This is an optimization exercise on Yosys and OpenROAD, whose aim is small area, a short achievable clock period and few clock cycles, not a production implementation.
In this exercise RTL edits were held to simulation tests only and were not proved equivalent to the original.
The series may have gaps, and a smaller design here may also do less where the tests do not look.

--- design.v ---
`timescale 1ns/100ps
`default_nettype none
module Milestone1 (
	   input  	logic	      	Clock,
	   input  	logic	      	Resetn,
	   input  	logic	      	Enable,
	   output 	logic	[17:0]	SRAM_address,
	   input  	logic	[15:0]	SRAM_read_data,
	   output 	logic	[15:0]	SRAM_write_data,
	   output 	logic 			SRAM_we_n
);
typedef enum logic [4:0]{
	S_M1_IDLE,
	S_M1_LI_FIRST_READ_V,
	S_M1_LI_FIRST_READ_U,
	S_M1_LI_FIRST_READ_Y,
	S_M1_LI_V1,
	S_M1_LI_U1,
	S_M1_LI_Y1,
	S_M1_LI_CALC_V,
	S_M1_LI_CALC_U,
	S_M1_CALC_FIRST_RB,
	S_M1_CALC_FIRST_G,
	S_M1_CALC_SECOND_RB,
	S_M1_CALC_SECOND_G,
	S_M1_CALC_V_PRIME,
	S_M1_CALC_U_PRIME,
	S_M1_LO_CALC_FIRST_RB,
	S_M1_LO_CALC_FIRST_G,
	S_M1_LO_CALC_SECOND_RB,
	S_M1_LO_CALC_SECOND_G,
	S_M1_LO_WRITE_BR,
	S_M1_LO_WRITE_GB
} Milestone1_state_type;
Milestone1_state_type M1_state;
parameter intit_Y_address = 18'd0,
		intit_U_address = 18'd38400,
		intit_V_address = 18'd57600,
		init_RGB_address = 18'd146944;
logic [31:0] result_a;
logic [31:0] result_b;
logic [31:0] result_c;
logic [31:0] temp_a;
logic [31:0] temp_b;
logic [31:0] temp_c;
logic [31:0] Op1;
logic [31:0] Op2;
logic [31:0] Op3;
logic [31:0] Op4;
logic [31:0] Op5;
logic [31:0] Op6;
logic [16:0] RGB_count;  
logic [15:0] Y_count;
logic [15:0] UV_count;
logic [7:0] U_odd;
logic [31:0] U_prime;
logic [7:0] U_buffer [5:0];	 
logic [7:0] V_odd;
logic [31:0] V_prime;
logic [7:0] V_buffer [5:0];
logic [7:0] Y_buffer [1:0];
logic read_UV_flag;
logic LP_flag;
logic [7:0] R_even;
logic [7:0] R_odd;
logic [31:0] R_temp;
logic [7:0] G_even;
logic [7:0] G_odd;
logic [31:0] G_temp;
logic [7:0] B_even;
logic [7:0] B_odd;
logic [31:0] B_temp;
assign temp_a = (Op1 * Op2);
assign temp_b = (Op3 * Op4);
assign temp_c = (Op5 * Op6);
assign result_a = {temp_a[31:0]};
assign result_b = {temp_b[31:0]};
assign result_c = {temp_c[31:0]};
assign R_temp = (result_a + result_c);
assign B_temp = (result_a + result_b);
assign G_temp = (result_a - result_b - result_c);
logic [7:0] Read_byte1;
logic [7:0] Read_byte2;
assign Read_byte1 = SRAM_read_data[7:0];
assign Read_byte2 = SRAM_read_data[15:8];
always_comb begin
	if(M1_state == S_M1_CALC_V_PRIME || M1_state == S_M1_LI_CALC_V || M1_state == S_M1_LO_WRITE_BR)begin
		Op1 = V_buffer[5] + V_buffer[0];
		Op2 = 31'd21;
		Op3 = V_buffer[4] + V_buffer[1];
		Op4 = 31'd52;
		Op5 = V_buffer[3] + V_buffer[2];
		Op6 = 31'd159;
	end else if (M1_state == S_M1_CALC_U_PRIME || M1_state == S_M1_LI_CALC_U || M1_state == S_M1_LO_WRITE_GB) begin
		Op1 = U_buffer[5] + U_buffer[0];
		Op2 = 31'd21;
		Op3 = U_buffer[4] + U_buffer[1];
		Op4 = 31'd52;
		Op5 = U_buffer[3] + U_buffer[2];
		Op6 = 31'd159;	
	end else if (M1_state == S_M1_CALC_FIRST_RB || M1_state == S_M1_LO_CALC_FIRST_RB) begin
		Op1 = Y_buffer[1] - 31'd16;
		Op2 = 31'd76284;
		Op3 = U_buffer[2] - 31'd128;
		Op4 = 31'd132251;
		Op5 = V_buffer[2] - 31'd128;
		Op6 = 31'd104595;
	end else if (M1_state == S_M1_CALC_SECOND_RB || M1_state == S_M1_LO_CALC_SECOND_RB) begin
		Op1 = Y_buffer[0] - 31'd16;
		Op2 = 31'd76284;
		Op3 = U_prime - 31'd128;
		Op4 = 31'd132251;
		Op5 = V_prime - 31'd128;
		Op6 = 31'd104595;
	end else if (M1_state == S_M1_CALC_FIRST_G || M1_state == S_M1_LO_CALC_FIRST_G) begin
		Op1 = Y_buffer[1] - 31'd16;
		Op2 = 31'd76284;
		Op3 = U_buffer[2] - 31'd128;
		Op4 = 31'd25624;
		Op5 = V_buffer[2] - 31'd128;
		Op6 = 31'd53281;
	end else if (M1_state == S_M1_CALC_SECOND_G || M1_state == S_M1_LO_CALC_SECOND_G) begin
		Op1 = Y_buffer[0] - 31'd16;
		Op2 = 31'd76284;
		Op3 = U_prime - 31'd128;
		Op4 = 31'd25624;
		Op5 = V_prime - 31'd128;
		Op6 = 31'd53281;
	end else begin
		Op1 = 31'd0;
		Op2 = 31'd0;
		Op3 = 31'd0;
		Op4 = 31'd0;
		Op5 = 31'd0;
		Op6 = 31'd0;
	end
end
always @(posedge Clock or negedge Resetn) begin
	if (~Resetn) begin
		SRAM_we_n <= 1'b1;
		SRAM_write_data <= 16'd0;
		SRAM_address <= 16'd0;
		read_UV_flag <= 1'b1;
		RGB_count <= 16'd0;
		Y_count <= 16'd0;
		UV_count <= 16'd0;
		LP_flag <= 1'b0;
		M1_state <= S_M1_IDLE;
	end	else begin
		case(M1_state)
			S_M1_IDLE:begin
				if (Enable == 1'b1) begin
					M1_state <= S_M1_LI_FIRST_READ_V;
					SRAM_address <= intit_V_address;
					RGB_count <= 16'd0;
					Y_count <= 16'd0;
					UV_count <= 16'd0;
				end
			end
			S_M1_LI_FIRST_READ_V:begin
				SRAM_address <= intit_U_address + UV_count;
				UV_count <= UV_count + 16'd1;
				SRAM_we_n <= 1'b1;
				M1_state <= S_M1_LI_FIRST_READ_U;
			end
			S_M1_LI_FIRST_READ_U:begin
				SRAM_address <= intit_Y_address + Y_count;
				Y_count <= Y_count + 16'd1;
				M1_state <= S_M1_LI_FIRST_READ_Y;
			end
			S_M1_LI_FIRST_READ_Y:begin
				V_buffer[5] <= SRAM_read_data[7:0];
				V_buffer[4] <= SRAM_read_data[15:8];
				V_buffer[3] <= SRAM_read_data[15:8];
				V_buffer[2] <= SRAM_read_data[15:8];
				V_buffer[1] <= SRAM_read_data[15:8];
				V_buffer[0] <= SRAM_read_data[15:8];
				SRAM_address <= intit_V_address + UV_count;
				M1_state <= S_M1_LI_V1;
			end
			S_M1_LI_V1:begin
				U_buffer[5] <= SRAM_read_data[7:0];
				U_buffer[4] <= SRAM_read_data[15:8];
				U_buffer[3] <= SRAM_read_data[15:8];
				U_buffer[2] <= SRAM_read_data[15:8];
				U_buffer[1] <= SRAM_read_data[15:8];
				U_buffer[0] <= SRAM_read_data[15:8];
				SRAM_address <= intit_U_address + UV_count;
				UV_count <= UV_count + 16'd1;
				M1_state <= S_M1_LI_U1;
			end
			S_M1_LI_U1:begin
				Y_buffer[1] <= SRAM_read_data[15:8];
				Y_buffer[0] <= SRAM_read_data[7:0];
				M1_state <= S_M1_LI_Y1;
			end
			S_M1_LI_Y1:begin
				V_buffer[5] <= SRAM_read_data[7:0];
				V_buffer[4] <= SRAM_read_data[15:8];
				V_buffer[3] <= V_buffer[5];
				V_buffer[2] <= V_buffer[4];
				V_buffer[1] <= V_buffer[3];
				V_buffer[0] <= V_buffer[2];
				M1_state <= S_M1_LI_CALC_V;
			end
			S_M1_LI_CALC_V:begin
				V_prime <= (result_a - result_b + result_c + 32'd128) >>> 8;
				U_buffer[5] <= SRAM_read_data[7:0] ;
				U_buffer[4] <= SRAM_read_data[15:8];
				U_buffer[3] <= U_buffer[5];
				U_buffer[2] <= U_buffer[4];
				U_buffer[1] <= U_buffer[3];
				U_buffer[0] <= U_buffer[2];
				M1_state <= S_M1_LI_CALC_U;
			end
			S_M1_LI_CALC_U:begin
				U_prime <= (result_a - result_b + result_c + 32'd128) >>> 8;
				M1_state <= S_M1_CALC_FIRST_RB;
			end
			S_M1_CALC_FIRST_RB:begin
				R_even <= (R_temp[31] == 1'd1)
					? 8'd0
					: |R_temp[30:24] ? 8'd255 : R_temp >>> 16;
				B_even <= (B_temp[31] == 1'd1)
					? 8'd0
					: |B_temp[30:24] ? 8'd255 : B_temp >>> 16;
				SRAM_we_n <= 1'b1;
				M1_state <= S_M1_CALC_FIRST_G;
				if(read_UV_flag == 1'b1) begin
					SRAM_address <= intit_V_address + UV_count;
				end else begin
					Y_count <= Y_count + 1'd1;
					SRAM_address <= intit_Y_address + Y_count;
				end
			end
			S_M1_CALC_FIRST_G:begin
				G_even <= (G_temp[31] == 1'd1)
							? 8'd0
							: |G_temp[30:24] ? 8'd255 : G_temp >>> 16;
				M1_state <= S_M1_CALC_SECOND_RB;
				if(read_UV_flag == 1'b1) begin
					UV_count <= UV_count + 1'd1;
					SRAM_address <= intit_U_address + UV_count;
				end
			end
			S_M1_CALC_SECOND_RB:begin
				R_odd <= (R_temp[31] == 1'd1)
							? 8'd0
							: |R_temp[30:24] ? 8'd255 : R_temp >>> 16;
				B_odd <= (B_temp[31] == 1'd1)
							? 8'd0
							: |B_temp[30:24] ? 8'd255 : B_temp >>> 16;
				M1_state <= S_M1_CALC_SECOND_G;
				if(read_UV_flag == 1'b1) begin
					Y_count <= Y_count + 1'd1;
					SRAM_we_n <= 1'b1;
					SRAM_address <= intit_Y_address + Y_count;
				end else begin
					SRAM_write_data <= {R_even, G_even};
					SRAM_we_n <= 1'b0;
					SRAM_address <= init_RGB_address + RGB_count;
					RGB_count <= RGB_count + 1'd1;
				end
			end
			S_M1_CALC_SECOND_G:begin
				G_odd <= (G_temp[31] == 1'd1)
							? 8'd0
							: |G_temp[30:24] ? 8'd255 : G_temp >>> 16;
				SRAM_we_n <= 1'b0;
				SRAM_address <= init_RGB_address + RGB_count;
				RGB_count <= RGB_count + 1'd1;
				M1_state <= S_M1_CALC_V_PRIME;
				if(read_UV_flag == 1'b1) begin
					V_odd <= {SRAM_read_data[7:0]};
					V_buffer[5] <= SRAM_read_data[15:8];
					V_buffer[4] <= V_buffer[5];
					V_buffer[3] <= V_buffer[4];
					V_buffer[2] <= V_buffer[3];
					V_buffer[1] <= V_buffer[2];
					V_buffer[0] <= V_buffer[1];
					SRAM_write_data <= {R_even, G_even};
				end else begin
					V_buffer[5] <= V_odd;
					V_buffer[4] <= V_buffer[5];
					V_buffer[3] <= V_buffer[4];
					V_buffer[2] <= V_buffer[3];
					V_buffer[1] <= V_buffer[2];
					V_buffer[0] <= V_buffer[1];
					SRAM_write_data <= {B_even, R_odd};
					Y_buffer[1] <= SRAM_read_data[15:8];
					Y_buffer[0] <= SRAM_read_data[7:0];
				end
			end
			S_M1_CALC_V_PRIME:begin
				V_prime <= (result_a - result_b + result_c + 32'd128) >>> 8;
				SRAM_address <= init_RGB_address + RGB_count;
				RGB_count <= RGB_count + 1'd1;
				M1_state <= S_M1_CALC_U_PRIME;
				if(read_UV_flag == 1'b1) begin
					SRAM_write_data <= {B_even, R_odd};
					U_odd <= {SRAM_read_data[7:0]};
					U_buffer[5] <= SRAM_read_data[15:8];
					U_buffer[4] <= U_buffer[5];
					U_buffer[3] <= U_buffer[4];
					U_buffer[2] <= U_buffer[3];
					U_buffer[1] <= U_buffer[2];
					U_buffer[0] <= U_buffer[1];						
				end else begin
					U_buffer[5] <= U_odd;
					U_buffer[4] <= U_buffer[5];
					U_buffer[3] <= U_buffer[4];
					U_buffer[2] <= U_buffer[3];
					U_buffer[1] <= U_buffer[2];
					U_buffer[0] <= U_buffer[1];	
					SRAM_write_data <= {G_odd, B_odd};
				end
			end
			S_M1_CALC_U_PRIME:begin
				U_prime <= (result_a - result_b + result_c + 32'd128) >>> 8;
				read_UV_flag <= ~read_UV_flag;
				if ((Y_count % 160) == 157) begin
					M1_state <= S_M1_LO_CALC_FIRST_RB;
				end else begin
					M1_state <= S_M1_CALC_FIRST_RB;
				end
				if(read_UV_flag == 1'b1) begin
					SRAM_address <= init_RGB_address + RGB_count;
					RGB_count <= RGB_count + 1'd1;
					SRAM_write_data <= {G_odd, B_odd};
					Y_buffer[1] <= SRAM_read_data[15:8];
					Y_buffer[0] <= SRAM_read_data[7:0];
				end else begin					
					SRAM_we_n <= 1'b1;
				end
			end
			S_M1_LO_CALC_FIRST_RB:begin
				SRAM_we_n <= 1'b1;
				if ((Y_count != 31'd38401)  && (LP_flag == 1'b0))begin
					SRAM_address <= intit_Y_address + Y_count;
					Y_count <= Y_count + 16'd1;
				end
				R_even <= (R_temp[31] == 1'd1)
					? 8'd0
					: |R_temp[30:24] ? 8'd255 : R_temp >>> 16;
				B_even <= (B_temp[31] == 1'd1)
					? 8'd0
					: |B_temp[30:24] ? 8'd255 : B_temp >>> 16;
				M1_state <= S_M1_LO_CALC_FIRST_G;
			end
			S_M1_LO_CALC_FIRST_G:begin
				G_even <= (G_temp[31] == 1'd1)
							? 8'd0
							: |G_temp[30:24] ? 8'd255 : G_temp >>> 16;
				M1_state <= S_M1_LO_CALC_SECOND_RB;
			end
			S_M1_LO_CALC_SECOND_RB:begin
				R_odd <= (R_temp[31] == 1'd1)
							? 8'd0
							: |R_temp[30:24] ? 8'd255 : R_temp >>> 16;
				B_odd <= (B_temp[31] == 1'd1)
							? 8'd0
							: |B_temp[30:24] ? 8'd255 : B_temp >>> 16;
				SRAM_we_n <= 1'b0;
				SRAM_write_data <= {R_even, G_even};
				SRAM_address <= init_RGB_address + RGB_count;
				RGB_count <= RGB_count + 1'd1;
				M1_state <= S_M1_LO_CALC_SECOND_G;
			end
			S_M1_LO_CALC_SECOND_G:begin
				G_odd <= (G_temp[31] == 1'd1)
							? 8'd0
							: |G_temp[30:24] ? 8'd255 : G_temp >>> 16;
				SRAM_address <= init_RGB_address + RGB_count;
				RGB_count <= RGB_count + 1'd1;
				SRAM_write_data <= {B_even, R_odd};
				M1_state <= S_M1_LO_WRITE_BR;
				if ((Y_count != 31'd38401) && (LP_flag == 1'b0)) begin
					V_buffer[5] <= V_odd;
					V_buffer[4] <= V_buffer[5];
					V_buffer[3] <= V_buffer[4];
					V_buffer[2] <= V_buffer[3];
					V_buffer[1] <= V_buffer[2];
					V_buffer[0] <= V_buffer[1];
					Y_buffer[1] <= SRAM_read_data[15:8];
					Y_buffer[0] <= SRAM_read_data[7:0];
				end
			end
			S_M1_LO_WRITE_BR:begin
				V_prime <= (result_a - result_b + result_c + 32'd128) >>> 8;
				SRAM_address <= init_RGB_address + RGB_count;
				RGB_count <= RGB_count + 1'd1;
				SRAM_write_data <= {G_odd, B_odd};
				if ((Y_count != 31'd38401)  && (LP_flag == 1'b0)) begin
					U_buffer[5] <= U_odd;
					U_buffer[4] <= U_buffer[5];
					U_buffer[3] <= U_buffer[4];
					U_buffer[2] <= U_buffer[3];
					U_buffer[1] <= U_buffer[2];
					U_buffer[0] <= U_buffer[1];	
				end
				M1_state <= S_M1_LO_WRITE_GB;
			end
			S_M1_LO_WRITE_GB:begin
				U_prime <= (result_a - result_b + result_c + 32'd128) >>> 8;
				if ((Y_count == 31'd38400) && (LP_flag == 1'b1)) begin
					LP_flag <= 1'b0;
					M1_state <= S_M1_IDLE;
				end else if(LP_flag == 1'b1)begin
					LP_flag <= 1'b0;
					SRAM_address <= intit_V_address + UV_count;
					M1_state <= S_M1_LI_FIRST_READ_V;
				end else if((Y_count % 160) == 0) begin
					LP_flag <= 1'b1;
					M1_state <= S_M1_LO_CALC_FIRST_RB;
				end else begin
					M1_state <= S_M1_LO_CALC_FIRST_RB;
				end	
				SRAM_we_n <= 1'b1;
			end
			default: M1_state <= S_M1_IDLE;
		endcase
	end
end
endmodule
--- run.sh ---
#!/bin/bash
# synth_recipe.tcl (not shown) runs the flow's synth.tcl, then flattens the netlist and writes it again
# the make line also repeats each setting of config.mk as NAME=value (left out here)
make -C /OpenROAD-flow-scripts/flow DESIGN_CONFIG=/design/flow/config.mk WORK_HOME=/design/flow/orfs CLKGATE_MAP_FILE= SYNTH_SCRIPT=/design/flow/synth_recipe.tcl finish
--- config.mk ---
export PLATFORM = sky130hd
export DESIGN_NAME = Milestone1
export DESIGN_NICKNAME = Milestone1
export VERILOG_FILES = /design/flow/design.v
export SDC_FILE = /design/flow/constraint.sdc
export NUM_CORES = 4
export LEC_CHECK = 0
export CAP_MARGIN = 20
export CORE_MARGIN = 2
export CORE_UTILIZATION = 40
export PLACE_DENSITY = 0.6
export SLEW_MARGIN = 20
--- constraint.sdc ---
create_clock -name core_clock -period 12.0 [get_ports {Clock}]
set_input_delay 2.4000 -clock core_clock [delete_from_list [all_inputs] [get_ports {Clock}]]
set_output_delay 2.4000 -clock core_clock [all_outputs]
set_load 0.01 [all_outputs]
Run 1, the worst timing path:
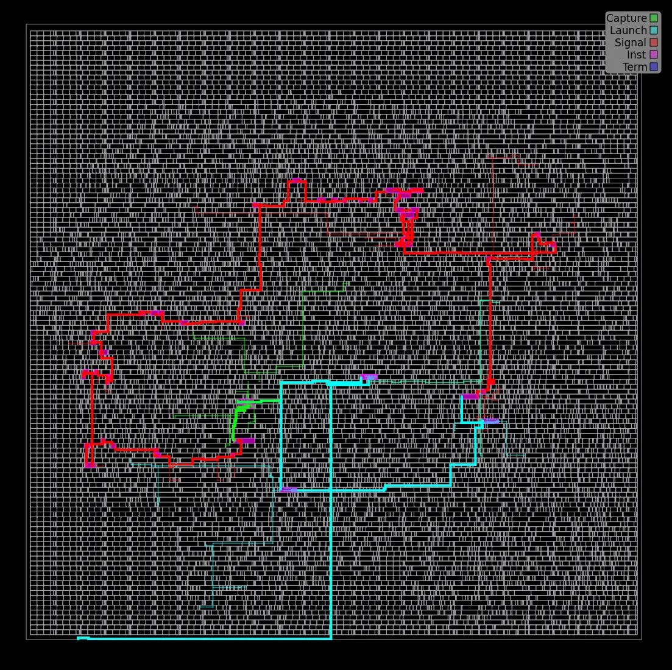
fin util: 44.7%
Post-Layout Cell Count: 6556
worst setup margin: 642 ps
setup TNS: 0 ps

Run 1, met2 routing:
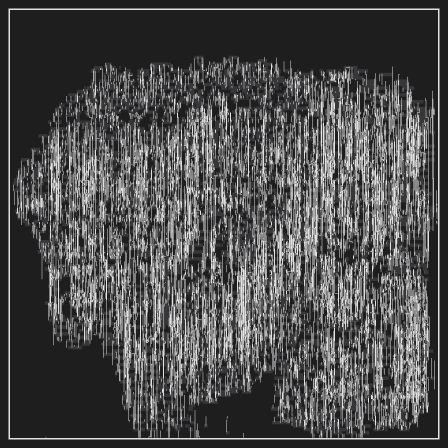
- share of all routed wire: 47%
- nets with wire on the layer: 5161
- longest straight run: 89.1 um
- wire length on this layer: 62.5 mm
- main direction: vertical
grt met2 use: 37.9%
via count: 35500
final WL: 132 mm

Run 1, PDN straps and rails:
Pins as bars on the die edge. Tap cells in gray.
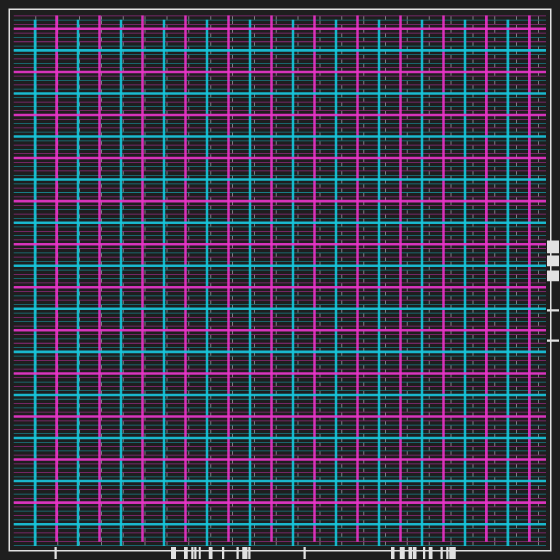
- VSS: cyan
- VDD: magenta
- met4 straps: 24
- met5 straps: 24
- met1 rails: 124
- signal pins: 54
- tap cells: 1500
die width: 341 um
die height: 341 um
core region area: 112000 um^2

==> summary.md, run 1 <==
| Metric | Value |
|---|---|
| Routed length per instance | `between 20 and 25 um` |
| WP data arrival | `11650 ps` |
| Pre-CTS WS | `-88.3 ps` |
| Fin nets | `6147` |
| Synth warnings | `4` |
| Tightest Pin Transition | `1020 ps` |
| Final setup skew | `between 50 and 60 ps` |
| Syn avg cell area | `9.35 um^2` |
| Slowest stage cell, crit path | `fa_1` |
| GPL Wtd Cong | `around 0.94` |
| Post-DR vias/cell | `~5.4` |
| First-pass GRT wire length | `208 mm` |
| Layout cells sized above 1 | `between 7 and 8%` |
| Clk buf depth | `3` |
| Vias in the first global route | `approximately 36000` |
| CP required | `12300 ps` |
| Path type of the worst min-delay path | `flop to flop` |
| Io pins | `54` |
| Largest cells by area after synthesis | `fa_1 22%, ha_1 17%, edfxtp_1 15%` |
| Flop and latch count out of synthesis | `315` |
| Number of I/O port buffers | `53` |
| Most frequent cells in the layout | `887 x inv_1, 599 x ha_1, 502 x fa_1, 336 x nor2_1, 284 x nand2_1` |
| Cts bufs inserted | `40` |
| CTS tree | `done` |
| Tot GR Track Use | `a little under a quarter` |
| Initial antenna violation count | `1` |
| Placed insts | `6478` |
| Run status | `no timing/DRC/antenna violations` |
| Largest stage delay, worst path | `520 ps` |
| Worst setup EP type | `flop` |
| Pre-Repair DR Iteration Count | `7` |
| Largest area contributor in the netlist | `fa_1` |
| Count leader, synth | `inv_1` |
| Initial DRC count | `approximately 2700` |
| Top cells by count, synth | `887 x inv_1, 600 x ha_1, 502 x fa_1, 347 x nor2_1, 284 x nand2_1` |
| Final Setup Violations | `0` |
| Area occupied by registers | `9010 um^2` |
| Fmax | `88.0 MHz` |
| Startpoint Class | `flop` |
| Grt met1 use | `between 30% and 40%` |
| Clock sink count | `315` |
| Reg2Reg Depth | `47` |
| CTS Hold Buffers Added | `0` |
| Area Growth Syn to Fin | `10.7%` |
| GRT Max-Usage Layer | `met2` |
| Crit. Startpoint | `M1_state[4]` |
| Clock Root Buffer | `clkbuf_16` |
| Tmin final | `11360 ps` |
| Crit path max fanout | `14` |
| Initial core utilization | `40.4%` |
| Fin crit share | `94.6%` |
| Residual DRC | `0` |
| H-tree lvl count | `2` |
| Post-Syn Area | `45400 um^2` |
| Hold_ws | `around 490 ps` |
| Number of filler cells placed in the layout | `10900` |
| Clock transition at path regs | `60 ps` |
| Max_slew headroom | `32.2%` |
| Synth async-reset ratio | `28.9%` |
| Max-slew violation count | `0` |
| Seq/Total Area, Yosys | `between 10% and 20%` |
| Antenna-violating nets left | `0` |
| Syn Inst Count | `4861` |
| Detailed-placement wirelength estimate | `109 mm` |
| Top cell type's share of synthesized area | `22.1%` |
| Critical Path Sink | `G_odd[1]` |
| Die Area | `approximately 120000 um^2` |
| Largest net degree at the start of global routing | `62` |
| Post-DP Area | `48600 um^2` |
| Synth Flop Type | `edfxtp_1` |
| Post-synth EDFFs | `224` |
| M3 GR Usage | `2.77%` |
| Antenna diode count | `0` |
| Max Cap Viol | `0` |
| FF-to-FF End | `G_odd[1]` |
| Row count | `123` |
| Hold Vio Cnt, Final | `0` |
| Area taken by multi-input logic gates | `approximately 33000 um^2` |
| Worst setup path category | `flop to flop` |
| Reg2Reg Setup Slack | `640 ps` |
| Clock insertion delay at the later pin of the skew report | `610 ps` |
| Design Area, Final | `50300 um^2` |
| Residual overflow from global routing | `0` |
| Most common cell after layout, fill and taps aside | `inv_1` |
| Worst R2R Start | `M1_state[4]` |
| Synth cell types | `114` |
Testbench counts for the RTL of run 1, summed over its fixed seeds: cycles 1,858,568.
-- run 1: flip-flops by register name, summed over array words and instances (netlist names), 16 cells and up --
register / count
RGB_count: 17
SRAM_address: 18
SRAM_write_data: 16
UV_count: 16
U_buffer: 48
U_prime: 24
V_buffer: 48
V_prime: 24
Y_buffer: 16
Y_count: 16
-- run 1: worst min path at each step --
stage               startpoint         endpoint  slack [ps]  cells past startpoint
3_3_place_gp   SRAM_address[3]  SRAM_address[3]         470                      2
2_1_floorplan     RGB_count[0]     RGB_count[0]         490                      1
3_5_place_dp   SRAM_address[1]  SRAM_address[1]         480                      2
6_report       SRAM_address[1]  SRAM_address[1]         490                      2
5_1_grt        SRAM_address[5]  SRAM_address[5]         520                      2
4_1_cts        SRAM_address[1]  SRAM_address[1]         490                      2
-- run 1: repair_timing --
item,CTS,global route
endpoints found under the setup margin,4,68
buffers inserted,0,5
gates resized for setup,2,63
pin swaps,0,15
gates cloned,0,0
-- run 1: per-layer routing --
metal | up-vias | routed length [um]
met4 | 0 | 2870
met3 | 154 | 7470
met2 | 1019 | 62500
met5 | - | 0
met1 | 17600 | 59100
li1 | 16700 | -
-- run 1: logic make-up after synthesis --
| logic type | Yosys count | share of synthesized area, % |
|---|---|---|
| simple gates | 1120 | 11.8 |
| fa+ha+maj | 1107 | 38.8 |
| buf+inv | 1042 | 8.81 |
| flops | 315 | 19.8 |
| compound gates | 974 | 15.0 |
| xor+xnor | 291 | 5.61 |
| mux | 10 | 0.251 |
| other cells | 2 | 0.0165 |
-- run 1: layout make-up --
cell class | count | area share [%]
multi-input combinational | 3577 | 65.6
tap | 1500 | 3.73
clock buffer | 47 | 2.12
sequential | 315 | 17.9
clock inverter | 25 | 0.677
timing repair buffer | 200 | 3.31
inverter | 892 | 6.66
-- run 1: worst max-delay path: cells and delay by family, from the launching register on --
kind / cells / cell delay (ps)
AOI/OAI and AO/OA: 19 / 3880
adders and majority gates: 9 / 3170
and+or+nand+nor: 8 / 1740
buffers and inverters: 8 / 1180
xor gates and xnor gates: 3 / 540
DFF: 1 / 490
--- run 2 (changed files replaced; the others as in run 1) ---
==> design.v <==
`timescale 1ns/100ps
`default_nettype none
module Milestone1 (
	input  logic        Clock,
	input  logic        Resetn,
	input  logic        Enable,
	output logic [17:0] SRAM_address,
	input  logic [15:0] SRAM_read_data,
	output logic [15:0] SRAM_write_data,
	output logic        SRAM_we_n
);
localparam [17:0] U_BASE   = 18'd38400;
localparam [17:0] V_BASE   = 18'd57600;
localparam [17:0] RGB_BASE = 18'd146944;
logic       busy, first;
logic [7:0] col;
logic [3:0] ph;
logic [15:0] p;    
logic [14:0] q;    
logic [17:0] wa;   
logic [7:0] wU [0:5];
logic [7:0] wV [0:5];
logic [7:0] hU, vh1, vh2;
logic [15:0] Yh;
logic signed [8:0] FU, FV;
logic [7:0] B0h, G1h, B1h;
wire [7:0] rd_hi = SRAM_read_data[15:8];
wire [7:0] rd_lo = SRAM_read_data[7:0];
wire selV = (ph == 4'd1);
wire [7:0] fa = selV ? wV[0] : wU[0];
wire [7:0] fb = selV ? wV[1] : wU[1];
wire [7:0] fc = selV ? wV[2] : wU[2];
wire [7:0] fd = selV ? wV[3] : wU[3];
wire [7:0] fe = selV ? wV[4] : wU[4];
wire [7:0] ff = selV ? wV[5] : wU[5];
wire [8:0] s1 = fa + ff;
wire [8:0] s2 = fb + fe;
wire [8:0] s3 = fc + fd;
wire signed [17:0] s1s = {9'd0, s1};
wire signed [17:0] s2s = {9'd0, s2};
wire signed [17:0] s3s = {9'd0, s3};
wire signed [17:0] fs = s1s * 18'sd21 - s2s * 18'sd52 + s3s * 18'sd159 - 18'sd32640;
wire signed [8:0] fout = fs[16:8];
wire odd = (ph == 4'd3);
wire [7:0] py = odd ? Yh[7:0] : Yh[15:8];
wire signed [8:0] pu = odd ? FU : {~wU[2][7], ~wU[2][7], wU[2][6:0]};
wire signed [8:0] pv = odd ? FV : {~wV[2][7], ~wV[2][7], wV[2][6:0]};
wire signed [9:0] pyz = {2'b00, py};
wire signed [9:0] pys = pyz - 10'sd16;
wire signed [26:0] Yt = pys * 27'sd76284;
wire signed [26:0] XR = Yt + pv * 27'sd104595;
wire signed [26:0] XG = Yt - pu * 27'sd25624 - pv * 27'sd53281;
wire signed [26:0] XB = Yt + pu * 27'sd132251;
wire Nu = pu[8] & ~pu[7];
wire Nv = pv[8] & ~pv[7];
function automatic [7:0] clampc(input signed [26:0] x);
	clampc = x[26] ? 8'd0 : (|x[25:24]) ? 8'd255 : x[23:16];
endfunction
wire [7:0] Ro = Nv ? 8'd0 : clampc(XR);
wire [7:0] Go = (Nu | Nv) ? 8'd0 : clampc(XG);
wire [7:0] Bo = Nu ? 8'd0 : clampc(XB);
wire c159   = (col == 8'd159);
wire ceven  = ~col[0];
wire last_ph = c159 ? (ph == 4'd8) : (ph == 4'd4);
wire [7:0] ncol = last_ph ? (c159 ? 8'd0 : col + 8'd1) : col;
wire [3:0] nph  = last_ph ? 4'd0 : ph + 4'd1;
wire nc159 = (ncol == 8'd159);
wire nwrite = (nph == 4'd0) | (nph == 4'd3) | (nph == 4'd4);
wire nreadY = (nph == 4'd2 & ~nc159) | (nph == 4'd8);
wire nreadU = (nph == 4'd1 & ~ncol[0] & ncol <= 8'd154) | (nph == 4'd2 & nc159) | (nph == 4'd6);
wire nreadV = (nph == 4'd1 & (nc159 | (ncol[0] & ncol <= 8'd153))) | (nph == 4'd5) | (nph == 4'd7);
always_ff @(posedge Clock or negedge Resetn) begin
	if (~Resetn) begin
		busy <= 1'b0;
		SRAM_we_n <= 1'b1;
	end else begin
		if (~busy) begin
			SRAM_we_n <= 1'b1;
			if (Enable) busy <= 1'b1;
		end else begin
			SRAM_we_n <= ~(nwrite & ~first);
			if (ph == 4'd0 & col == 8'd0 & wa == 18'd0) begin
				busy <= 1'b0;
				SRAM_we_n <= 1'b1;
			end
		end
	end
end
always_ff @(posedge Clock) begin
	if (~busy) begin
		col <= 8'd159;
		ph <= 4'd1;
		p <= 16'd0;
		q <= 15'd0;
		wa <= RGB_BASE - 18'd3;
		first <= 1'b1;
		SRAM_address <= V_BASE;
	end else begin
		col <= ncol;
		ph <= nph;
		if (ph == 4'd8) first <= 1'b0;
		if (nwrite) begin
			SRAM_address <= wa;
			wa <= wa + 18'd1;
		end else if (nreadY) begin
			SRAM_address <= {2'b00, p};
			p <= p + 16'd1;
		end else if (nreadU) begin
			SRAM_address <= U_BASE + q;
			q <= q + 15'd1;
		end else if (nreadV) begin
			SRAM_address <= V_BASE + q;
		end
	end
end
wire cle153 = (col <= 8'd153);
wire cle154 = (col <= 8'd154);
wire cle155 = (col <= 8'd155);
wire [7:0] srcU = (ceven & cle154) ? rd_hi : (cle155 ? hU : wU[5]);
wire [7:0] srcV = cle155 ? vh1 : wV[5];
always_ff @(posedge Clock) begin
	case (ph)
	4'd0: begin
		FU <= fout;
		if (col == 8'd0) begin
			vh1 <= rd_hi;
			vh2 <= rd_lo;
		end
	end
	4'd1: begin
		FV <= fout;
		if (col == 8'd0) Yh <= SRAM_read_data;
	end
	4'd2: begin
		SRAM_write_data <= {Ro, Go};
		B0h <= Bo;
	end
	4'd3: begin
		SRAM_write_data <= {B0h, Ro};
		G1h <= Go;
		B1h <= Bo;
		if (c159) begin
			wV[0] <= rd_hi; wV[1] <= rd_hi; wV[2] <= rd_hi; wV[3] <= rd_lo;
		end else begin
			wU[0] <= wU[1]; wU[1] <= wU[2]; wU[2] <= wU[3]; wU[3] <= wU[4]; wU[4] <= wU[5]; wU[5] <= srcU;
			if (ceven & cle154) hU <= rd_lo;
			wV[0] <= wV[1]; wV[1] <= wV[2]; wV[2] <= wV[3]; wV[3] <= wV[4]; wV[4] <= wV[5]; wV[5] <= srcV;
			if (~ceven & cle153) begin
				vh1 <= rd_hi;
				vh2 <= rd_lo;
			end else if (ceven & cle154) begin
				vh1 <= vh2;
			end
		end
	end
	4'd4: begin
		SRAM_write_data <= {G1h, B1h};
		if (c159) begin
			wU[0] <= rd_hi; wU[1] <= rd_hi; wU[2] <= rd_hi; wU[3] <= rd_lo;
		end else begin
			Yh <= SRAM_read_data;
		end
	end
	4'd7: begin
		wV[4] <= rd_hi; wV[5] <= rd_lo;
	end
	4'd8: begin
		wU[4] <= rd_hi; wU[5] <= rd_lo;
	end
	default: ;
	endcase
end
endmodule
Run 2, the routed nets:
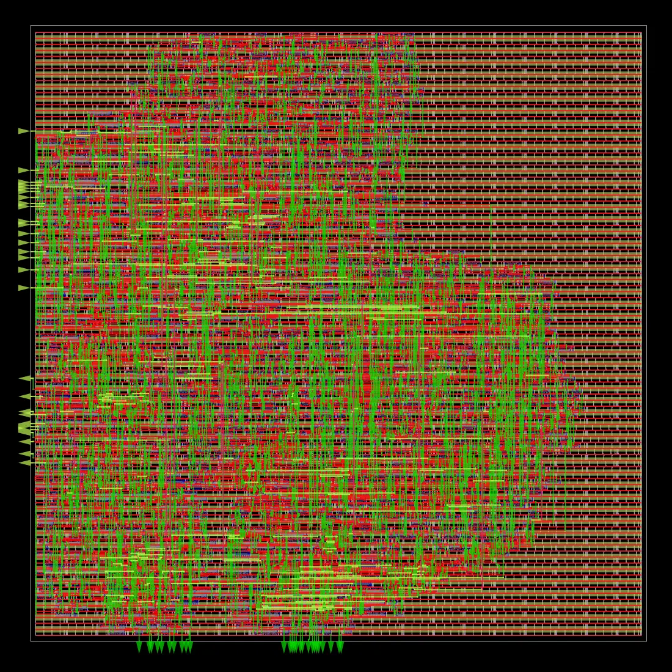
routed length per instance: 17.3 um
Tot GR Track Use: 18.2%
wl on met1: 33.1 mm

Run 2, met2 routing:
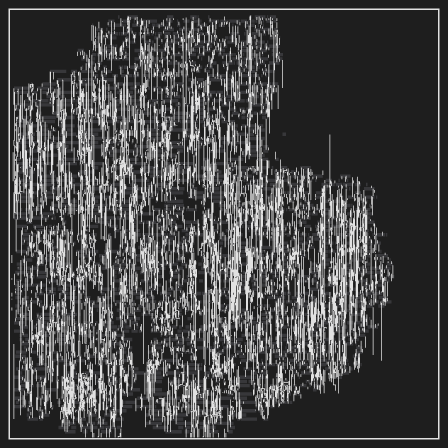
grt met2 use: 30.1%
via count: 20800
final WL: 70.5 mm

==> run 2 against run 1 <==
Still clean on timing, DRC and antenna. Design area is 35% lower. Core utilization is 0.75 points lower. Critical endpoint is now SRAM_write_data[3]. Clock-buffer cell count is 4 lower.
==> summary.md, run 2 <==
| Metric | Value |
|---|---|
| Io pins | `54` |
| Vias in the first global route | `20700` |
| Most common cell after layout, fill and taps aside | `inv_1` |
| Seq/Total Area, Yosys | `24.9%` |
| Final Setup Violations | `0` |
| Initial DRC count | `between 1000 and 1500` |
| Die height | `approximately 280 um` |
| FF-to-FF End | `SRAM_write_data[3]` |
| Startpoint Class | `flop` |
| Worst setup EP type | `flop` |
| Regs by FF count | `wU x48, wV x48` |
| Top cell type's share of synthesized area | `22.5%` |
| Residual overflow from global routing | `0` |
| Synth warnings | `3` |
| Die Area | `77200 um^2` |
| CTS tree | `done` |
| Count leader, synth | `inv_1` |
| Reg2Reg Depth | `39` |
| Top cells by count, synth | `570 x inv_1, 539 x ha_1, 309 x nand2_1, 242 x fa_1, 194 x edfxtp_1` |
| H-tree lvl count | `1` |
| Max Cap Viol | `0` |
| Antenna-violating nets left | `0` |
| Clk buf depth | `3` |
| Residual DRC | `0` |
| Clock transition at path regs | `60 ps` |
| Crit path max fanout | `39` |
| Run status | `no timing/DRC/antenna violations` |
| Hold Vio Cnt, Final | `0` |
| CP Depth | `39` |
| CP bufs+invs | `8` |
| Worst R2R Start | `ph[0]` |
| Detailed-placement wirelength estimate | `57.6 mm` |
| Most frequent cells in the layout | `570 x inv_1, 539 x ha_1, 309 x nand2_1, 242 x fa_1, 194 x edfxtp_1` |
| Largest area contributor in the netlist | `ha_1` |
| Tmin final | `11160 ps` |
| Clock Root Buffer | `clkbuf_16` |
| Synth cell types | `92` |
| Post-synth EDFFs | `194` |
| Layout cells sized above 1 | `6.18%` |
| Row count | `100` |
Testbench counts for the RTL of run 2, summed over its fixed seeds: cycles 1,543,760.
## run 2: cell types whose count changed after synthesis, moves of 61 or more
cell	before	now
a21oi_1	246	107
clkbuf_1	123	42
dfrtp_1	89	1
dfxtp_1	0	80
fa_1	502	242
ha_1	600	539
inv_1	887	570
mux2_2	4	82
nor2_1	347	87
nor3_1	99	25
o21ai_0	158	80
xnor2_1	196	102
## run 2: how the worst min path moves through the flow
stage | from | end | slack (ps) | cells after the start
after floorplan | first | first | 420 | 2
after global placement | first | first | 430 | 2
after detailed placement | first | first | 440 | 2
after CTS | first | first | 450 | 2
after global routing | first | first | 460 | 2
final | first | first | 440 | 2
## run 2: metrics by stage
stage               hold WS (ps)  area [um^2]  setup slack (ps)
global placement             433        31700               791
detailed placement           438        31700               544
CTS                          447        32700               478
floorplan                    416        30000               671
global route                 463        32700              5.67
finish                       445        32700               844
## run 2: what timing repair did
action / in CTS / in global routing
resized for setup: 0 / 4
setup buffers: 0 / 0
hold buffers: 0 / 0
setup endpoints to repair: 0 / 12
## run 2: logic make-up (layout without fill, tap and decap cells)
kind of cell | Yosys count | count (layout) | share of synthesized area (%)
compound gates | 409 | 409 | 9.00
flops | 276 | 276 | 24.9
buf+inv | 630 | 705 | 7.94
mux | 119 | 119 | 4.31
simple gates | 666 | 666 | 10.8
xor+xnor | 152 | 152 | 4.44
fa+ha+maj | 781 | 781 | 38.6
## run 2: area by class of cell
cell class / count / area (um^2)
inverter: 574 / 2160
sequential: 276 / 7480
multi-input combinational: 2127 / 20200
clock buffer: 43 / 820
tap: 969 / 1210
clock inverter: 9 / 114
fill: 7207 / 41700
timing repair buffer: 79 / 726
## run 2: per-layer routing
| metal | up-vias | GRT usage [%] | wire length, um | share of wire, % |
|---|---|---|---|---|
| li1 | 10300 | - | - | - |
| met1 | 10000 | 25.5 | 33100 | 47 |
| met2 | 427 | 30.1 | 32700 | 46 |
| met3 | 64 | 2.32 | 3370 | 4.8 |
| met4 | 0 | 3.89 | 1360 | 1.9 |
| met5 | - | 0 | 0 | 0 |
--- run 3: outline of the changes from run 2 ---
design.v: 173 -> 962 lines; modules unchanged: 0
  Milestone1: edited, 171 -> 960 lines
Run 3, routed clock nets over the placement:
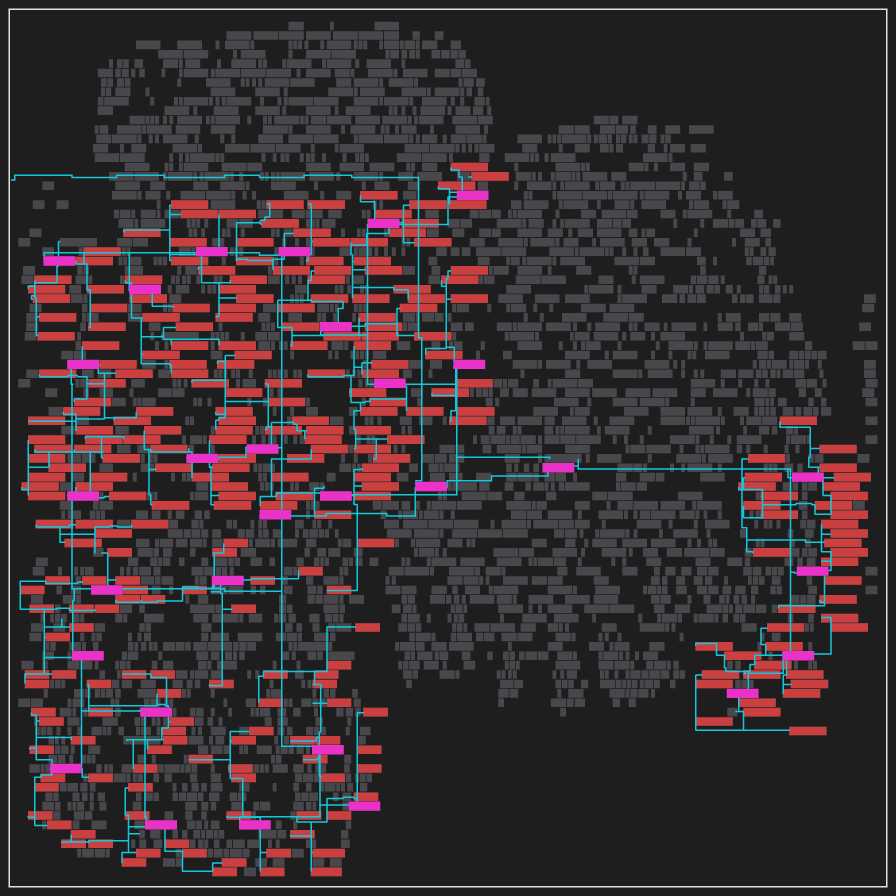
- clock-net drivers: magenta (count 30)
- clock wires: cyan (length 3650 um)
- flip-flops: red (count 276)
- routed clock nets: 31
final setup skew: 56.3 ps
clock insertion delay at the later pin of the skew report: 610 ps

Run 3, the worst timing path:
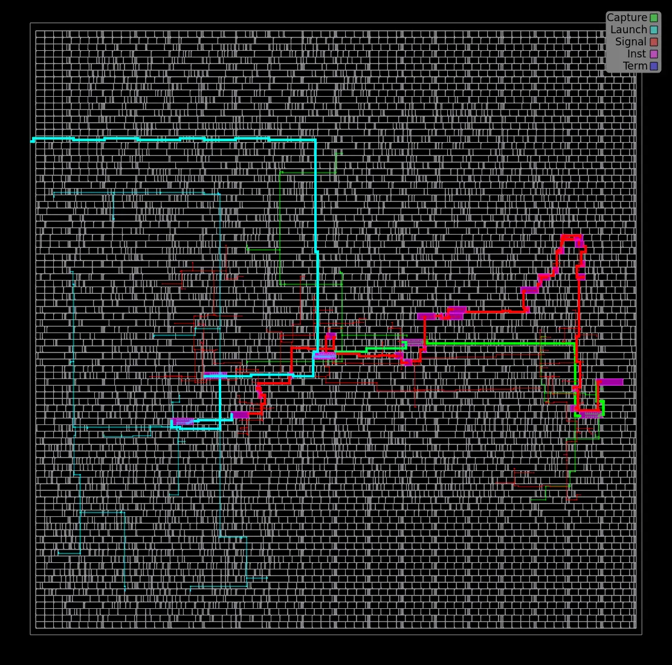
Tmin final: 8910 ps
worst setup margin: 3090 ps
Post-Layout Cell Count: 3410
fin util: 44.6%

==> run 3 against run 2 <==
Worst hold slack better by 14 ps. Critical path type unchanged. Highest routed layer unchanged. Worst setup slack gained 2200 ps. Non-clock buffer count up 7. Maximum frequency grew 25%. Largest cell class unchanged. Synthesized cell count shrank 18%. Area after synthesis is 17% lower. Flip-flop and latch count unchanged.
==> summary.md, run 3 <==
| Metric | Value |
|---|---|
| Initial antenna violation count | `1` |
| Tightest Pin Transition | `1020 ps` |
| Run status | `no timing/DRC/antenna violations` |
| Setup TNS | `0 ps` |
| Vias in the first global route | `18800` |
| Synth cell types | `94` |
| Pre-CTS WS | `3210 ps` |
| Post-DR vias/cell | `5.21` |
| Clock transition at path regs | `70 ps` |
| Via count | `17800` |
| Area Growth Syn to Fin | `10.2%` |
| HP Start | `SRAM_address[7]` |
| Syn Inst Count | `2496` |
| Largest area contributor in the netlist | `edfxtp_1` |
| Setup Buffers After CTS | `0` |
| Syn avg cell area | `9.98 um^2` |
| Final Setup Violations | `0` |
| Die width | `254 um` |
| Hold endpoint | `SRAM_address[7]` |
| Max-slew violation count | `0` |
| Residual DRC | `0` |
| Number of I/O port buffers | `53` |
| Tot GR Track Use | `21.7%` |
| Row count | `91` |
| Routed length per instance | `19.8 um` |
| WP data arrival | `9310 ps` |
| CP required | `approximately 12000 ps` |
| First-pass GRT wire length | `108 mm` |
| Post-Syn Area | `24900 um^2` |
| Synth warnings | `3` |
| Largest net degree at the start of global routing | `between 50 and 60` |
| Post-DP Area | `26400 um^2` |
| Die Area | `64300 um^2` |
| Path type of the worst min-delay path | `flop to flop` |
| Initial core utilization | `40.4%` |
| CTS Hold Buffers Added | `0` |
Testbench counts for the RTL of run 3, summed over its fixed seeds: cycles 1,543,760.
## run 3: cell count changes after synthesis, sizes merged, moves of 24 or more
cell,delta
ha,-335
inv,-112
xnor2,-59
mux2,-39
fa,+34
and2,-30
nand2,+28
mux2i,+27
nor2,+26
o21bai,-24
## run 3: routing by layer
layer / up-vias / GRT usage (%) / part of all wire (%)
met3: 93 / 2.53 / 4.6
li1: 8404 / - / -
met4: 0 / 5.43 / 2.7
met5: - / 0 / 0
met2: 491 / 37.9 / 49
met1: 8795 / 28.8 / 44
## run 3: area by class of cell
class / instances / area, um^2 / area share, %
Clock inverter: 21 / 233 / 0.848
Clock buffer: 35 / 769 / 2.80
Sequential cell: 276 / 7480 / 27.2
Tap cell: 837 / 1050 / 3.82
Inverter: 462 / 1740 / 6.32
Multi-Input combinational cell: 1693 / 15400 / 56.1
Timing Repair Buffer: 86 / 778 / 2.84
## run 3: kinds of logic after synthesis
| group | count (synthesis) | synth area share, % |
|---|---|---|
| mux | 107 | 4.52 |
| fa+ha+maj | 482 | 32.5 |
| compound gates | 369 | 10.1 |
| flops | 276 | 30.0 |
| buf+inv | 527 | 8.19 |
| simple gates | 662 | 12.0 |
| xor+xnor | 73 | 2.57 |
## run 3: critical path, stage by stage (launching register included)
cell and delay (ps):
dfxtp_1 550, nor2_1 160, nand2_1 580, clkinv_2 980
mux2i_1 1070, xnor2_1 240, xnor2_1 460, inv_1 140
fa_1 520, inv_1 50, fa_1 410, fa_1 540
inv_1 70, fa_1 490, inv_1 40, ha_1 330
nand4_1 130, nor4_1 320, o311a_1 240, a41oi_1 70
and4b_1 240, o21ai_0 180, o31a_1 510, o21ai_0 190
o211ai_1 140
==> run 4, diff against run 3 <==
--- a/design.v
+++ b/design.v
@@ -28,3 +28,3 @@
 wire [7:0] rd_lo = SRAM_read_data[7:0];
-wire selV = (ph == 4'd1);
+logic selV;   
 wire [7:0] fa = selV ? wV[0] : wU[0];
@@ -307,6 +307,15 @@
 wire signed [8:0] fout = FS[16:8];
-wire odd = (ph == 4'd3);
-wire [7:0] py = odd ? Yh[7:0] : Yh[15:8];
-wire signed [8:0] pu = odd ? FU : {~wU[2][7], ~wU[2][7], wU[2][6:0]};
-wire signed [8:0] pv = odd ? FV : {~wV[2][7], ~wV[2][7], wV[2][6:0]};
+logic [7:0] py;
+logic signed [8:0] pu, pv;
+always_ff @(posedge Clock) begin
+	if (selV) begin
+		py <= Yh[15:8];
+		pu <= {~wU[2][7], ~wU[2][7], wU[2][6:0]};
+		pv <= {~wV[2][7], ~wV[2][7], wV[2][6:0]};
+	end else begin
+		py <= Yh[7:0];
+		pu <= FU;
+		pv <= FV;
+	end
+end
 wire txr_0 = py[5] ^ py[3];
@@ -857,5 +866,5 @@
 wire nwrite = (nph == 4'd0) | (nph == 4'd3) | (nph == 4'd4);
-wire nreadY = (nph == 4'd2 & ~nc159) | (nph == 4'd8);
+wire nreadY = (nph == 4'd2 & ~nc159) | (nph == 4'd7);
 wire nreadU = (nph == 4'd1 & ~ncol[0] & ncol <= 8'd154) | (nph == 4'd2 & nc159) | (nph == 4'd6);
-wire nreadV = (nph == 4'd1 & (nc159 | (ncol[0] & ncol <= 8'd153))) | (nph == 4'd5) | (nph == 4'd7);
+wire nreadV = (nph == 4'd1 & (nc159 | (ncol[0] & ncol <= 8'd153))) | (nph == 4'd5) | (nph == 4'd8);
 always_ff @(posedge Clock or negedge Resetn) begin
@@ -885,2 +894,3 @@
 		first <= 1'b1;
+		selV <= 1'b1;
 		SRAM_address <= V_BASE;
@@ -889,2 +899,3 @@
 		ph <= nph;
+		selV <= (nph == 4'd1);
 		if (ph == 4'd8) first <= 1'b0;
@@ -913,2 +924,6 @@
 		FU <= fout;
+		if (col == 8'd0) Yh <= SRAM_read_data;
+	end
+	4'd1: begin
+		FV <= fout;
 		if (col == 8'd0) begin
@@ -918,6 +933,2 @@
 	end
-	4'd1: begin
-		FV <= fout;
-		if (col == 8'd0) Yh <= SRAM_read_data;
-	end
 	4'd2: begin
Run 4, the routed nets:
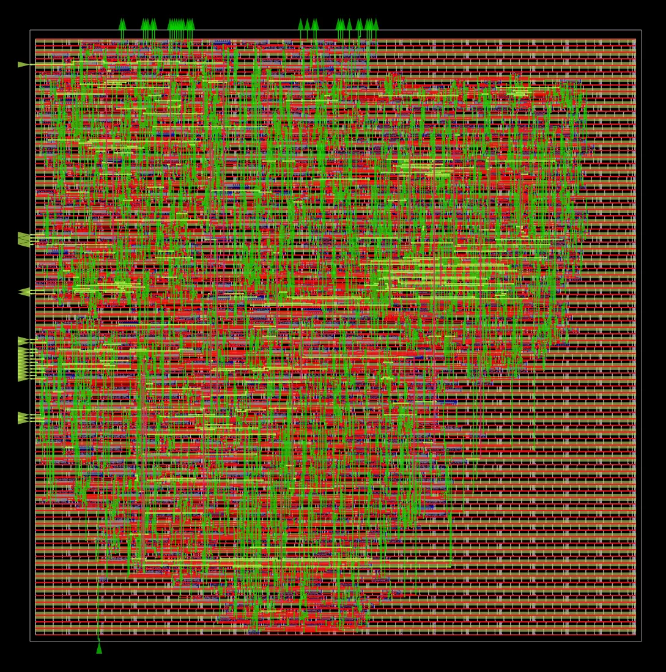
metal3 WL: 3.32 mm
final WL: 63.0 mm
Tot GR Track Use: 20.0%

Run 4, PDN straps and rails:
Pins as bars on the die edge. Tap cells in gray.
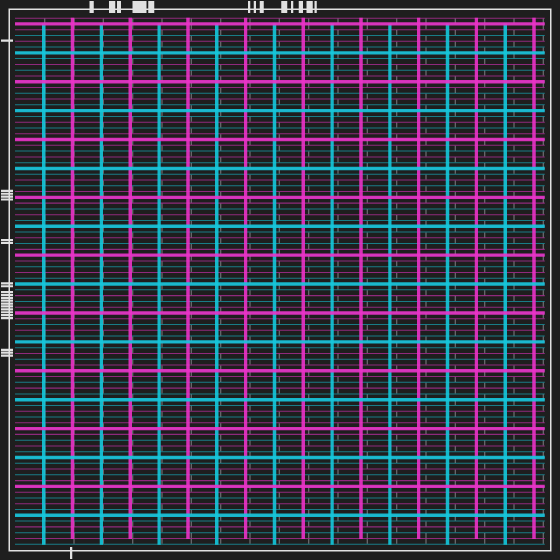
die height: 254 um
die width: 254 um
core region area: 61700 um^2

==> run 4 against run 3 <==
Worst setup slack improved by 1300 ps. Non-clock buffer count decreased by 18. Clock skew decreased by 33 ps. Clock-buffer cell count increased by 8. Area after synthesis increased by 0.44%. Worst hold slack got worse by 20 ps. Maximum frequency increased by 17%.
==> summary.md, run 4 <==
| Metric | Value |
|---|---|
| H-tree lvl count | `1` |
| Synth async-reset ratio | `0.660%` |
| Residual overflow from global routing | `0` |
| Initial antenna violation count | `0` |
| Worst R2R Start | `selV` |
| Post-synth EDFFs | `194` |
| Clock transition at path regs | `60 ps` |
| Die Area | `roughly 65000 um^2` |
| CP required | `12320 ps` |
| Max Cap Viol | `0` |
| Vias in the first global route | `18000` |
| Flop and latch count out of synthesis | `about 300` |
| Pre-Repair DR Iteration Count | `8` |
| Initial DRC count | `1095` |
| Max-slew violation count | `0` |
| Crit path max fanout | `42` |
| Post-DP Area | `approximately 26000 um^2` |
| CTS tree | `done` |
| Antenna diode count | `0` |
| Cts bufs inserted | `31` |
| GPL Wtd Cong | `a little over 0.9` |
| Most frequent cells in the layout | `466 x inv_1, 293 x nand2_1, 287 x fa_1, 195 x ha_1, 194 x edfxtp_1` |
| Count leader, synth | `inv_1` |
| Syn Inst Count | `2413` |
| Final Setup Violations | `0` |
| Top cell type's share of synthesized area | `23.3%` |
| Post-Syn Area | `~25000 um^2` |
| Clock insertion delay at the later pin of the skew report | `580 ps` |
| Area Growth Syn to Fin | `9.39%` |
| Detailed-placement wirelength estimate | `49.5 mm` |
| Run status | `no timing/DRC/antenna violations` |
| Max_slew headroom | `between 30% and 40%` |
| Clock Root Buffer | `clkbuf_16` |
| Design Area, Final | `27400 um^2` |
| Largest net degree at the start of global routing | `63` |
| WP data arrival | `between 7000 and 8000 ps` |
| Clk buf depth | `3` |
| Hold endpoint | `first` |
| Regs by FF count | `wU x48, wV x48` |
| Reg2Reg Setup Slack | `4410 ps` |
| Hold Vio Cnt, Final | `0` |
| Synth Flop Type | `edfxtp_1` |
| Fin util | `44.3%` |
| Path type of the worst min-delay path | `flop to flop` |
| Setup Buffers After CTS | `0` |
| Clock sink count | `303` |
| Fmax | `132 MHz` |
| Tightest Pin Transition | `1030 ps` |
| Final setup skew | `23.6 ps` |
| Worst setup margin | `4410 ps` |
| Syn avg cell area | `10.4 um^2` |
| Worst setup path category | `flop to flop` |
| Setup TNS | `0 ps` |
| Largest cells by area after synthesis | `edfxtp_1 23%, fa_1 23%, ha_1 9.8%` |
| Initial core utilization | `40.5%` |
| Pre-CTS WS | `around 4300 ps` |
| Post-CTS Resized | `0` |
| FF-to-FF End | `FV[8]` |
| Post-DR vias/cell | `5.20` |
| Routed length per instance | `roughly 19 um` |
| Residual DRC | `0` |
| First-pass GRT wire length | `99.9 mm` |
| Io pins | `54` |
| Largest area contributor in the netlist | `edfxtp_1` |
| Top cells by count, synth | `467 x inv_1, 293 x nand2_1, 287 x fa_1, 195 x ha_1, 194 x edfxtp_1` |
| Seq/Total Area, Yosys | `32.1%` |
| Synth cell types | `84` |
| Hold depth | `2` |
| Fin nets | `2947` |
| HP Start | `first` |
| Fin crit share | `63.3%` |
| Antenna-violating nets left | `0` |
Testbench counts for the RTL of run 4, summed over its fixed seeds: cycles 1,543,760.
==> run 4: cell types whose count changed in the layout (fill, tap and decap cells not counted), sizes merged, moves of 14 or more <==
cell   change
o21a      +17
o21ai     -30
dfxtp     +27
nand2     -44
a21oi     -43
nor2      -14
buf       -18
==> run 4: worst max-delay path, cell delays in order (launching register included) <==
cell     delay, ps
dfxtp_4        780
buf_4          580
mux2_2         450
fa_1           480
fa_1           530
inv_1           60
fa_1           530
inv_1           50
fa_1           390
inv_1           90
fa_1           430
inv_1           90
fa_1           420
ha_1           210
or4_1          400
a211o_1        320
a31oi_2        280
o21ai_1        200
o41a_1         420
and4_1         210
or3_1          380
==> run 4: cell type report <==
class | count | area [um^2]
clock inverter | 14 | 119
tap | 837 | 1050
timing repair buffer | 68 | 643
inverter | 467 | 1750
multi-input combinational | 1575 | 15000
sequential | 303 | 8020
clock buffer | 43 | 821
fill | 5925 | 34300
==> run 4: logic make-up after synthesis <==
logic type               Yosys count  synth area share, %
XOR/XNOR                          71                 2.49
adder cells (fa/ha/maj)          484                 32.8
AO/OA/AOI/OAI                    321                 9.11
multiplexers                     104                 4.41
AND/OR/NAND/NOR                  595                 10.9
flip-flops                       303                 32.1
buffers and inverters            535                 8.18
==> run 4: worst max path at each step <==
stage,end,from,depth (start not counted)
floorplan,FU[8],selV,22
global placement,FU[8],selV,20
detailed placement,FU[8],selV,20
CTS,FV[8],selV,20
global route,FU[8],selV,20
finish,FV[8],selV,20
==> run 4: layer usage <==
| layer | GRT usage (%) | wire [um] | vias up |
|---|---|---|---|
| met5 | 0 | 0 | - |
| li1 | - | - | 8054 |
| met4 | 4.89 | 1390 | 0 |
| met2 | 32.9 | 29600 | 403 |
| met3 | 3.05 | 3320 | 79 |
| met1 | 27.6 | 28600 | 8655 |
==> run 4: metrics by stage <==
step	instances	hold slack, ps
detailed placement	3250	435
global placement	3250	435
global route	3307	491
CTS	3307	444
finish	3307	439
floorplan	2413	416
==> run 5, diff against run 4 <==
--- a/config.mk
+++ b/config.mk
@@ -11,2 +11,3 @@
 export PLACE_DENSITY = 0.6
+export SETUP_SLACK_MARGIN = 5
 export SLEW_MARGIN = 20
Run 5, the routed nets:
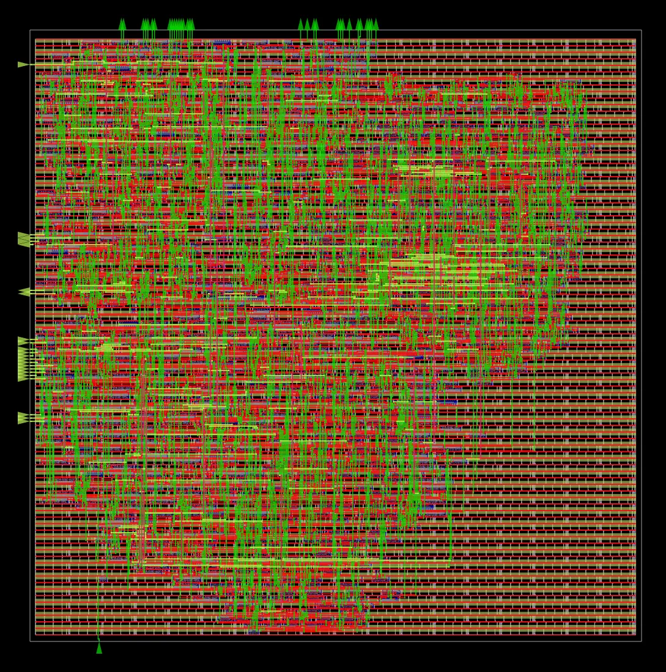
Top Layer Used: met4
wl on met1: 28.6 mm

Run 5, met2 routing:
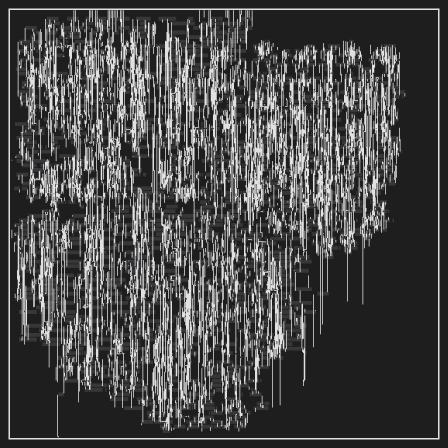
- nets with wire on the layer: 2469
- longest straight run: 77.0 um
- main direction: vertical
- wire length on this layer: 30.0 mm
- share of all routed wire: 47%
via count: 17200
final WL: 63.5 mm
grt met2 use: 33.3%

==> run 5 against run 4 <==
First-iteration DRC count up 6.6%. Still clean. Register-to-register slack better by 890 ps. Synthesized cell count unchanged. Worst hold slack better by 0.50 ps.
==> summary.md, run 5 <==
| Metric | Value |
|---|---|
| Top cells by count, synth | `467 x inv_1, 293 x nand2_1, 287 x fa_1, 195 x ha_1, 194 x edfxtp_1` |
| Number of filler cells placed in the layout | `5911` |
| Post-DP Area | `26400 um^2` |
| Setup TNS | `0 ps` |
| Synth Area in Adders | `32.8%` |
| Worst setup path category | `flop to flop` |
| Clock insertion delay at the later pin of the skew report | `580 ps` |
| Residual DRC | `0` |
| Max Cap Viol | `0` |
| Tightest Pin Transition | `1070 ps` |
| Startpoint Class | `flop` |
| Run status | `no timing/DRC/antenna violations` |
| Initial core utilization | `40.5%` |
| GRT Max-Usage Layer | `met2` |
| Die Area | `around 65000 um^2` |
| Post-synth EDFFs | `194` |
| Hold_ws | `439 ps` |
| Synth Area in Compound Gates | `9.11%` |
| Io pins | `54` |
| Die height | `about 250 um` |
| Final setup skew | `about 24 ps` |
| Design Area, Final | `27500 um^2` |
| Max-slew violation count | `0` |
| Largest family of logic cells by synthesized area | `adder cells` |
| Clock Root Buffer | `clkbuf_16` |
| Core region area | `around 62000 um^2` |
| Post-DR vias/cell | `5.20` |
| Fin nets | `2954` |
| Initial antenna violation count | `0` |
| Largest net degree at the start of global routing | `63` |
| Mux contribution to synthesized area | `~4.4%` |
| GPL Wtd Cong | `0.924` |
| Clock transition at path regs | `60 ps` |
| Row count | `91` |
| Hold Vio Cnt, Final | `0` |
| Fmax | `approximately 150 MHz` |
| Top cell type's share of synthesized area | `23.3%` |
| Post-Syn Area | `25000 um^2` |
| Worst setup EP type | `flop` |
| Tot GR Track Use | `20.1%` |
| Largest cells by area after synthesis | `edfxtp_1 23%, fa_1 23%, ha_1 9.8%` |
| Largest area contributor in the netlist | `edfxtp_1` |
| Initial DRC count | `1167` |
| Vias in the first global route | `18000` |
| Grt met1 use | `between 20% and 30%` |
| Synth warnings | `3` |
| Synth cell types | `84` |
| Seq/Total Area, Yosys | `32.1%` |
| Pre-CTS WS | `4320 ps` |
| WP data arrival | `7020 ps` |
| CP required | `12320 ps` |
| H-tree lvl count | `1` |
| Antenna-violating nets left | `0` |
| Clock sink count | `~300` |
| Crit path max fanout | `20` |
| Tmin final | `roughly 6700 ps` |
| Path type of the worst min-delay path | `flop to flop` |
| Routed length per instance | `19.2 um` |
| Detailed-placement wirelength estimate | `49.5 mm` |
| Synth Area in XOR/XNOR | `2.49%` |
| Placed insts | `3250` |
| Cts bufs inserted | `31` |
| Regs by FF count | `wU x48, wV x48` |
| Number of I/O port buffers | `53` |
| M3 GR Usage | `under 10%` |
| Worst setup margin | `5300 ps` |
| Antenna diode count | `0` |
| Synth Flop Type | `edfxtp_1` |
| Residual overflow from global routing | `0` |
| Area Growth Syn to Fin | `9.93%` |
| CTS tree | `done` |
| Synth async-reset ratio | `less than 1%` |
| Syn Inst Count | `2413` |
| RSZ-0062 raised after global routing | `no` |
| Clk buf depth | `3` |
| Fin crit share | `55.8%` |
| Most common cell after layout, fill and taps aside | `inv_1` |
| Flop and latch count out of synthesis | `303` |
| Final Setup Violations | `0` |
| Max_slew headroom | `28.8%` |
| Syn avg cell area | `10.4 um^2` |
| Post-Layout Cell Count | `3314` |
| Pre-Repair DR Iteration Count | `9` |
| Post-Synth Simple-Gate Area | `10.9%` |
| Most frequent cells in the layout | `466 x inv_1, 293 x nand2_1, 287 x fa_1, 195 x ha_1, 194 x edfxtp_1` |
| Count leader, synth | `inv_1` |
| Die width | `254 um` |
[run 5: cell counts after synthesis]
No cell type changed its count.
[run 5: what timing repair did]
action | 4_1_cts | 5_1_grt
buffers inserted | 2 | 4
endpoints found under the hold margin | 0 | 0
hold buffers | 0 | 0
resized for setup | 3 | 2
endpoints found under the setup margin | 8 | 2
cloned | 1 | 0
[run 5: layout make-up]
| class | count | area [um^2] | area share [%] |
|---|---|---|---|
| Multi-Input combinational cell | 1575 | 15000 | 54.4 |
| Sequential cell | 303 | 8020 | 29.2 |
| Clock buffer | 43 | 821 | 2.98 |
| Clock inverter | 14 | 119 | 0.432 |
| Inverter | 467 | 1750 | 6.37 |
| Tap cell | 837 | 1050 | 3.81 |
| Timing Repair Buffer | 75 | 766 | 2.78 |
[run 5: critical path, stage by stage, from the launching register on]
cell and delay, ps:
dfxtp_4 440, buf_12 210, mux2_2 410, fa_1 480, fa_1 530, inv_1 60
fa_1 530, inv_1 50, fa_1 390, inv_1 90, fa_1 430, inv_1 90
fa_1 420, ha_1 210, or4_1 400, a211o_1 340, a31oi_4 250, o21ai_2 130
o41a_1 390, and4_1 210, or3_1 380
[run 5: path summary, 6_finish.rpt]
kind	cells after the start	to	slack, ps	from
setup / recovery	20	FV[8]	5300	selV
hold / removal	2	first	440	first
setup reg to reg	20	FV[8]	5300	selV
hold reg to reg	2	first	440	first
max in group asynchronous	1	SRAM_we_n	9800	Resetn
min in group asynchronous	1	busy	2000	Resetn
[run 5: layer usage]
| layer | up-vias | part of all wire (%) |
|---|---|---|
| li1 | 8067 | - |
| met1 | 8695 | 45 |
| met2 | 401 | 47 |
| met3 | 84 | 5.4 |
| met4 | 0 | 2.2 |
| met5 | - | 0 |
[run 5: cell families (layout without fill, tap and decap cells)]
kind of cell,Yosys count,count (layout)
DFF,303,303
and+or+nand+nor,595,595
xor gates and xnor gates,71,71
adders and majority gates,484,484
muxes,104,104
buffers and inverters,535,599
AOI/OAI and AO/OA,321,321
## Run 6: large edit since run 5, in outline
design.v: 973 -> 974 lines; modules unchanged: 0
  Milestone1: edited, 971 -> 972 lines
Run 6, the worst timing path:
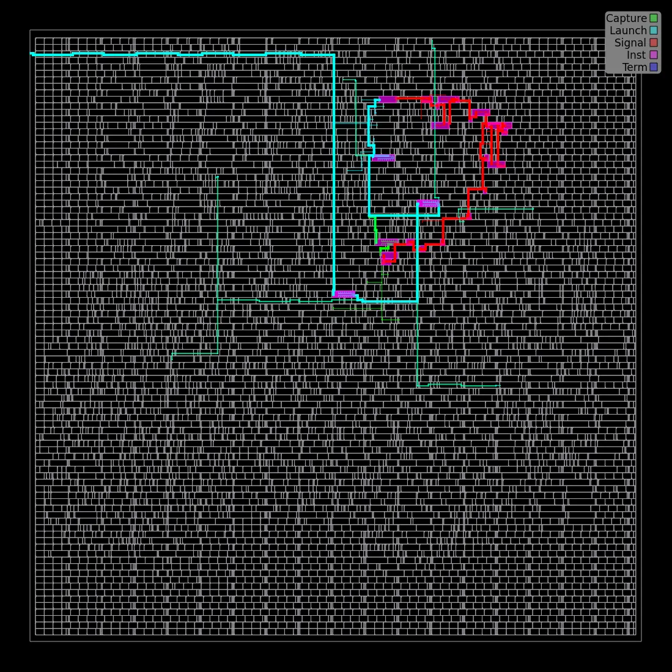
fin util: 45.3%
Tmin final: 5100 ps
Post-Layout Cell Count: 3324

Run 6, the routed nets:
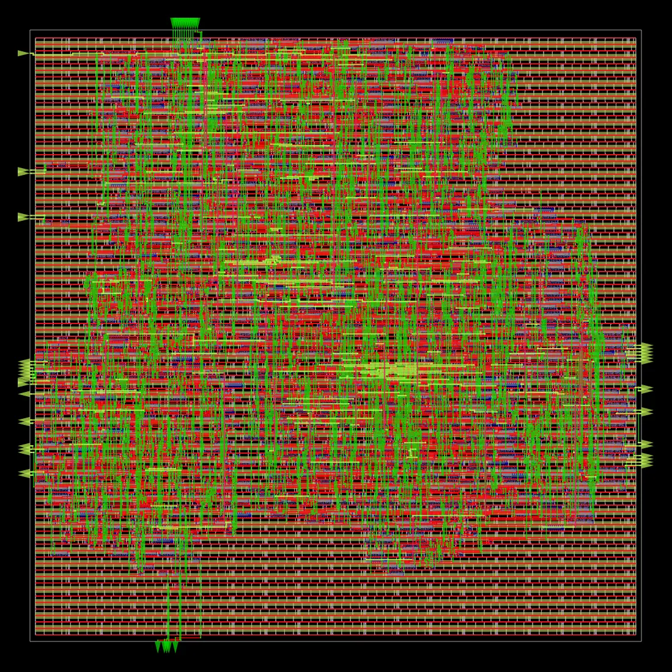
Tot GR Track Use: 18.5%
final WL: 59.6 mm
routed length per instance: 17.9 um
wl on met1: 27.6 mm

==> run 6 against run 5 <==
Still clean on timing, DRC and antenna. Clock skew rose by 0.97 ps. Wire length is 6.1% lower. Global-route usage shrank 1.7 points. Clock-buffer cell count up 17. Sequential share of layout area grew 4.5 points. Critical path depth shrank 1. Largest cell class unchanged.
==> summary.md, run 6 <==
| Metric | Value |
|---|---|
| Top cell type's share of synthesized area | `21.8%` |
| Synth warnings | `3` |
| Seq/Total Area, Yosys | `a little under two fifths` |
| Critical Path Sink | `pv[7]` |
| Max-slew violation count | `0` |
| Largest delay contributor family on the critical path | `adder cells` |
| Vias in the first global route | `about 17000` |
| Critical-path cell list | `ha_1 -> inv_1 -> fa_1 -> inv_1 -> fa_1 -> inv_1 -> fa_1 -> inv_1 -> fa_1 -> ha_1 -> or2_2 -> a221oi_1 -> o21ai_0 -> nand2_1 -> o21ai_0 -> o21ai_0 -> nor2b_1 -> xnor2_1 -> mux2_2` |
| Post-Syn Area | `25500 um^2` |
| Worst R2R Start | `s1[5]` |
| Max Cap Viol | `0` |
| First-pass GRT wire length | `95.7 mm` |
| Io pins | `54` |
| Most common cell after layout, fill and taps aside | `inv_1` |
| Crit path max fanout | `3` |
| RSZ-0062 raised after global routing | `no` |
| Setup Buffers After CTS | `0` |
| Fin nets | `2910` |
| Slowest stage cell, crit path | `fa_1` |
| Residual DRC | `0` |
| Path type of the worst min-delay path | `flop to flop` |
| Post-CTS Resized | `0` |
| Cts bufs inserted | `44` |
| Flop and latch count out of synthesis | `386` |
| Post-DR vias/cell | `5.02` |
| Initial core utilization | `40.4%` |
| Synth async-reset ratio | `0.518%` |
| Number of I/O port buffers | `53` |
| Regs by FF count | `wU x48, wV x48` |
| Clock sink count | `386` |
| Crit. Startpoint | `s1[5]` |
| CTS Hold Buffers Added | `0` |
| Max_slew headroom | `roughly a quarter` |
| Initial antenna violation count | `1` |
| Hold_ws | `between 400 and 500 ps` |
| Area Growth Syn to Fin | `12.0%` |
| Core region area | `63000 um^2` |
| Worst setup EP type | `flop` |
| Largest cells by area after synthesis | `edfxtp_1 22%, fa_1 19%, dfxtp_1 16%` |
| Initial DRC count | `972` |
| Synth cell types | `a little over 80` |
| Antenna diode count | `0` |
| Antenna-violating nets left | `0` |
| GPL Wtd Cong | `0.874` |
| WP data arrival | `5550 ps` |
| Hold Vio Cnt, Final | `0` |
| Detailed-placement wirelength estimate | `45.4 mm` |
| Clock transition at path regs | `60 ps` |
| Synth Flop Type | `dfxtp_1` |
| Fin crit share | `42.5%` |
| Layout cells sized above 1 | `8.11%` |
| CP bufs+invs | `4` |
| Final Setup Violations | `0` |
| Clk buf depth | `3` |
| Final setup skew | `25.2 ps` |
| Syn avg cell area | `10.7 um^2` |
| H-tree lvl count | `2` |
| Die width | `256 um` |
| Post-synth EDFFs | `185` |
| Top cells by count, synth | `417 x inv_1, 287 x nand2_1, 243 x fa_1, 206 x ha_1, 199 x dfxtp_1` |
| Die height | `256 um` |
| Most frequent cells in the layout | `417 x inv_1, 286 x nand2_1, 243 x fa_1, 206 x ha_1, 198 x dfxtp_1` |
| Row count | `92` |
| Setup TNS | `0 ps` |
| Run status | `no timing/DRC/antenna violations` |
| FF-to-FF End | `pv[7]` |
| Reg2Reg Depth | `19` |
| Via count | `16700` |
| Fmax | `196 MHz` |
| Largest area contributor in the netlist | `edfxtp_1` |
| CP required | `12450 ps` |
| Reg2Reg Setup Slack | `6900 ps` |
| Startpoint Class | `flop` |
| Clock insertion delay at the later pin of the skew report | `~580 ps` |
| Residual overflow from global routing | `0` |
| Syn Inst Count | `2382` |
| CP Depth | `19` |
| Largest stage delay, worst path | `between 500 and 600 ps` |
| CTS tree | `done` |
| Tightest Pin Transition | `1110 ps` |
| Count leader, synth | `inv_1` |
| Largest net degree at the start of global routing | `58` |
| Pre-Repair DR Iteration Count | `5` |
| Clock Root Buffer | `clkbuf_16` |
| Die Area | `65700 um^2` |
| Worst setup path category | `flop to flop` |
Testbench counts for the RTL of run 6, summed over its fixed seeds: cycles 1,543,760.
-- run 6: changes by cell type in the layout (fill, tap and decap cells not counted), sizes merged, moves of 25 or more --
cell and delta:
mux2i -25, dfxtp +92, inv -47, xnor2 +25
o21ai +29, fa -44, mux2 +32
-- run 6: worst min-delay path by stage --
stage | slack [ps] | from | to | cells after the start
2_1_floorplan | 430 | first | SRAM_we_n | 1
3_3_place_gp | 450 | SRAM_address[2] | SRAM_address[2] | 2
3_5_place_dp | 450 | SRAM_address[1] | SRAM_address[1] | 2
4_1_cts | 460 | SRAM_address[1] | SRAM_address[1] | 2
5_1_grt | 490 | SRAM_address[1] | SRAM_address[1] | 2
6_report | 460 | SRAM_address[1] | SRAM_address[1] | 2
-- run 6: logic make-up (layout without fill, tap and decap cells) --
group / Yosys count / count (layout) / synth area share [%]
buf+inv: 478 / 574 / 7.17
flops: 386 / 386 / 37.7
xor+xnor: 85 / 85 / 2.92
mux: 111 / 111 / 4.76
fa+ha+maj: 449 / 449 / 29.2
simple gates: 557 / 557 / 10.2
compound gates: 316 / 316 / 8.03
-- run 6: final cells by class --
cell class                      count  area, um^2
Fill cell                        5837       34400
Sequential cell                   386        9600
Tap cell                          846        1060
Clock inverter                     22         251
Inverter                          418        1570
Clock buffer                       60        1270
Timing Repair Buffer               74         688
Multi-Input combinational cell   1518       14100
-- run 6: metrics by stage --
stage	setup slack, ps	cells	area [um^2]	util (%)
after floorplan	7500	2382	25500	-
after global placement	7120	3241	27000	42.8
after detailed placement	6980	3241	27000	42.8
after CTS	6950	3323	28500	45.3
after global routing	6590	3324	28500	45.3
final	6900	3324	28500	45.3
-- run 6: routing by layer --
metal,track usage (%),routed length [um],share of wire [%]
met1,25.3,27600,46
met2,30.4,27800,47
met3,2.97,2870,4.8
met4,4.73,1290,2.2
met5,0,0,0
-- run 6: tightest hold or removal path, stage by stage (launching register included) --
cell      delay, ps
dfxtp_1         310
nand2_1          50
a21boi_1         50
==> run 7, diff against run 6 <==
--- a/design.v
+++ b/design.v
@@ -18,3 +18,2 @@
 logic [15:0] p;    
-logic [14:0] q;    
 logic [17:0] wa;   
@@ -867,3 +866,3 @@
 wire ceven  = ~col[0];
-wire last_ph = c159 ? (ph == 4'd8) : (ph == 4'd4);
+wire last_ph = c159 ? (ph == 4'd9) : (ph == 4'd4);
 wire [7:0] ncol = last_ph ? (c159 ? 8'd0 : col + 8'd1) : col;
@@ -872,5 +871,7 @@
 wire nwrite = (nph == 4'd0) | (nph == 4'd1) | (nph == 4'd4);
-wire nreadY = (nph == 4'd3 & ~nc159) | (nph == 4'd7);
-wire nreadU = (nph == 4'd2 & ~ncol[0] & ncol <= 8'd154) | (nph == 4'd3 & nc159) | (nph == 4'd6);
-wire nreadV = (nph == 4'd2 & (nc159 | (ncol[0] & ncol <= 8'd153))) | (nph == 4'd5) | (nph == 4'd8);
+wire nreadY = (nph == 4'd3 & ~nc159) | (nph == 4'd8);
+wire nreadU = (nph == 4'd2 & (nc159 | ~ncol[0] & ncol <= 8'd154)) | (nph == 4'd6);
+wire nreadV = (nph == 4'd3 & nc159) | (nph == 4'd2 & ncol[0] & ncol <= 8'd153) | (nph == 4'd7) | (nph == 4'd9);
+wire [1:0] uvoff = (nc159 & (nph == 4'd2 | nph == 4'd3)) ? 2'd0 : (nph == 4'd6 | nph == 4'd7) ? 2'd1 : 2'd2;
+wire [17:0] uvaddr = (nreadU ? U_BASE : V_BASE) + {16'd0, uvoff} + {3'd0, p[15:1]};
 always_ff @(posedge Clock or negedge Resetn) begin
@@ -897,3 +898,2 @@
 		p <= 16'd0;
-		q <= 15'd0;
 		wa <= RGB_BASE - 18'd3;
@@ -901,3 +901,3 @@
 		selV <= 1'b0;
-		SRAM_address <= V_BASE;
+		SRAM_address <= U_BASE;
 	end else begin
@@ -913,7 +913,4 @@
 			p <= p + 16'd1;
-		end else if (nreadU) begin
-			SRAM_address <= U_BASE + q;
-			q <= q + 15'd1;
-		end else if (nreadV) begin
-			SRAM_address <= V_BASE + q;
+		end else begin
+			SRAM_address <= uvaddr;    
 		end
@@ -924,4 +921,34 @@
 wire cle155 = (col <= 8'd155);
-wire [7:0] srcU = (ceven & cle154) ? rd_hi : (cle155 ? hU : wU[5]);
-wire [7:0] srcV = cle155 ? vh1 : wV[5];
+wire c0 = (col == 8'd0);
+wire rsU = c159 & (ph >= 4'd4);
+wire rsV = c159 & (ph >= 4'd5) | c0 & (ph == 4'd0);
+wire shU = (ph == 4'd4) | rsU;
+wire shV = (ph == 4'd4) & ~c159 | rsV;
+wire uhi  = rsU ? (ph == 4'd4 | ph == 4'd8) : (ceven & cle154);
+wire urep = rsU ? (ph == 4'd5 | ph == 4'd6) : ~cle155;
+wire vhi  = rsV & (ph == 4'd5 | ph == 4'd9);
+wire vrep = rsV ? (ph == 4'd6 | ph == 4'd7) : ~cle155;
+wire [7:0] srcU = uhi ? rd_hi : (urep ? wU[5] : hU);
+wire [7:0] srcV = vhi ? rd_hi : (vrep ? wV[5] : vh1);
+always_ff @(posedge Clock) begin
+	if (shU) begin
+		wU[0] <= wU[1]; wU[1] <= wU[2]; wU[2] <= wU[3]; wU[3] <= wU[4]; wU[4] <= wU[5]; wU[5] <= srcU;
+		if (uhi) hU <= rd_lo;
+	end
+	if (shV) begin
+		wV[0] <= wV[1]; wV[1] <= wV[2]; wV[2] <= wV[3]; wV[3] <= wV[4]; wV[4] <= wV[5]; wV[5] <= srcV;
+	end
+	if ((ph == 4'd4 & ~ceven & cle153) | (c0 & ph == 4'd1)) begin
+		vh1 <= rd_hi;
+		vh2 <= rd_lo;
+	end else if (vhi) begin
+		vh1 <= rd_lo;
+	end else if (ph == 4'd4 & ceven & cle154) begin
+		vh1 <= vh2;
+	end
+end
+always_ff @(posedge Clock) begin
+	FU <= fout;
+	B0h <= Bo;
+end
 always_ff @(posedge Clock) begin
@@ -932,13 +959,3 @@
 	end
-	4'd1: begin
-		FU <= fout;
-		if (col == 8'd0) begin
-			vh1 <= rd_hi;
-			vh2 <= rd_lo;
-		end
-	end
-	4'd3: begin
-		SRAM_write_data <= {Ro, Go};
-		B0h <= Bo;
-	end
+	4'd3: SRAM_write_data <= {Ro, Go};
 	4'd4: begin
@@ -947,24 +964,2 @@
 		B1h <= Bo;
-		if (c159) begin
-			wV[0] <= rd_hi; wV[1] <= rd_hi; wV[2] <= rd_hi; wV[3] <= rd_lo;
-		end else begin
-			wU[0] <= wU[1]; wU[1] <= wU[2]; wU[2] <= wU[3]; wU[3] <= wU[4]; wU[4] <= wU[5]; wU[5] <= srcU;
-			if (ceven & cle154) hU <= rd_lo;
-			wV[0] <= wV[1]; wV[1] <= wV[2]; wV[2] <= wV[3]; wV[3] <= wV[4]; wV[4] <= wV[5]; wV[5] <= srcV;
-			if (~ceven & cle153) begin
-				vh1 <= rd_hi;
-				vh2 <= rd_lo;
-			end else if (ceven & cle154) begin
-				vh1 <= vh2;
-			end
-		end
-	end
-	4'd5: begin
-		wU[0] <= rd_hi; wU[1] <= rd_hi; wU[2] <= rd_hi; wU[3] <= rd_lo;
-	end
-	4'd7: begin
-		wV[4] <= rd_hi; wV[5] <= rd_lo;
-	end
-	4'd8: begin
-		wU[4] <= rd_hi; wU[5] <= rd_lo;
 	end
Run 7, PDN straps and rails:
Pins as bars on the die edge. Tap cells in gray.
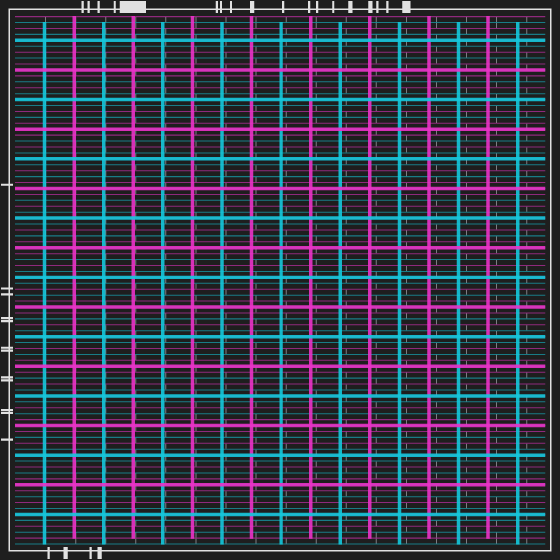
- VDD: magenta
- VSS: cyan
- tap cells: 773
- met1 rails: 90
- signal pins: 54
- met5 straps: 17
- rows: 89
core region area: 58900 um^2

Run 7, the routed nets:
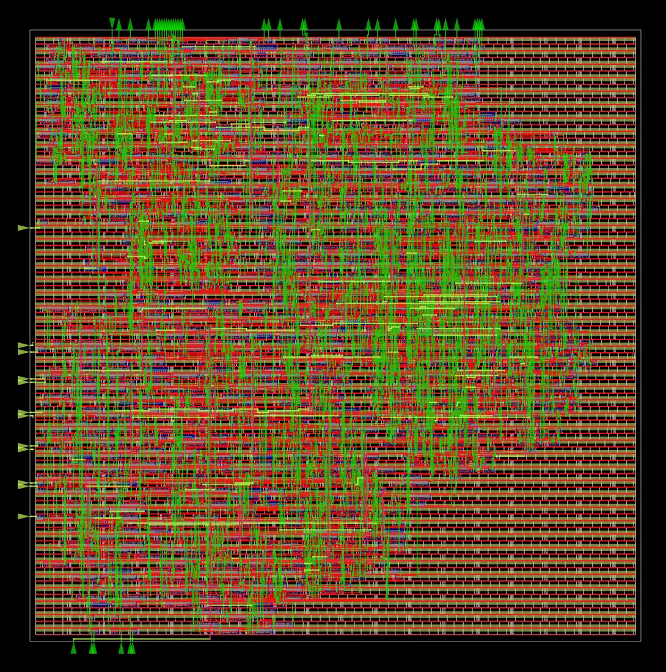
routed length per instance: 18.1 um
via count: 14900

==> run 7 against run 6 <==
Still clean on timing, DRC and antenna. Worst hold slack worse by 22 ps. Flip-flop and latch count shrank 15. Die area is 6.5% lower.
==> summary.md, run 7 <==
| Metric | Value |
|---|---|
| Setup Buffers After CTS | `0` |
| Number of filler cells placed in the layout | `5394` |
| Final WL | `53.3 mm` |
| CTS tree | `done` |
| Setup TNS | `0 ps` |
| Fmax | `187 MHz` |
| Row count | `89` |
| Hold Vio Cnt, Final | `0` |
| Post-Layout Cell Count | `between 2000 and 3000` |
| Syn avg cell area | `11.5 um^2` |
| Synth warnings | `3` |
| Area Growth Syn to Fin | `12.3%` |
| Syn Inst Count | `2072` |
| Count leader, synth | `inv_1` |
| Path type of the worst min-delay path | `flop to flop` |
| Antenna diode count | `0` |
| Residual DRC | `0` |
| Clock insertion delay at the later pin of the skew report | `560 ps` |
| Detailed-placement wirelength estimate | `40.8 mm` |
| Post-Syn Area | `23800 um^2` |
| CP required | `between 10000 and 15000 ps` |
| Clk buf depth | `3` |
| GPL Wtd Cong | `0.879` |
| Die width | `approximately 250 um` |
| Largest net degree at the start of global routing | `64` |
| Top cells by count, synth | `393 x inv_1, 244 x fa_1, 209 x ha_1, 201 x dfxtp_1, 168 x edfxtp_1` |
| CTS Hold Buffers Added | `0` |
| Clock sink count | `371` |
| Vias in the first global route | `15800` |
| Worst setup path category | `flop to flop` |
| WP data arrival | `5820 ps` |
| Tightest Pin Transition | `1010 ps` |
| Largest cells by area after synthesis | `edfxtp_1 21%, fa_1 21%, dfxtp_1 17%` |
| Regs by FF count | `wU x48, wV x48` |
| Flop and latch count out of synthesis | `371` |
| Number of I/O port buffers | `between 50 and 60` |
| Post-DR vias/cell | `5.04` |
| Tot GR Track Use | `around 18%` |
| Tmin final | `between 5000 and 6000 ps` |
| Initial DRC count | `810` |
| Pre-Repair DR Iteration Count | `6` |
| Largest area contributor in the netlist | `edfxtp_1` |
| Layout cells sized above 1 | `between 8 and 9%` |
| Clock Root Buffer | `clkbuf_16` |
| Synth Flop Type | `dfxtp_1` |
| H-tree lvl count | `2` |
| Max-slew violation count | `0` |
| Run status | `no timing/DRC/antenna violations` |
| Synth async-reset ratio | `less than 1%` |
| Initial antenna violation count | `0` |
| Startpoint Class | `flop` |
| First-pass GRT wire length | `86.2 mm` |
| Die height | `~250 um` |
| Final Setup Violations | `0` |
| Post-synth EDFFs | `168` |
| Placed insts | `2874` |
| Post-DP Area | `25300 um^2` |
| Hold_ws | `435 ps` |
| Fin crit share | `44.5%` |
| Clock transition at path regs | `60 ps` |
| Synth cell types | `78` |
| Max Cap Viol | `0` |
| Fin nets | `2617` |
| Area occupied by registers | `9120 um^2` |
| Initial core utilization | `40.4%` |
| Residual overflow from global routing | `0` |
| Most frequent cells in the layout | `393 x inv_1, 244 x fa_1, 209 x ha_1, 200 x dfxtp_1, 168 x edfxtp_1` |
| Antenna-violating nets left | `0` |
| Post-CTS Resized | `0` |
| Worst setup EP type | `flop` |
| RSZ-0062 raised after global routing | `no` |
| Max_slew headroom | `32.5%` |
| Io pins | `54` |
| Seq/Total Area, Yosys | `38.3%` |
| Design Area, Final | `26700 um^2` |
| Cts bufs inserted | `42` |
| Final setup skew | `11.3 ps` |
| Crit path max fanout | `34` |
| Top cell type's share of synthesized area | `21.2%` |
| Most common cell after layout, fill and taps aside | `inv_1` |
| Die Area | `61400 um^2` |
| Area taken by multi-input logic gates | `~13000 um^2` |
Testbench counts for the RTL of run 7, summed over its fixed seeds: cycles 1,545,688.
## run 7: worst max-delay path: stages, from the launching register on
cell      delay [ps]
dfxtp_1          400
inv_1            120
ha_1             220
nand3b_1         280
inv_2            610
o21ai_2          300
or4_1            600
and4bb_4         240
nand4b_4         120
nand2_1           60
o211a_1          310
inv_1            120
ha_1             250
and3_1           200
a31oi_1          200
o21ai_0          180
a311oi_1         330
nor2_1           120
xnor2_1          130
or3_1            300
a21oi_1          140
## run 7: cells by family after synthesis
group	synth area share [%]
XOR/XNOR	2.91
buffers and inverters	7.02
flip-flops	38.3
AND/OR/NAND/NOR	7.00
AO/OA/AOI/OAI	8.54
multiplexers	4.64
adder cells (fa/ha/maj)	31.5
## run 7: layer usage
metal  global-route usage (%)  part of all wire, %  vias to the layer above
met3                     2.66                  3.6                       74
met1                     24.2                   45                     7492
li1                         -                    -                     7081
met2                     30.7                   49                      237
met5                        0                    0                        -
met4                     5.00                  2.2                        0
## run 7: area by class of cell
cell class	instances	area share (%)
Tap cell	773	3.62
Timing Repair Buffer	72	2.52
Clock inverter	28	1.09
Clock buffer	49	4.27
Inverter	394	5.54
Sequential cell	371	34.2
Multi-Input combinational cell	1264	48.8
## run 7: path summary, 6_finish.rpt
path                          start                to  slack (ps)  cells past startpoint
max                           ph[0]  SRAM_address[14]        6660                     20
max reg2reg                   ph[0]  SRAM_address[14]        6660                     20
min                        wV[1][5]          wV[0][5]         440                      0
min in group asynchronous    Resetn              busy        2000                      1
min reg2reg                wV[1][5]          wV[0][5]         440                      0
max in group asynchronous    Resetn         SRAM_we_n        9800                      1
## run 7: through the flow
stage	util (%)	setup WS (ps)
after global placement	42.9	6850
after floorplan	-	7180
after CTS	45.3	6670
final	45.3	6660
after detailed placement	42.9	6710
after global routing	45.3	6230
==> run 8, diff against run 7 <==
--- a/design.v
+++ b/design.v
@@ -14,3 +14,3 @@
 localparam [17:0] RGB_BASE = 18'd146944;
-logic       busy, first;
+logic       busy, first, oddB;
 logic [7:0] col;
@@ -23,3 +23,2 @@
 logic [15:0] Yh;
-logic signed [8:0] FU;
 logic [7:0] B0h, G1h, B1h;
@@ -205,4 +204,13 @@
 wire [16:0] tf_b = {~s2[8], tf_161, tf_159, tf_156, tf_153, tf_150, tf_147, tf_144, tf_141, tf_138, tf_135, tf_132, tf_129, ~tf_127, tf_124, ~tf_122, s1[0]};
-wire [16:0] FS = tf_a + tf_b;
-wire signed [8:0] fout = FS[16:8];
+wire [8:0] fl = {1'b0, tf_a[7:0]} + {1'b0, tf_b[7:0]};
+logic [8:0] FUa, FUb, FVa, FVb;
+logic FUc, FVc;
+always_ff @(posedge Clock) begin
+	if (ph == 4'd1) begin
+		FUa <= tf_a[16:8]; FUb <= tf_b[16:8]; FUc <= fl[8];
+	end
+	FVa <= tf_a[16:8]; FVb <= tf_b[16:8]; FVc <= fl[8];
+end
+wire [8:0] FU = FUa + FUb + {8'd0, FUc};
+wire [8:0] FV = FVa + FVb + {8'd0, FVc};
 logic [7:0] py;
@@ -217,3 +225,3 @@
 		pu <= FU;
-		pv <= fout;
+		pv <= FV;
 	end
@@ -865,2 +873,3 @@
 wire c159   = (col == 8'd159);
+wire c0     = (col == 8'd0);
 wire ceven  = ~col[0];
@@ -870,7 +879,6 @@
 wire nc159 = (ncol == 8'd159);
-wire nwrite = (nph == 4'd0) | (nph == 4'd1) | (nph == 4'd4);
+wire nwrite = (nph == 4'd1) | (nph == 4'd2) | (nph == 4'd4);
 wire nreadY = (nph == 4'd3 & ~nc159) | (nph == 4'd8);
-wire nreadU = (nph == 4'd2 & (nc159 | ~ncol[0] & ncol <= 8'd154)) | (nph == 4'd6);
-wire nreadV = (nph == 4'd3 & nc159) | (nph == 4'd2 & ncol[0] & ncol <= 8'd153) | (nph == 4'd7) | (nph == 4'd9);
-wire [1:0] uvoff = (nc159 & (nph == 4'd2 | nph == 4'd3)) ? 2'd0 : (nph == 4'd6 | nph == 4'd7) ? 2'd1 : 2'd2;
+wire nreadU = (nph == 4'd0 & (nc159 | ~ncol[0] & ncol <= 8'd154)) | (nph == 4'd5);
+wire [1:0] uvoff = (nc159 & (nph == 4'd0 | nph == 4'd3)) ? 2'd0 : (nph == 4'd5 | nph == 4'd7) ? 2'd1 : 2'd2;
 wire [17:0] uvaddr = (nreadU ? U_BASE : V_BASE) + {16'd0, uvoff} + {3'd0, p[15:1]};
@@ -886,3 +894,3 @@
 			SRAM_we_n <= ~(nwrite & ~first);
-			if (ph == 4'd1 & col == 8'd0 & wa == 18'd0) begin
+			if (ph == 4'd2 & c0 & wa == 18'd0) begin
 				busy <= 1'b0;
@@ -896,7 +904,8 @@
 		col <= 8'd159;
-		ph <= 4'd2;
+		ph <= 4'd0;
 		p <= 16'd0;
-		wa <= RGB_BASE - 18'd3;
+		wa <= RGB_BASE - 18'd5;
 		first <= 1'b1;
 		selV <= 1'b0;
+		oddB <= 1'b0;
 		SRAM_address <= U_BASE;
@@ -906,3 +915,4 @@
 		selV <= (nph == 4'd1);
-		if (ph == 4'd0 & col == 8'd0) first <= 1'b0;
+		oddB <= (ph == 4'd4);
+		if (ph == 4'd1 & c0) first <= 1'b0;
 		if (nwrite) begin
@@ -921,9 +931,8 @@
 wire cle155 = (col <= 8'd155);
-wire c0 = (col == 8'd0);
-wire rsU = c159 & (ph >= 4'd4);
+wire rsU = c159 & (ph >= 4'd2) & (ph != 4'd6) & (ph != 4'd9);
 wire rsV = c159 & (ph >= 4'd5) | c0 & (ph == 4'd0);
-wire shU = (ph == 4'd4) | rsU;
-wire shV = (ph == 4'd4) & ~c159 | rsV;
-wire uhi  = rsU ? (ph == 4'd4 | ph == 4'd8) : (ceven & cle154);
-wire urep = rsU ? (ph == 4'd5 | ph == 4'd6) : ~cle155;
+wire shU = (ph == 4'd2) | rsU;
+wire shV = (ph == 4'd2) & ~c159 | rsV;
+wire uhi  = c159 ? (ph == 4'd2 | ph == 4'd7) : (ceven & cle154);
+wire urep = c159 ? (ph == 4'd3 | ph == 4'd4) : ~cle155;
 wire vhi  = rsV & (ph == 4'd5 | ph == 4'd9);
@@ -940,3 +949,3 @@
 	end
-	if ((ph == 4'd4 & ~ceven & cle153) | (c0 & ph == 4'd1)) begin
+	if ((ph == 4'd2 & ~ceven & cle153) | (c0 & ph == 4'd1)) begin
 		vh1 <= rd_hi;
@@ -945,3 +954,3 @@
 		vh1 <= rd_lo;
-	end else if (ph == 4'd4 & ceven & cle154) begin
+	end else if (ph == 4'd2 & ceven & cle154) begin
 		vh1 <= vh2;
@@ -950,13 +959,7 @@
 always_ff @(posedge Clock) begin
-	FU <= fout;
-	B0h <= Bo;
-end
-always_ff @(posedge Clock) begin
-	case (ph)
-	4'd0: begin
-		Yh <= SRAM_read_data;
-		SRAM_write_data <= {G1h, B1h};
-	end
-	4'd3: SRAM_write_data <= {Ro, Go};
-	4'd4: begin
+	if (ph == 4'd0) Yh <= SRAM_read_data;
+	if (ph == 4'd3) begin
+		SRAM_write_data <= {Ro, Go};
+		B0h <= Bo;
+	end else if (oddB) begin
 		SRAM_write_data <= {B0h, Ro};
@@ -964,5 +967,5 @@
 		B1h <= Bo;
+	end else if (ph == 4'd1) begin
+		SRAM_write_data <= {G1h, B1h};
 	end
-	default: ;
-	endcase
 end
Run 8, the routed nets:
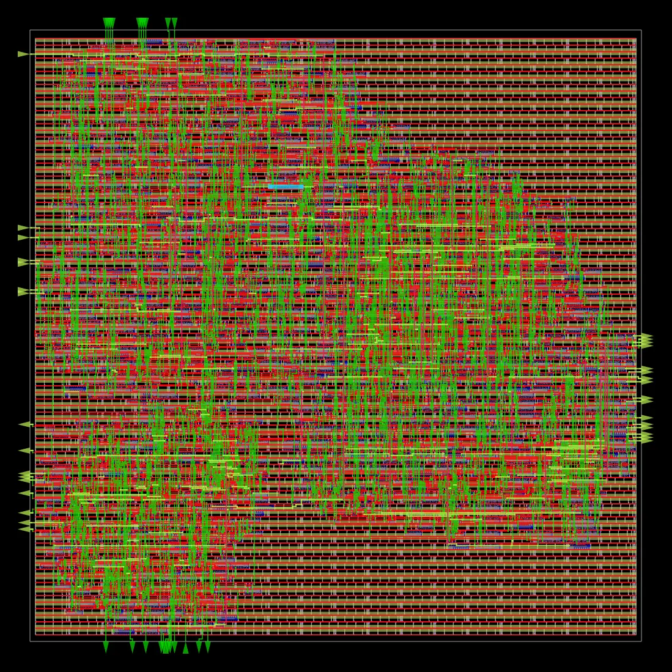
metal3 WL: 2.71 mm
metal2 WL: 27.2 mm

Run 8, met2 routing:
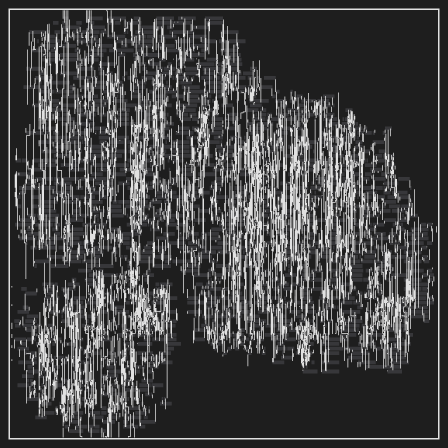
- nets with wire on the layer: 2334
- main direction: vertical
final WL: 56.2 mm
via count: 15700
grt met2 use: 30.3%

==> run 8 against run 7 <==
Still clean. Maximum frequency is 12% higher. Non-clock buffer count is the same. Worst hold slack better by 7.8 ps. Synthesized cell count grew 4.2%. First-iteration DRC count up 9.5%. Global-route usage fell by 0.066 points. Flip-flop and latch count is 30 higher. Core utilization rose by 0.27 points. Critical endpoint is now SRAM_address[16]. Highest routed layer is now met5.
==> summary.md, run 8 <==
| Metric | Value |
|---|---|
| Vias in the first global route | `16500` |
| Post-CTS Resized | `0` |
| Count leader, synth | `inv_1` |
| Area occupied by registers | `9990 um^2` |
| Number of I/O port buffers | `53` |
| Synth async-reset ratio | `less than 1%` |
| Die Area | `between 60000 and 70000 um^2` |
| Top cell type's share of synthesized area | `23.5%` |
| Tightest Pin Transition | `1060 ps` |
| Residual DRC | `0` |
| Run status | `no timing/DRC/antenna violations` |
| Max_slew headroom | `between 20% and 30%` |
| Post-Syn Area | `25000 um^2` |
| H-tree lvl count | `2` |
| Clock Root Buffer | `clkbuf_16` |
| CP required | `12440 ps` |
| RSZ-0062 raised after global routing | `no` |
| Setup TNS | `0 ps` |
| Initial core utilization | `40.4%` |
| Crit path max fanout | `12` |
| Final Setup Violations | `0` |
| Cts bufs inserted | `45` |
| Fmax | `around 210 MHz` |
| Syn Inst Count | `2158` |
| Tmin final | `around 4800 ps` |
| Io pins | `between 50 and 60` |
| Largest area contributor in the netlist | `edfxtp_1` |
| Antenna-violating nets left | `0` |
| Hold Vio Cnt, Final | `0` |
| Detailed-placement wirelength estimate | `43.0 mm` |
| GPL Wtd Cong | `0.899` |
| Clock sink count | `401` |
| Fin crit share | `39.7%` |
| Residual overflow from global routing | `0` |
| Hold_ws | `443 ps` |
| Largest cells by area after synthesis | `edfxtp_1 23%, fa_1 20%, dfxtp_1 16%` |
| Reg2Reg Setup Slack | `7240 ps` |
| Most frequent cells in the layout | `417 x inv_1, 248 x fa_1, 215 x ha_1, 203 x dfxtp_1, 195 x edfxtp_1` |
| WP data arrival | `5200 ps` |
| Synth Flop Type | `dfxtp_1` |
| Clock insertion delay at the later pin of the skew report | `590 ps` |
| Initial DRC count | `887` |
| Post-DR vias/cell | `5.06` |
| Most common cell after layout, fill and taps aside | `inv_1` |
| Area taken by multi-input logic gates | `around 13000 um^2` |
| Max Cap Viol | `0` |
| Pre-Repair DR Iteration Count | `5` |
| Fin nets | `2716` |
| Area Growth Syn to Fin | `12.8%` |
| Number of filler cells placed in the layout | `5721` |
| Startpoint Class | `flop` |
| Layout cells sized above 1 | `7.79%` |
| Routed length per instance | `18.1 um` |
| CTS tree | `done` |
| Regs by FF count | `wU x48, wV x48` |
| Initial antenna violation count | `4` |
| Flop and latch count out of synthesis | `approximately 400` |
| Seq/Total Area, Yosys | `40.0%` |
| Synth warnings | `3` |
| Core region area | `61700 um^2` |
| Worst setup EP type | `flop` |
| Die height | `254 um` |
| Syn avg cell area | `around 12 um^2` |
| Row count | `91` |
| Synth cell types | `77` |
| Setup Buffers After CTS | `0` |
| Die width | `~250 um` |
| CTS Hold Buffers Added | `0` |
| Largest net degree at the start of global routing | `96` |
| Clk buf depth | `3` |
| Top cells by count, synth | `417 x inv_1, 248 x fa_1, 215 x ha_1, 204 x dfxtp_1, 195 x edfxtp_1` |
| Worst setup path category | `flop to flop` |
| Antenna diode count | `0` |
| Post-synth EDFFs | `~200` |
| Clock transition at path regs | `60 ps` |
| First-pass GRT wire length | `90.0 mm` |
| Max-slew violation count | `0` |
| Tot GR Track Use | `18.1%` |
| Path type of the worst min-delay path | `flop to flop` |
| Final setup skew | `23.4 ps` |
Testbench counts for the RTL of run 8, summed over its fixed seeds: cycles 1,545,712.
==> run 8: final cells by class <==
type | count | area share [%]
flip-flops and latches | 401 | 35.5
clock buffers | 64 | 4.65
well taps | 837 | 3.72
multi-input cells | 1296 | 47.1
inverters | 418 | 5.57
clock inverters | 20 | 0.991
repair buffers | 72 | 2.46
==> run 8: critical path, cell delays in order, from the launching register on <==
cell       delay [ps]
dfxtp_1           440
inv_1             140
ha_1              260
and3b_1           280
o21ai_1           220
and2_1            480
o2bb2ai_1         240
and3_1            220
and2_2            160
a22oi_1           110
o21ai_0           280
fa_1              290
and3b_1           230
a31o_2            250
a21oi_1           230
o21bai_1          140
a41oi_1           310
nor2b_1            80
o211ai_1          160
a21oi_1            90
==> run 8: cell families after synthesis <==
| kind of cell | synth area share [%] |
|---|---|
| DFF | 40.0 |
| AOI/OAI and AO/OA | 8.73 |
| muxes | 3.95 |
| buffers and inverters | 7.00 |
| and+or+nand+nor | 6.59 |
| adders and majority gates | 30.7 |
| xor gates and xnor gates | 3.04 |
==> run 8: worst paths after layout <==
path / startpoint / to / cells past startpoint
worst max-delay path: ph[0] / SRAM_address[16] / 19
worst min register to register: wV[3][0] / wV[2][0] / 0
min in group asynchronous: Resetn / busy / 1
max in group asynchronous: Resetn / SRAM_we_n / 1
worst min-delay path: wV[3][0] / wV[2][0] / 0
worst max register to register: ph[0] / SRAM_address[16] / 19
==> run 8: per-layer routing <==
metal	vias up	part of all wire [%]	track usage (%)
met5	-	0.021	0
met4	2	2.7	5.61
met3	90	4.8	3.14
met2	351	48	30.3
met1	7888	44	23.9
li1	7383	-	-
==> run 8: metrics by stage <==
stage          cell area, um^2  instances  utilization, %  setup slack (ps)
6_report                 28100       3108            45.6              7240
5_1_grt                  28100       3108            45.6              6870
4_1_cts                  28100       3107            45.6              7260
3_5_place_dp             26500       3023            43.0              7280
3_3_place_gp             26500       3023            43.0              7410
2_1_floorplan            25000       2158               -              8040
==> run 9, diff against run 8 <==
--- a/design.v
+++ b/design.v
@@ -879,6 +879,21 @@
 wire nc159 = (ncol == 8'd159);
-wire nwrite = (nph == 4'd1) | (nph == 4'd2) | (nph == 4'd4);
-wire nreadY = (nph == 4'd3 & ~nc159) | (nph == 4'd8);
-wire nreadU = (nph == 4'd0 & (nc159 | ~ncol[0] & ncol <= 8'd154)) | (nph == 4'd5);
-wire [1:0] uvoff = (nc159 & (nph == 4'd0 | nph == 4'd3)) ? 2'd0 : (nph == 4'd5 | nph == 4'd7) ? 2'd1 : 2'd2;
+wire last_n = nc159 ? (nph == 4'd9) : (nph == 4'd4);
+wire [7:0] nncol = last_n ? (nc159 ? 8'd0 : ncol + 8'd1) : ncol;
+wire [3:0] nnph  = last_n ? 4'd0 : nph + 4'd1;
+wire nnc159 = (nncol == 8'd159);
+logic nwrite, nreadY, nreadU;
+logic [1:0] uvoff;    
+always_ff @(posedge Clock) begin
+	if (~busy) begin
+		nwrite <= 1'b1;     
+		nreadY <= 1'b0;
+		nreadU <= 1'b0;
+		uvoff <= 2'd0;
+	end else begin
+		nwrite <= (nnph == 4'd1) | (nnph == 4'd2) | (nnph == 4'd4);
+		nreadY <= (nnph == 4'd3 & ~nnc159) | (nnph == 4'd8);
+		nreadU <= (nnph == 4'd0 & (nnc159 | ~nncol[0] & nncol <= 8'd154)) | (nnph == 4'd5);
+		uvoff <= (nnc159 & (nnph == 4'd0 | nnph == 4'd3)) ? 2'd0 : (nnph == 4'd5 | nnph == 4'd7) ? 2'd1 : 2'd2;
+	end
+end
 wire [17:0] uvaddr = (nreadU ? U_BASE : V_BASE) + {16'd0, uvoff} + {3'd0, p[15:1]};
--- a/config.mk
+++ b/config.mk
@@ -7,2 +7,3 @@
 export LEC_CHECK = 0
+export ABC_CLOCK_PERIOD_IN_PS = 4000
 export CAP_MARGIN = 20
Run 9, wiring by layer:
Only two layers are drawn.
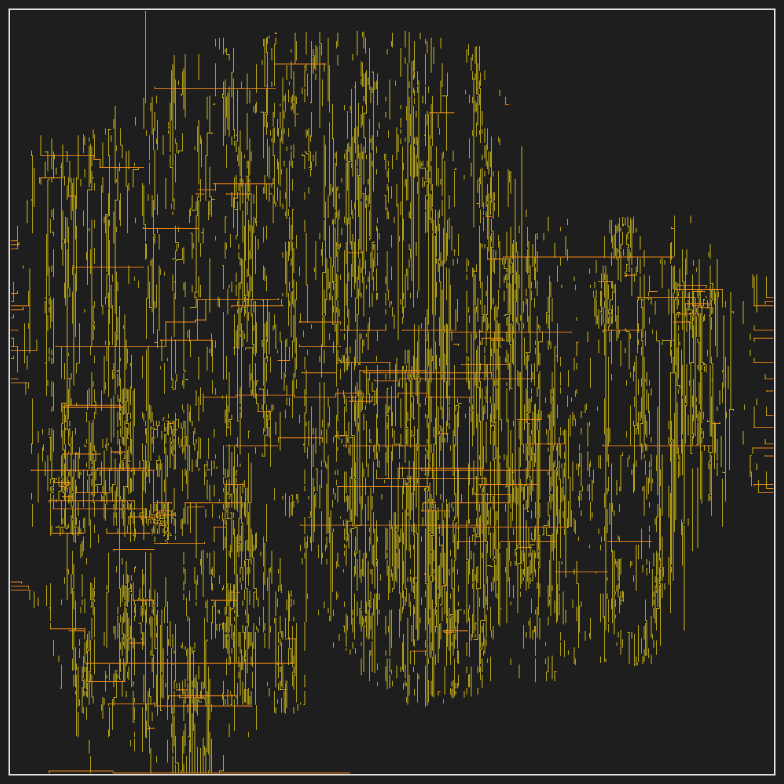
- M2: yellow (wire length 26.5 mm)
- M3: orange (wire length 2150 um)
routed length per instance: 17.5 um
final WL: 55.7 mm
via count: 15700
Tot GR Track Use: 17.5%

Run 9, PDN straps and rails:
Pins as bars on the die edge. Tap cells in gray.
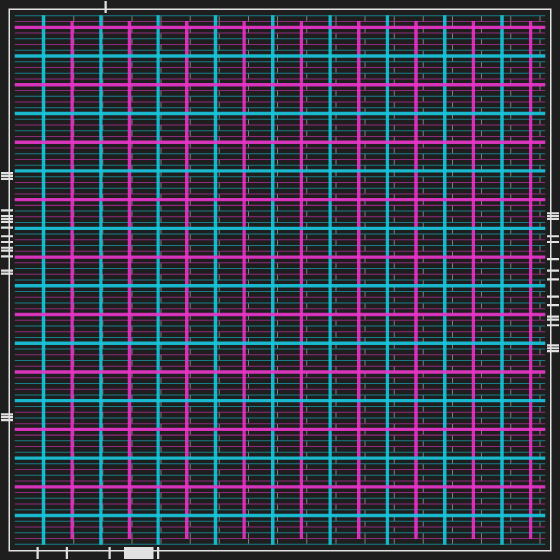
- VSS: cyan
- VDD: magenta
- tap cells: 846
- signal pins: 54
- met4 straps: 18
- met5 straps: 18
- met1 rails: 93
die width: 256 um
die height: 256 um
core region area: 62900 um^2

==> run 9 against run 8 <==
Via count shrank 0.29%. Worst hold slack lost 4.9 ps. Design area increased by 1.0%. Die area is 1.5% higher. Clock skew rose by 19 ps. Sequential share of layout area about the same. Still clean. Clock-buffer cell count is 1 lower. Flip-flop and latch count increased by 5.
==> summary.md, run 9 <==
| Metric | Value |
|---|---|
| CTS tree | `done` |
| Antenna diode count | `0` |
| Largest cells by area after synthesis | `edfxtp_1 23%, fa_1 20%, dfxtp_1 17%` |
| Max-slew violation count | `0` |
| Top cells by count, synth | `414 x inv_1, 248 x fa_1, 220 x ha_1, 209 x dfxtp_1, 195 x edfxtp_1` |
| Pre-CTS WS | `7870 ps` |
| Largest net degree at the start of global routing | `89` |
| Layout cells sized above 1 | `7.27%` |
| Hold endpoint | `first` |
| Syn avg cell area | `11.3 um^2` |
| Run status | `no timing/DRC/antenna violations` |
| Residual DRC | `0` |
| Post-Syn Area | `25300 um^2` |
| Clock Root Buffer | `clkbuf_16` |
| Initial DRC count | `811` |
| Crit path max fanout | `10` |
| Number of I/O port buffers | `53` |
| Reg2Reg Depth | `13` |
| Most frequent cells in the layout | `414 x inv_1, 248 x fa_1, 220 x ha_1, 208 x dfxtp_1, 195 x edfxtp_1` |
| Slowest stage cell, crit path | `dfxtp_1` |
| Initial core utilization | `40.3%` |
| Max Cap Viol | `0` |
| Regs by FF count | `wU x48, wV x48` |
| Crit. Startpoint | `pv[6]` |
| Hold depth | `2` |
| FF-to-FF End | `cg` |
| Clock transition at path regs | `60 ps` |
| GPL Wtd Cong | `0.923` |
| Top cell type's share of synthesized area | `around 23%` |
| Tightest Pin Transition | `1030 ps` |
| Synth cell types | `76` |
| Initial antenna violation count | `5` |
| Cts bufs inserted | `46` |
| Flop and latch count out of synthesis | `406` |
| Hold_ws | `roughly 440 ps` |
| Max_slew headroom | `31.5%` |
| Seq/Total Area, Yosys | `between 30% and 40%` |
| Io pins | `54` |
| Post-synth EDFFs | `195` |
| Synth async-reset ratio | `0.493%` |
| Final setup skew | `42.0 ps` |
| Largest area contributor in the netlist | `edfxtp_1` |
| Setup TNS | `0 ps` |
| Vias in the first global route | `16500` |
| Detailed-placement wirelength estimate | `between 40 and 50 mm` |
| First-pass GRT wire length | `90.6 mm` |
| Pre-Repair DR Iteration Count | `5` |
| Fin crit share | `35.0%` |
| Fin nets | `~2800` |
| Worst setup margin | `7810 ps` |
| Antenna-violating nets left | `0` |
| Reg2Reg Setup Slack | `around 7800 ps` |
| Largest stage delay, worst path | `750 ps` |
| Setup Buffers After CTS | `0` |
| Row count | `approximately 90` |
| H-tree lvl count | `2` |
| Hold Vio Cnt, Final | `0` |
| Final Setup Violations | `0` |
| Path type of the worst min-delay path | `flop to flop` |
| Count leader, synth | `inv_1` |
| Startpoint Class | `flop` |
| Fmax | `238 MHz` |
| Clock insertion delay at the later pin of the skew report | `610 ps` |
| WP data arrival | `4650 ps` |
| Worst setup path category | `flop to flop` |
| Post-Layout Cell Count | `roughly 3200` |
| Syn Inst Count | `approximately 2200` |
| Worst setup EP type | `flop` |
| HP Start | `first` |
| Synth Flop Type | `dfxtp_1` |
| Die Area | `65400 um^2` |
| Most common cell after layout, fill and taps aside | `inv_1` |
| CP required | `between 10000 and 15000 ps` |
| Area Growth Syn to Fin | `12.2%` |
| Residual overflow from global routing | `0` |
| CTS Hold Buffers Added | `0` |
| RSZ-0062 raised after global routing | `no` |
| Critical-path cell list | `inv_1 -> fa_1 -> inv_1 -> fa_1 -> inv_1 -> fa_1 -> ha_1 -> o21a_1 -> o21ai_0 -> a21oi_1 -> o211ai_1 -> a31oi_1 -> a211o_1` |
| Clock sink count | `406` |
| Synth warnings | `3` |
| Worst R2R Start | `pv[6]` |
Testbench counts for the RTL of run 9, summed over its fixed seeds: cycles 1,545,712.
## run 9: layout make-up
| type | instances | area [um^2] |
|---|---|---|
| well taps | 846 | 1060 |
| inverters | 415 | 1560 |
| multi-input cells | 1366 | 13500 |
| clock buffers | 63 | 1310 |
| repair buffers | 66 | 648 |
| flip-flops and latches | 406 | 10100 |
| fillers | 5843 | 34400 |
| clock inverters | 23 | 256 |
## run 9: worst max-delay path: cells and delay by family (launching register included)
kind	cells	cell delay [ps]
AO/OA/AOI/OAI	6	1060
buffers and inverters	3	430
adder cells (fa/ha/maj)	4	1800
flip-flops	1	750
## run 9: kinds of logic (layout without fill, tap and decap cells)
group | after synthesis | after routing | synth area share [%]
flops | 406 | 406 | 39.8
compound gates | 353 | 353 | 8.72
mux | 94 | 94 | 4.02
xor+xnor | 86 | 86 | 2.97
simple gates | 365 | 365 | 7.11
fa+ha+maj | 468 | 468 | 30.4
buf+inv | 464 | 567 | 6.91
## run 9: worst max-delay path by stage
stage / end / slack, ps
floorplan: wV[5][0] / 6880
global placement: cg / 7940
detailed placement: cg / 7870
CTS: cg / 7810
global route: cg / 7610
finish: cg / 7810
## run 9: metrics by stage
stage / util (%) / area, um^2
2_1_floorplan: - / 25300
3_3_place_gp: 42.7 / 26900
3_5_place_dp: 42.7 / 26900
4_1_cts: 45.2 / 28400
5_1_grt: 45.3 / 28400
6_report: 45.3 / 28400
## run 9: layer usage
layer | up-vias | track usage [%] | wire length (um)
met3 | 83 | 2.45 | 2150
met1 | 7688 | 23.7 | 25500
met5 | - | 0 | 8
met2 | 307 | 29.0 | 26500
met4 | 2 | 5.51 | 1520
li1 | 7589 | - | -
==> run 10, diff against run 9 <==
--- a/config.mk
+++ b/config.mk
@@ -7,3 +7,2 @@
 export LEC_CHECK = 0
-export ABC_CLOCK_PERIOD_IN_PS = 4000
 export CAP_MARGIN = 20
Run 10, met2 routing:
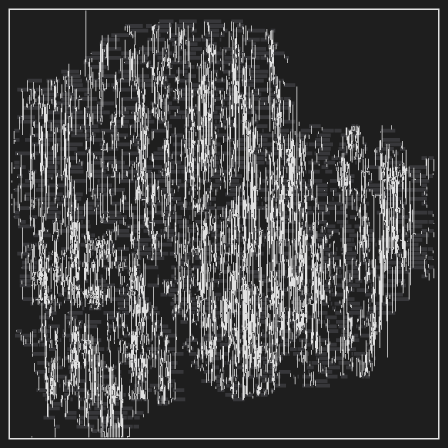
- wire length on this layer: 26.5 mm
- main direction: vertical
- nets with wire on the layer: 2317
- longest straight run: 122 um
- share of all routed wire: 48%
grt met2 use: 29.0%

Run 10, the routed nets:
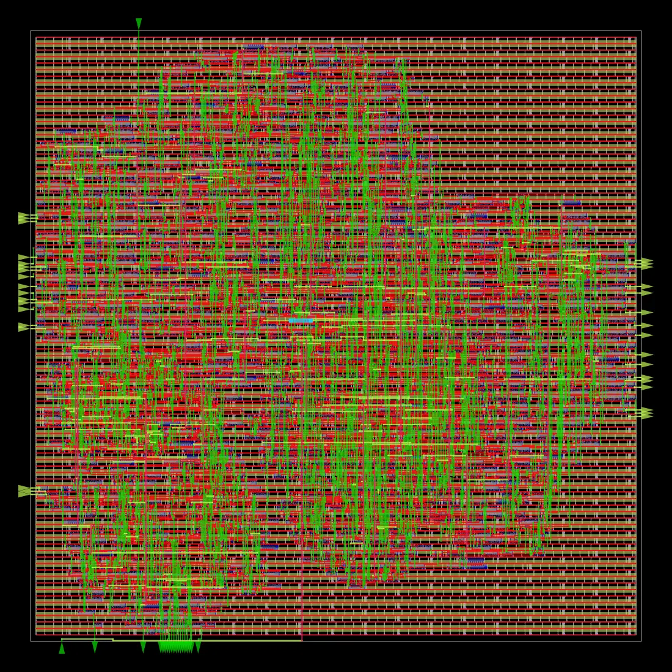
metal3 WL: 2.15 mm
wl on met1: 25.5 mm
metal2 WL: 26.5 mm
Top Layer Used: met5

==> run 10 against run 9 <==
Critical path type unchanged. Via count is the same. Maximum frequency is the same. Highest routed layer unchanged.
==> summary.md, run 10 <==
| Metric | Value |
|---|---|
| Path type of the worst min-delay path | `flop to flop` |
| Max Cap Viol | `0` |
| Final setup skew | `42.0 ps` |
| Die Area | `65400 um^2` |
| Io pins | `54` |
| Count leader, synth | `inv_1` |
| Reg2Reg Setup Slack | `7810 ps` |
| Post-CTS Resized | `0` |
| Synth Area in Compound Gates | `8.72%` |
| Fin crit share | `35.0%` |
| Pre-Repair DR Iteration Count | `5` |
| Largest family of logic cells by synthesized area | `adder cells` |
| Die height | `256 um` |
| Setup TNS | `0 ps` |
| Layout cells sized above 1 | `7.27%` |
| Routed length per instance | `17.5 um` |
| Post-Syn Area | `25300 um^2` |
| Max-slew violation count | `0` |
| Largest net degree at the start of global routing | `89` |
| Fin util | `a little under half` |
| Flop and latch count out of synthesis | `406` |
| Die width | `256 um` |
| CTS Hold Buffers Added | `0` |
| Tmin final | `4190 ps` |
| Setup Buffers After CTS | `0` |
| Fin nets | `2788` |
| GPL Wtd Cong | `0.923` |
| Initial core utilization | `40.3%` |
| Top cells by count, synth | `414 x inv_1, 248 x fa_1, 220 x ha_1, 209 x dfxtp_1, 195 x edfxtp_1` |
| Number of I/O port buffers | `53` |
| Initial DRC count | `around 810` |
| Area Growth Syn to Fin | `12.2%` |
| Synth Area in Adders | `30.4%` |
| Crit path max fanout | `10` |
| Syn avg cell area | `11.3 um^2` |
| Run status | `no timing/DRC/antenna violations` |
| Post-Synth Simple-Gate Area | `approximately 7.1%` |
| Seq/Total Area, Yosys | `39.8%` |
| Most common cell after layout, fill and taps aside | `inv_1` |
| Core region area | `62900 um^2` |
| Clock transition at path regs | `60 ps` |
| Clock Root Buffer | `clkbuf_16` |
| Synth cell types | `76` |
| Synth async-reset ratio | `less than 1%` |
| Fmax | `238 MHz` |
| Synth warnings | `3` |
[run 10: layer usage]
layer,wire (um),global-route usage (%)
met1,25500,23.7
met2,26500,29.0
met3,2150,2.45
met4,1520,5.51
met5,8,0
[run 10: layout make-up]
class / count / area share [%]
inverters: 415 / 5.48
multi-input cells: 1366 / 47.5
flip-flops and latches: 406 / 35.5
clock buffers: 63 / 4.59
repair buffers: 66 / 2.28
well taps: 846 / 3.72
clock inverters: 23 / 0.902
[run 10: path summary, 6_finish.rpt]
kind | start | end | depth (start not counted)
min in group asynchronous | Resetn | busy | 1
worst max register to register | pv[6] | cg | 13
worst max-delay path | pv[6] | cg | 13
worst min register to register | first | first | 2
max in group asynchronous | Resetn | SRAM_we_n | 1
worst min-delay path | first | first | 2
[run 10: kinds of logic after synthesis]
family,after synthesis
adders and majority gates,468
buffers and inverters,464
DFF,406
and+or+nand+nor,365
AOI/OAI and AO/OA,353
muxes,94
xor gates and xnor gates,86
[run 10: per-stage QoR]
stage	worst slack, ps	hold WS [ps]	cell area [um^2]	std cells
after CTS	7810	441	28400	3184
after floorplan	6880	418	25300	2236
final	7810	438	28400	3185
after global routing	7610	453	28400	3185
after global placement	7940	422	26900	3098
after detailed placement	7870	430	26900	3098
[run 10: worst max-delay path, cell delays in order (launching register included)]
cell	delay, ps
dfxtp_1	750
inv_1	330
fa_1	580
inv_1	50
fa_1	470
inv_1	50
fa_1	450
ha_1	300
o21a_1	100
o21ai_0	180
a21oi_1	110
o211ai_1	260
a31oi_1	130
a211o_1	280
==> run 11, diff against run 10 <==
--- a/config.mk
+++ b/config.mk
@@ -9,4 +9,4 @@
 export CORE_MARGIN = 2
-export CORE_UTILIZATION = 40
-export PLACE_DENSITY = 0.6
+export CORE_UTILIZATION = 75
+export PLACE_DENSITY = 0.85
 export SETUP_SLACK_MARGIN = 5
Run 11, PDN straps and rails:
Pins as bars on the die edge. Tap cells in gray.
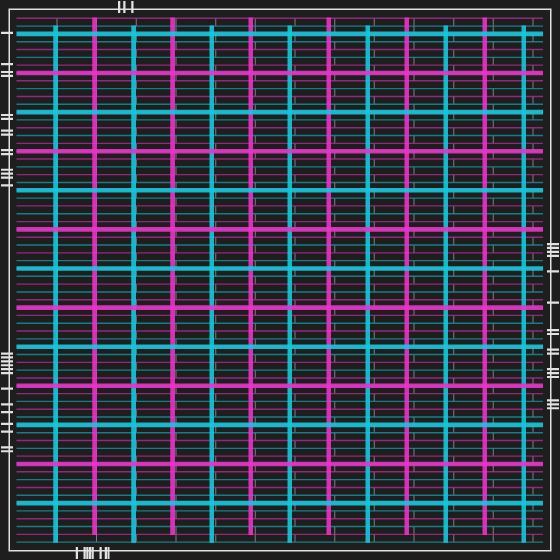
die width: 188 um
die height: 188 um
core region area: 33400 um^2

Run 11, routed clock nets over the placement:
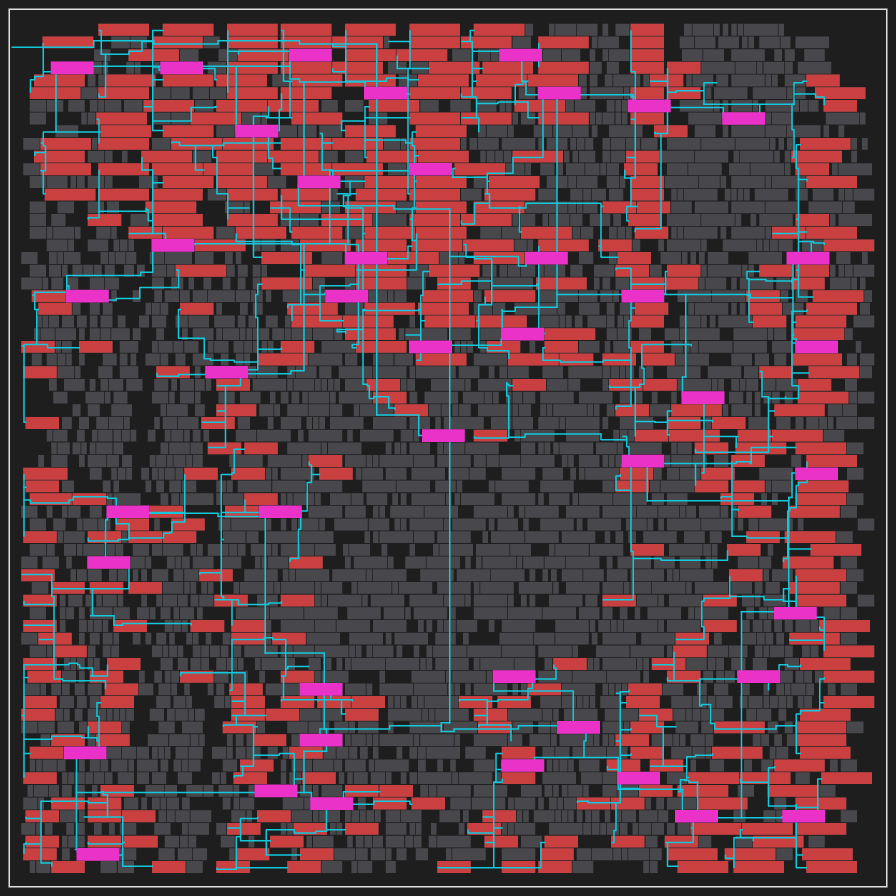
- clock-net drivers: magenta (count 43)
- flip-flops: red (count 406)
- clock wires: cyan (length 4700 um)
- flops lie: all over the die
clock insertion delay at the later pin of the skew report: 570 ps
final setup skew: 30.7 ps

==> run 11 against run 10 <==
First-iteration DRC count up 81%. Synthesized cell count unchanged. Clock-buffer cell count up 1. Maximum frequency up 1.2%. Critical endpoint unchanged. Highest routed layer is now met4.
==> summary.md, run 11 <==
| Metric | Value |
|---|---|
| Run status | `no timing/DRC/antenna violations` |
| Worst setup EP type | `flop` |
| Tmin final | `4150 ps` |
| Routed length per instance | `20.8 um` |
| Antenna-violating nets left | `0` |
| Area Growth Syn to Fin | `9.50%` |
| Reg2Reg Setup Slack | `a little under 8000 ps` |
| Post-Syn Area | `25300 um^2` |
| Residual overflow from global routing | `0` |
| Seq/Total Area, Yosys | `roughly two fifths` |
| Max Cap Viol | `0` |
| Die Area | `35300 um^2` |
| Count leader, synth | `inv_1` |
| Largest cells by area after synthesis | `edfxtp_1 23%, fa_1 20%, dfxtp_1 17%` |
| Most frequent cells in the layout | `414 x inv_1, 248 x fa_1, 220 x ha_1, 208 x dfxtp_1, 195 x edfxtp_1` |
| CTS Hold Buffers Added | `0` |
| Fmax | `241 MHz` |
| Path type of the worst min-delay path | `flop to flop` |
| Most common cell after layout, fill and taps aside | `inv_1` |
| Largest area contributor in the netlist | `edfxtp_1` |
| Post-DR vias/cell | `roughly 6` |
| Largest net degree at the start of global routing | `70` |
| First-pass GRT wire length | `between 90 and 100 mm` |
| Clk buf depth | `3` |
| Crit path max fanout | `8` |
| Top cells by count, synth | `414 x inv_1, 248 x fa_1, 220 x ha_1, 209 x dfxtp_1, 195 x edfxtp_1` |
| Hold depth | `0` |
| Tightest Pin Transition | `between 1000 and 1500 ps` |
| Max_slew headroom | `a little over a fifth` |
| Tot GR Track Use | `around a third` |
| Clock Root Buffer | `clkbuf_16` |
| CTS tree | `done` |
| Clock transition at path regs | `70 ps` |
| Io pins | `54` |
| Fin crit share | `34.6%` |
| Clock sink count | `roughly 410` |
| Final Setup Violations | `0` |
| Synth async-reset ratio | `0.493%` |
| Final WL | `57.8 mm` |
| Synth cell types | `76` |
| Pre-Repair DR Iteration Count | `5` |
| Layout cells sized above 1 | `6.86%` |
| Antenna diode count | `0` |
| Row count | `between 60 and 70` |
| Fin nets | `2783` |
| Startpoint Class | `flop` |
| Syn Inst Count | `around 2200` |
| Vias in the first global route | `17700` |
| Initial antenna violation count | `0` |
| Setup TNS | `0 ps` |
| Regs by FF count | `wU x48, wV x48` |
| Initial core utilization | `76.0%` |
| Synth warnings | `3` |
| Reg2Reg Depth | `10` |
| Worst setup path category | `flop to flop` |
| Initial DRC count | `approximately 1500` |
| Max-slew violation count | `0` |
| Number of filler cells placed in the layout | `around 1900` |
| Cts bufs inserted | `43` |
| Synth Flop Type | `dfxtp_1` |
| H-tree lvl count | `2` |
| Flop and latch count out of synthesis | `406` |
| Via count | `16700` |
| Syn avg cell area | `11.3 um^2` |
| Detailed-placement wirelength estimate | `42.8 mm` |
| Residual DRC | `0` |
| CP required | `12460 ps` |
| Post-synth EDFFs | `about 200` |
| Setup Buffers After CTS | `0` |
| Post-CTS Resized | `0` |
| GPL Wtd Cong | `0.939` |
| RSZ-0062 raised after global routing | `no` |
| Top cell type's share of synthesized area | `a little under a quarter` |
| Hold Vio Cnt, Final | `0` |
| Number of I/O port buffers | `between 50 and 60` |
| WP data arrival | `4610 ps` |
## run 11: cell counts after synthesis
No cell type changed its count.
## run 11: kinds of logic (layout without fill, tap and decap cells)
family	count (synthesis)	after routing	synth area share, %
flip-flops	406	406	39.8
adder cells (fa/ha/maj)	468	468	30.4
buffers and inverters	464	559	6.91
multiplexers	94	94	4.02
AO/OA/AOI/OAI	353	353	8.72
AND/OR/NAND/NOR	365	365	7.11
XOR/XNOR	86	86	2.97
## run 11: through the flow
stage	cell area, um^2	worst slack [ps]	hold WS [ps]	std cells	utilization (%)
detailed placement	26400	7880	428	2699	79.0
global route	27800	7670	449	2779	83.2
floorplan	25300	6880	418	2236	-
CTS	27800	7880	443	2779	83.2
finish	27800	7850	444	2779	83.2
global placement	26300	8020	423	2699	79.0
## run 11: layout make-up
cell class | instances | area (um^2) | area share, %
inverter | 415 | 1560 | 5.61
tap | 448 | 561 | 2.02
clock inverter | 16 | 103 | 0.370
sequential | 406 | 10100 | 36.4
clock buffer | 64 | 1300 | 4.68
timing repair buffer | 64 | 613 | 2.21
multi-input combinational | 1366 | 13500 | 48.7
## run 11: critical path, cell delays in order (launching register included)
cell and delay [ps]:
dfxtp_1 710, inv_1 320, fa_1 610, inv_1 110, fa_1 570, fa_1 440, fa_1 510, ha_1 330
o211ai_1 90, a31oi_1 70, a211o_1 290
## run 11: path summary, 6_finish.rpt
check	from	to
min in group asynchronous	Resetn	busy
worst min register to register	wV[4][5]	wV[3][5]
worst max-delay path	py[6]	cg
worst max register to register	py[6]	cg
max in group asynchronous	Resetn	SRAM_we_n
worst min-delay path	wV[4][5]	wV[3][5]
## run 11: per-layer routing
metal  GRT usage (%)  vias to the layer above  routed length [um]  share of wire (%)
li1                -                     7581                   -                  -
met1            44.9                     8201               23000                 40
met2            56.9                      712               27900                 48
met3            6.20                      158                4580                7.9
met4            14.1                        0                2320                4.0
met5               0                        -                   0                  0

[what the ideal ports hide]
In the flow no input, the clock included, has a driving cell. The finished layouts below were timed again as built, in two steps.
Step 1 assumes that a clkbuf_16 drives the clock port and a buf_2 every other input.
Step 2 also shifts input and output timing later by t, the mid clock arrival at the registers, as if the neighbouring blocks saw the same clock.
a / b / c = ideal / step 1 / step 2; a / b = the first two.
| run | t (ns) | setup WS [ns] | worst setup path after step 2 |
|---|---|---|---|
| run 1 | 0.650 | 0.642 / 0.642 / 0.642 | register to register |
| run 2 | 0.611 | 0.844 / 0.844 / 0.844 | register to register |
| run 3 | 0.645 | 3.087 / 3.087 / 3.087 | register to register |
| run 4 | 0.621 | 4.410 / 4.410 / 4.410 | register to register |
| run 5 | 0.623 | 5.300 / 5.300 / 5.300 | register to register |
| run 6 | 0.633 | 6.900 / 6.900 / 6.900 | register to register |
| run 7 | 0.615 | 6.664 / 6.664 / 6.664 | register to register |
| run 8 | 0.639 | 7.241 / 7.241 / 7.241 | register to register |
| run 9 | 0.641 | 7.806 / 7.806 / 7.806 | register to register |
| run 10 | 0.641 | 7.806 / 7.806 / 7.806 | register to register |
| run 11 | 0.605 | 7.854 / 7.854 / 7.854 | register to register |
After both steps every run listed still meets setup and hold.
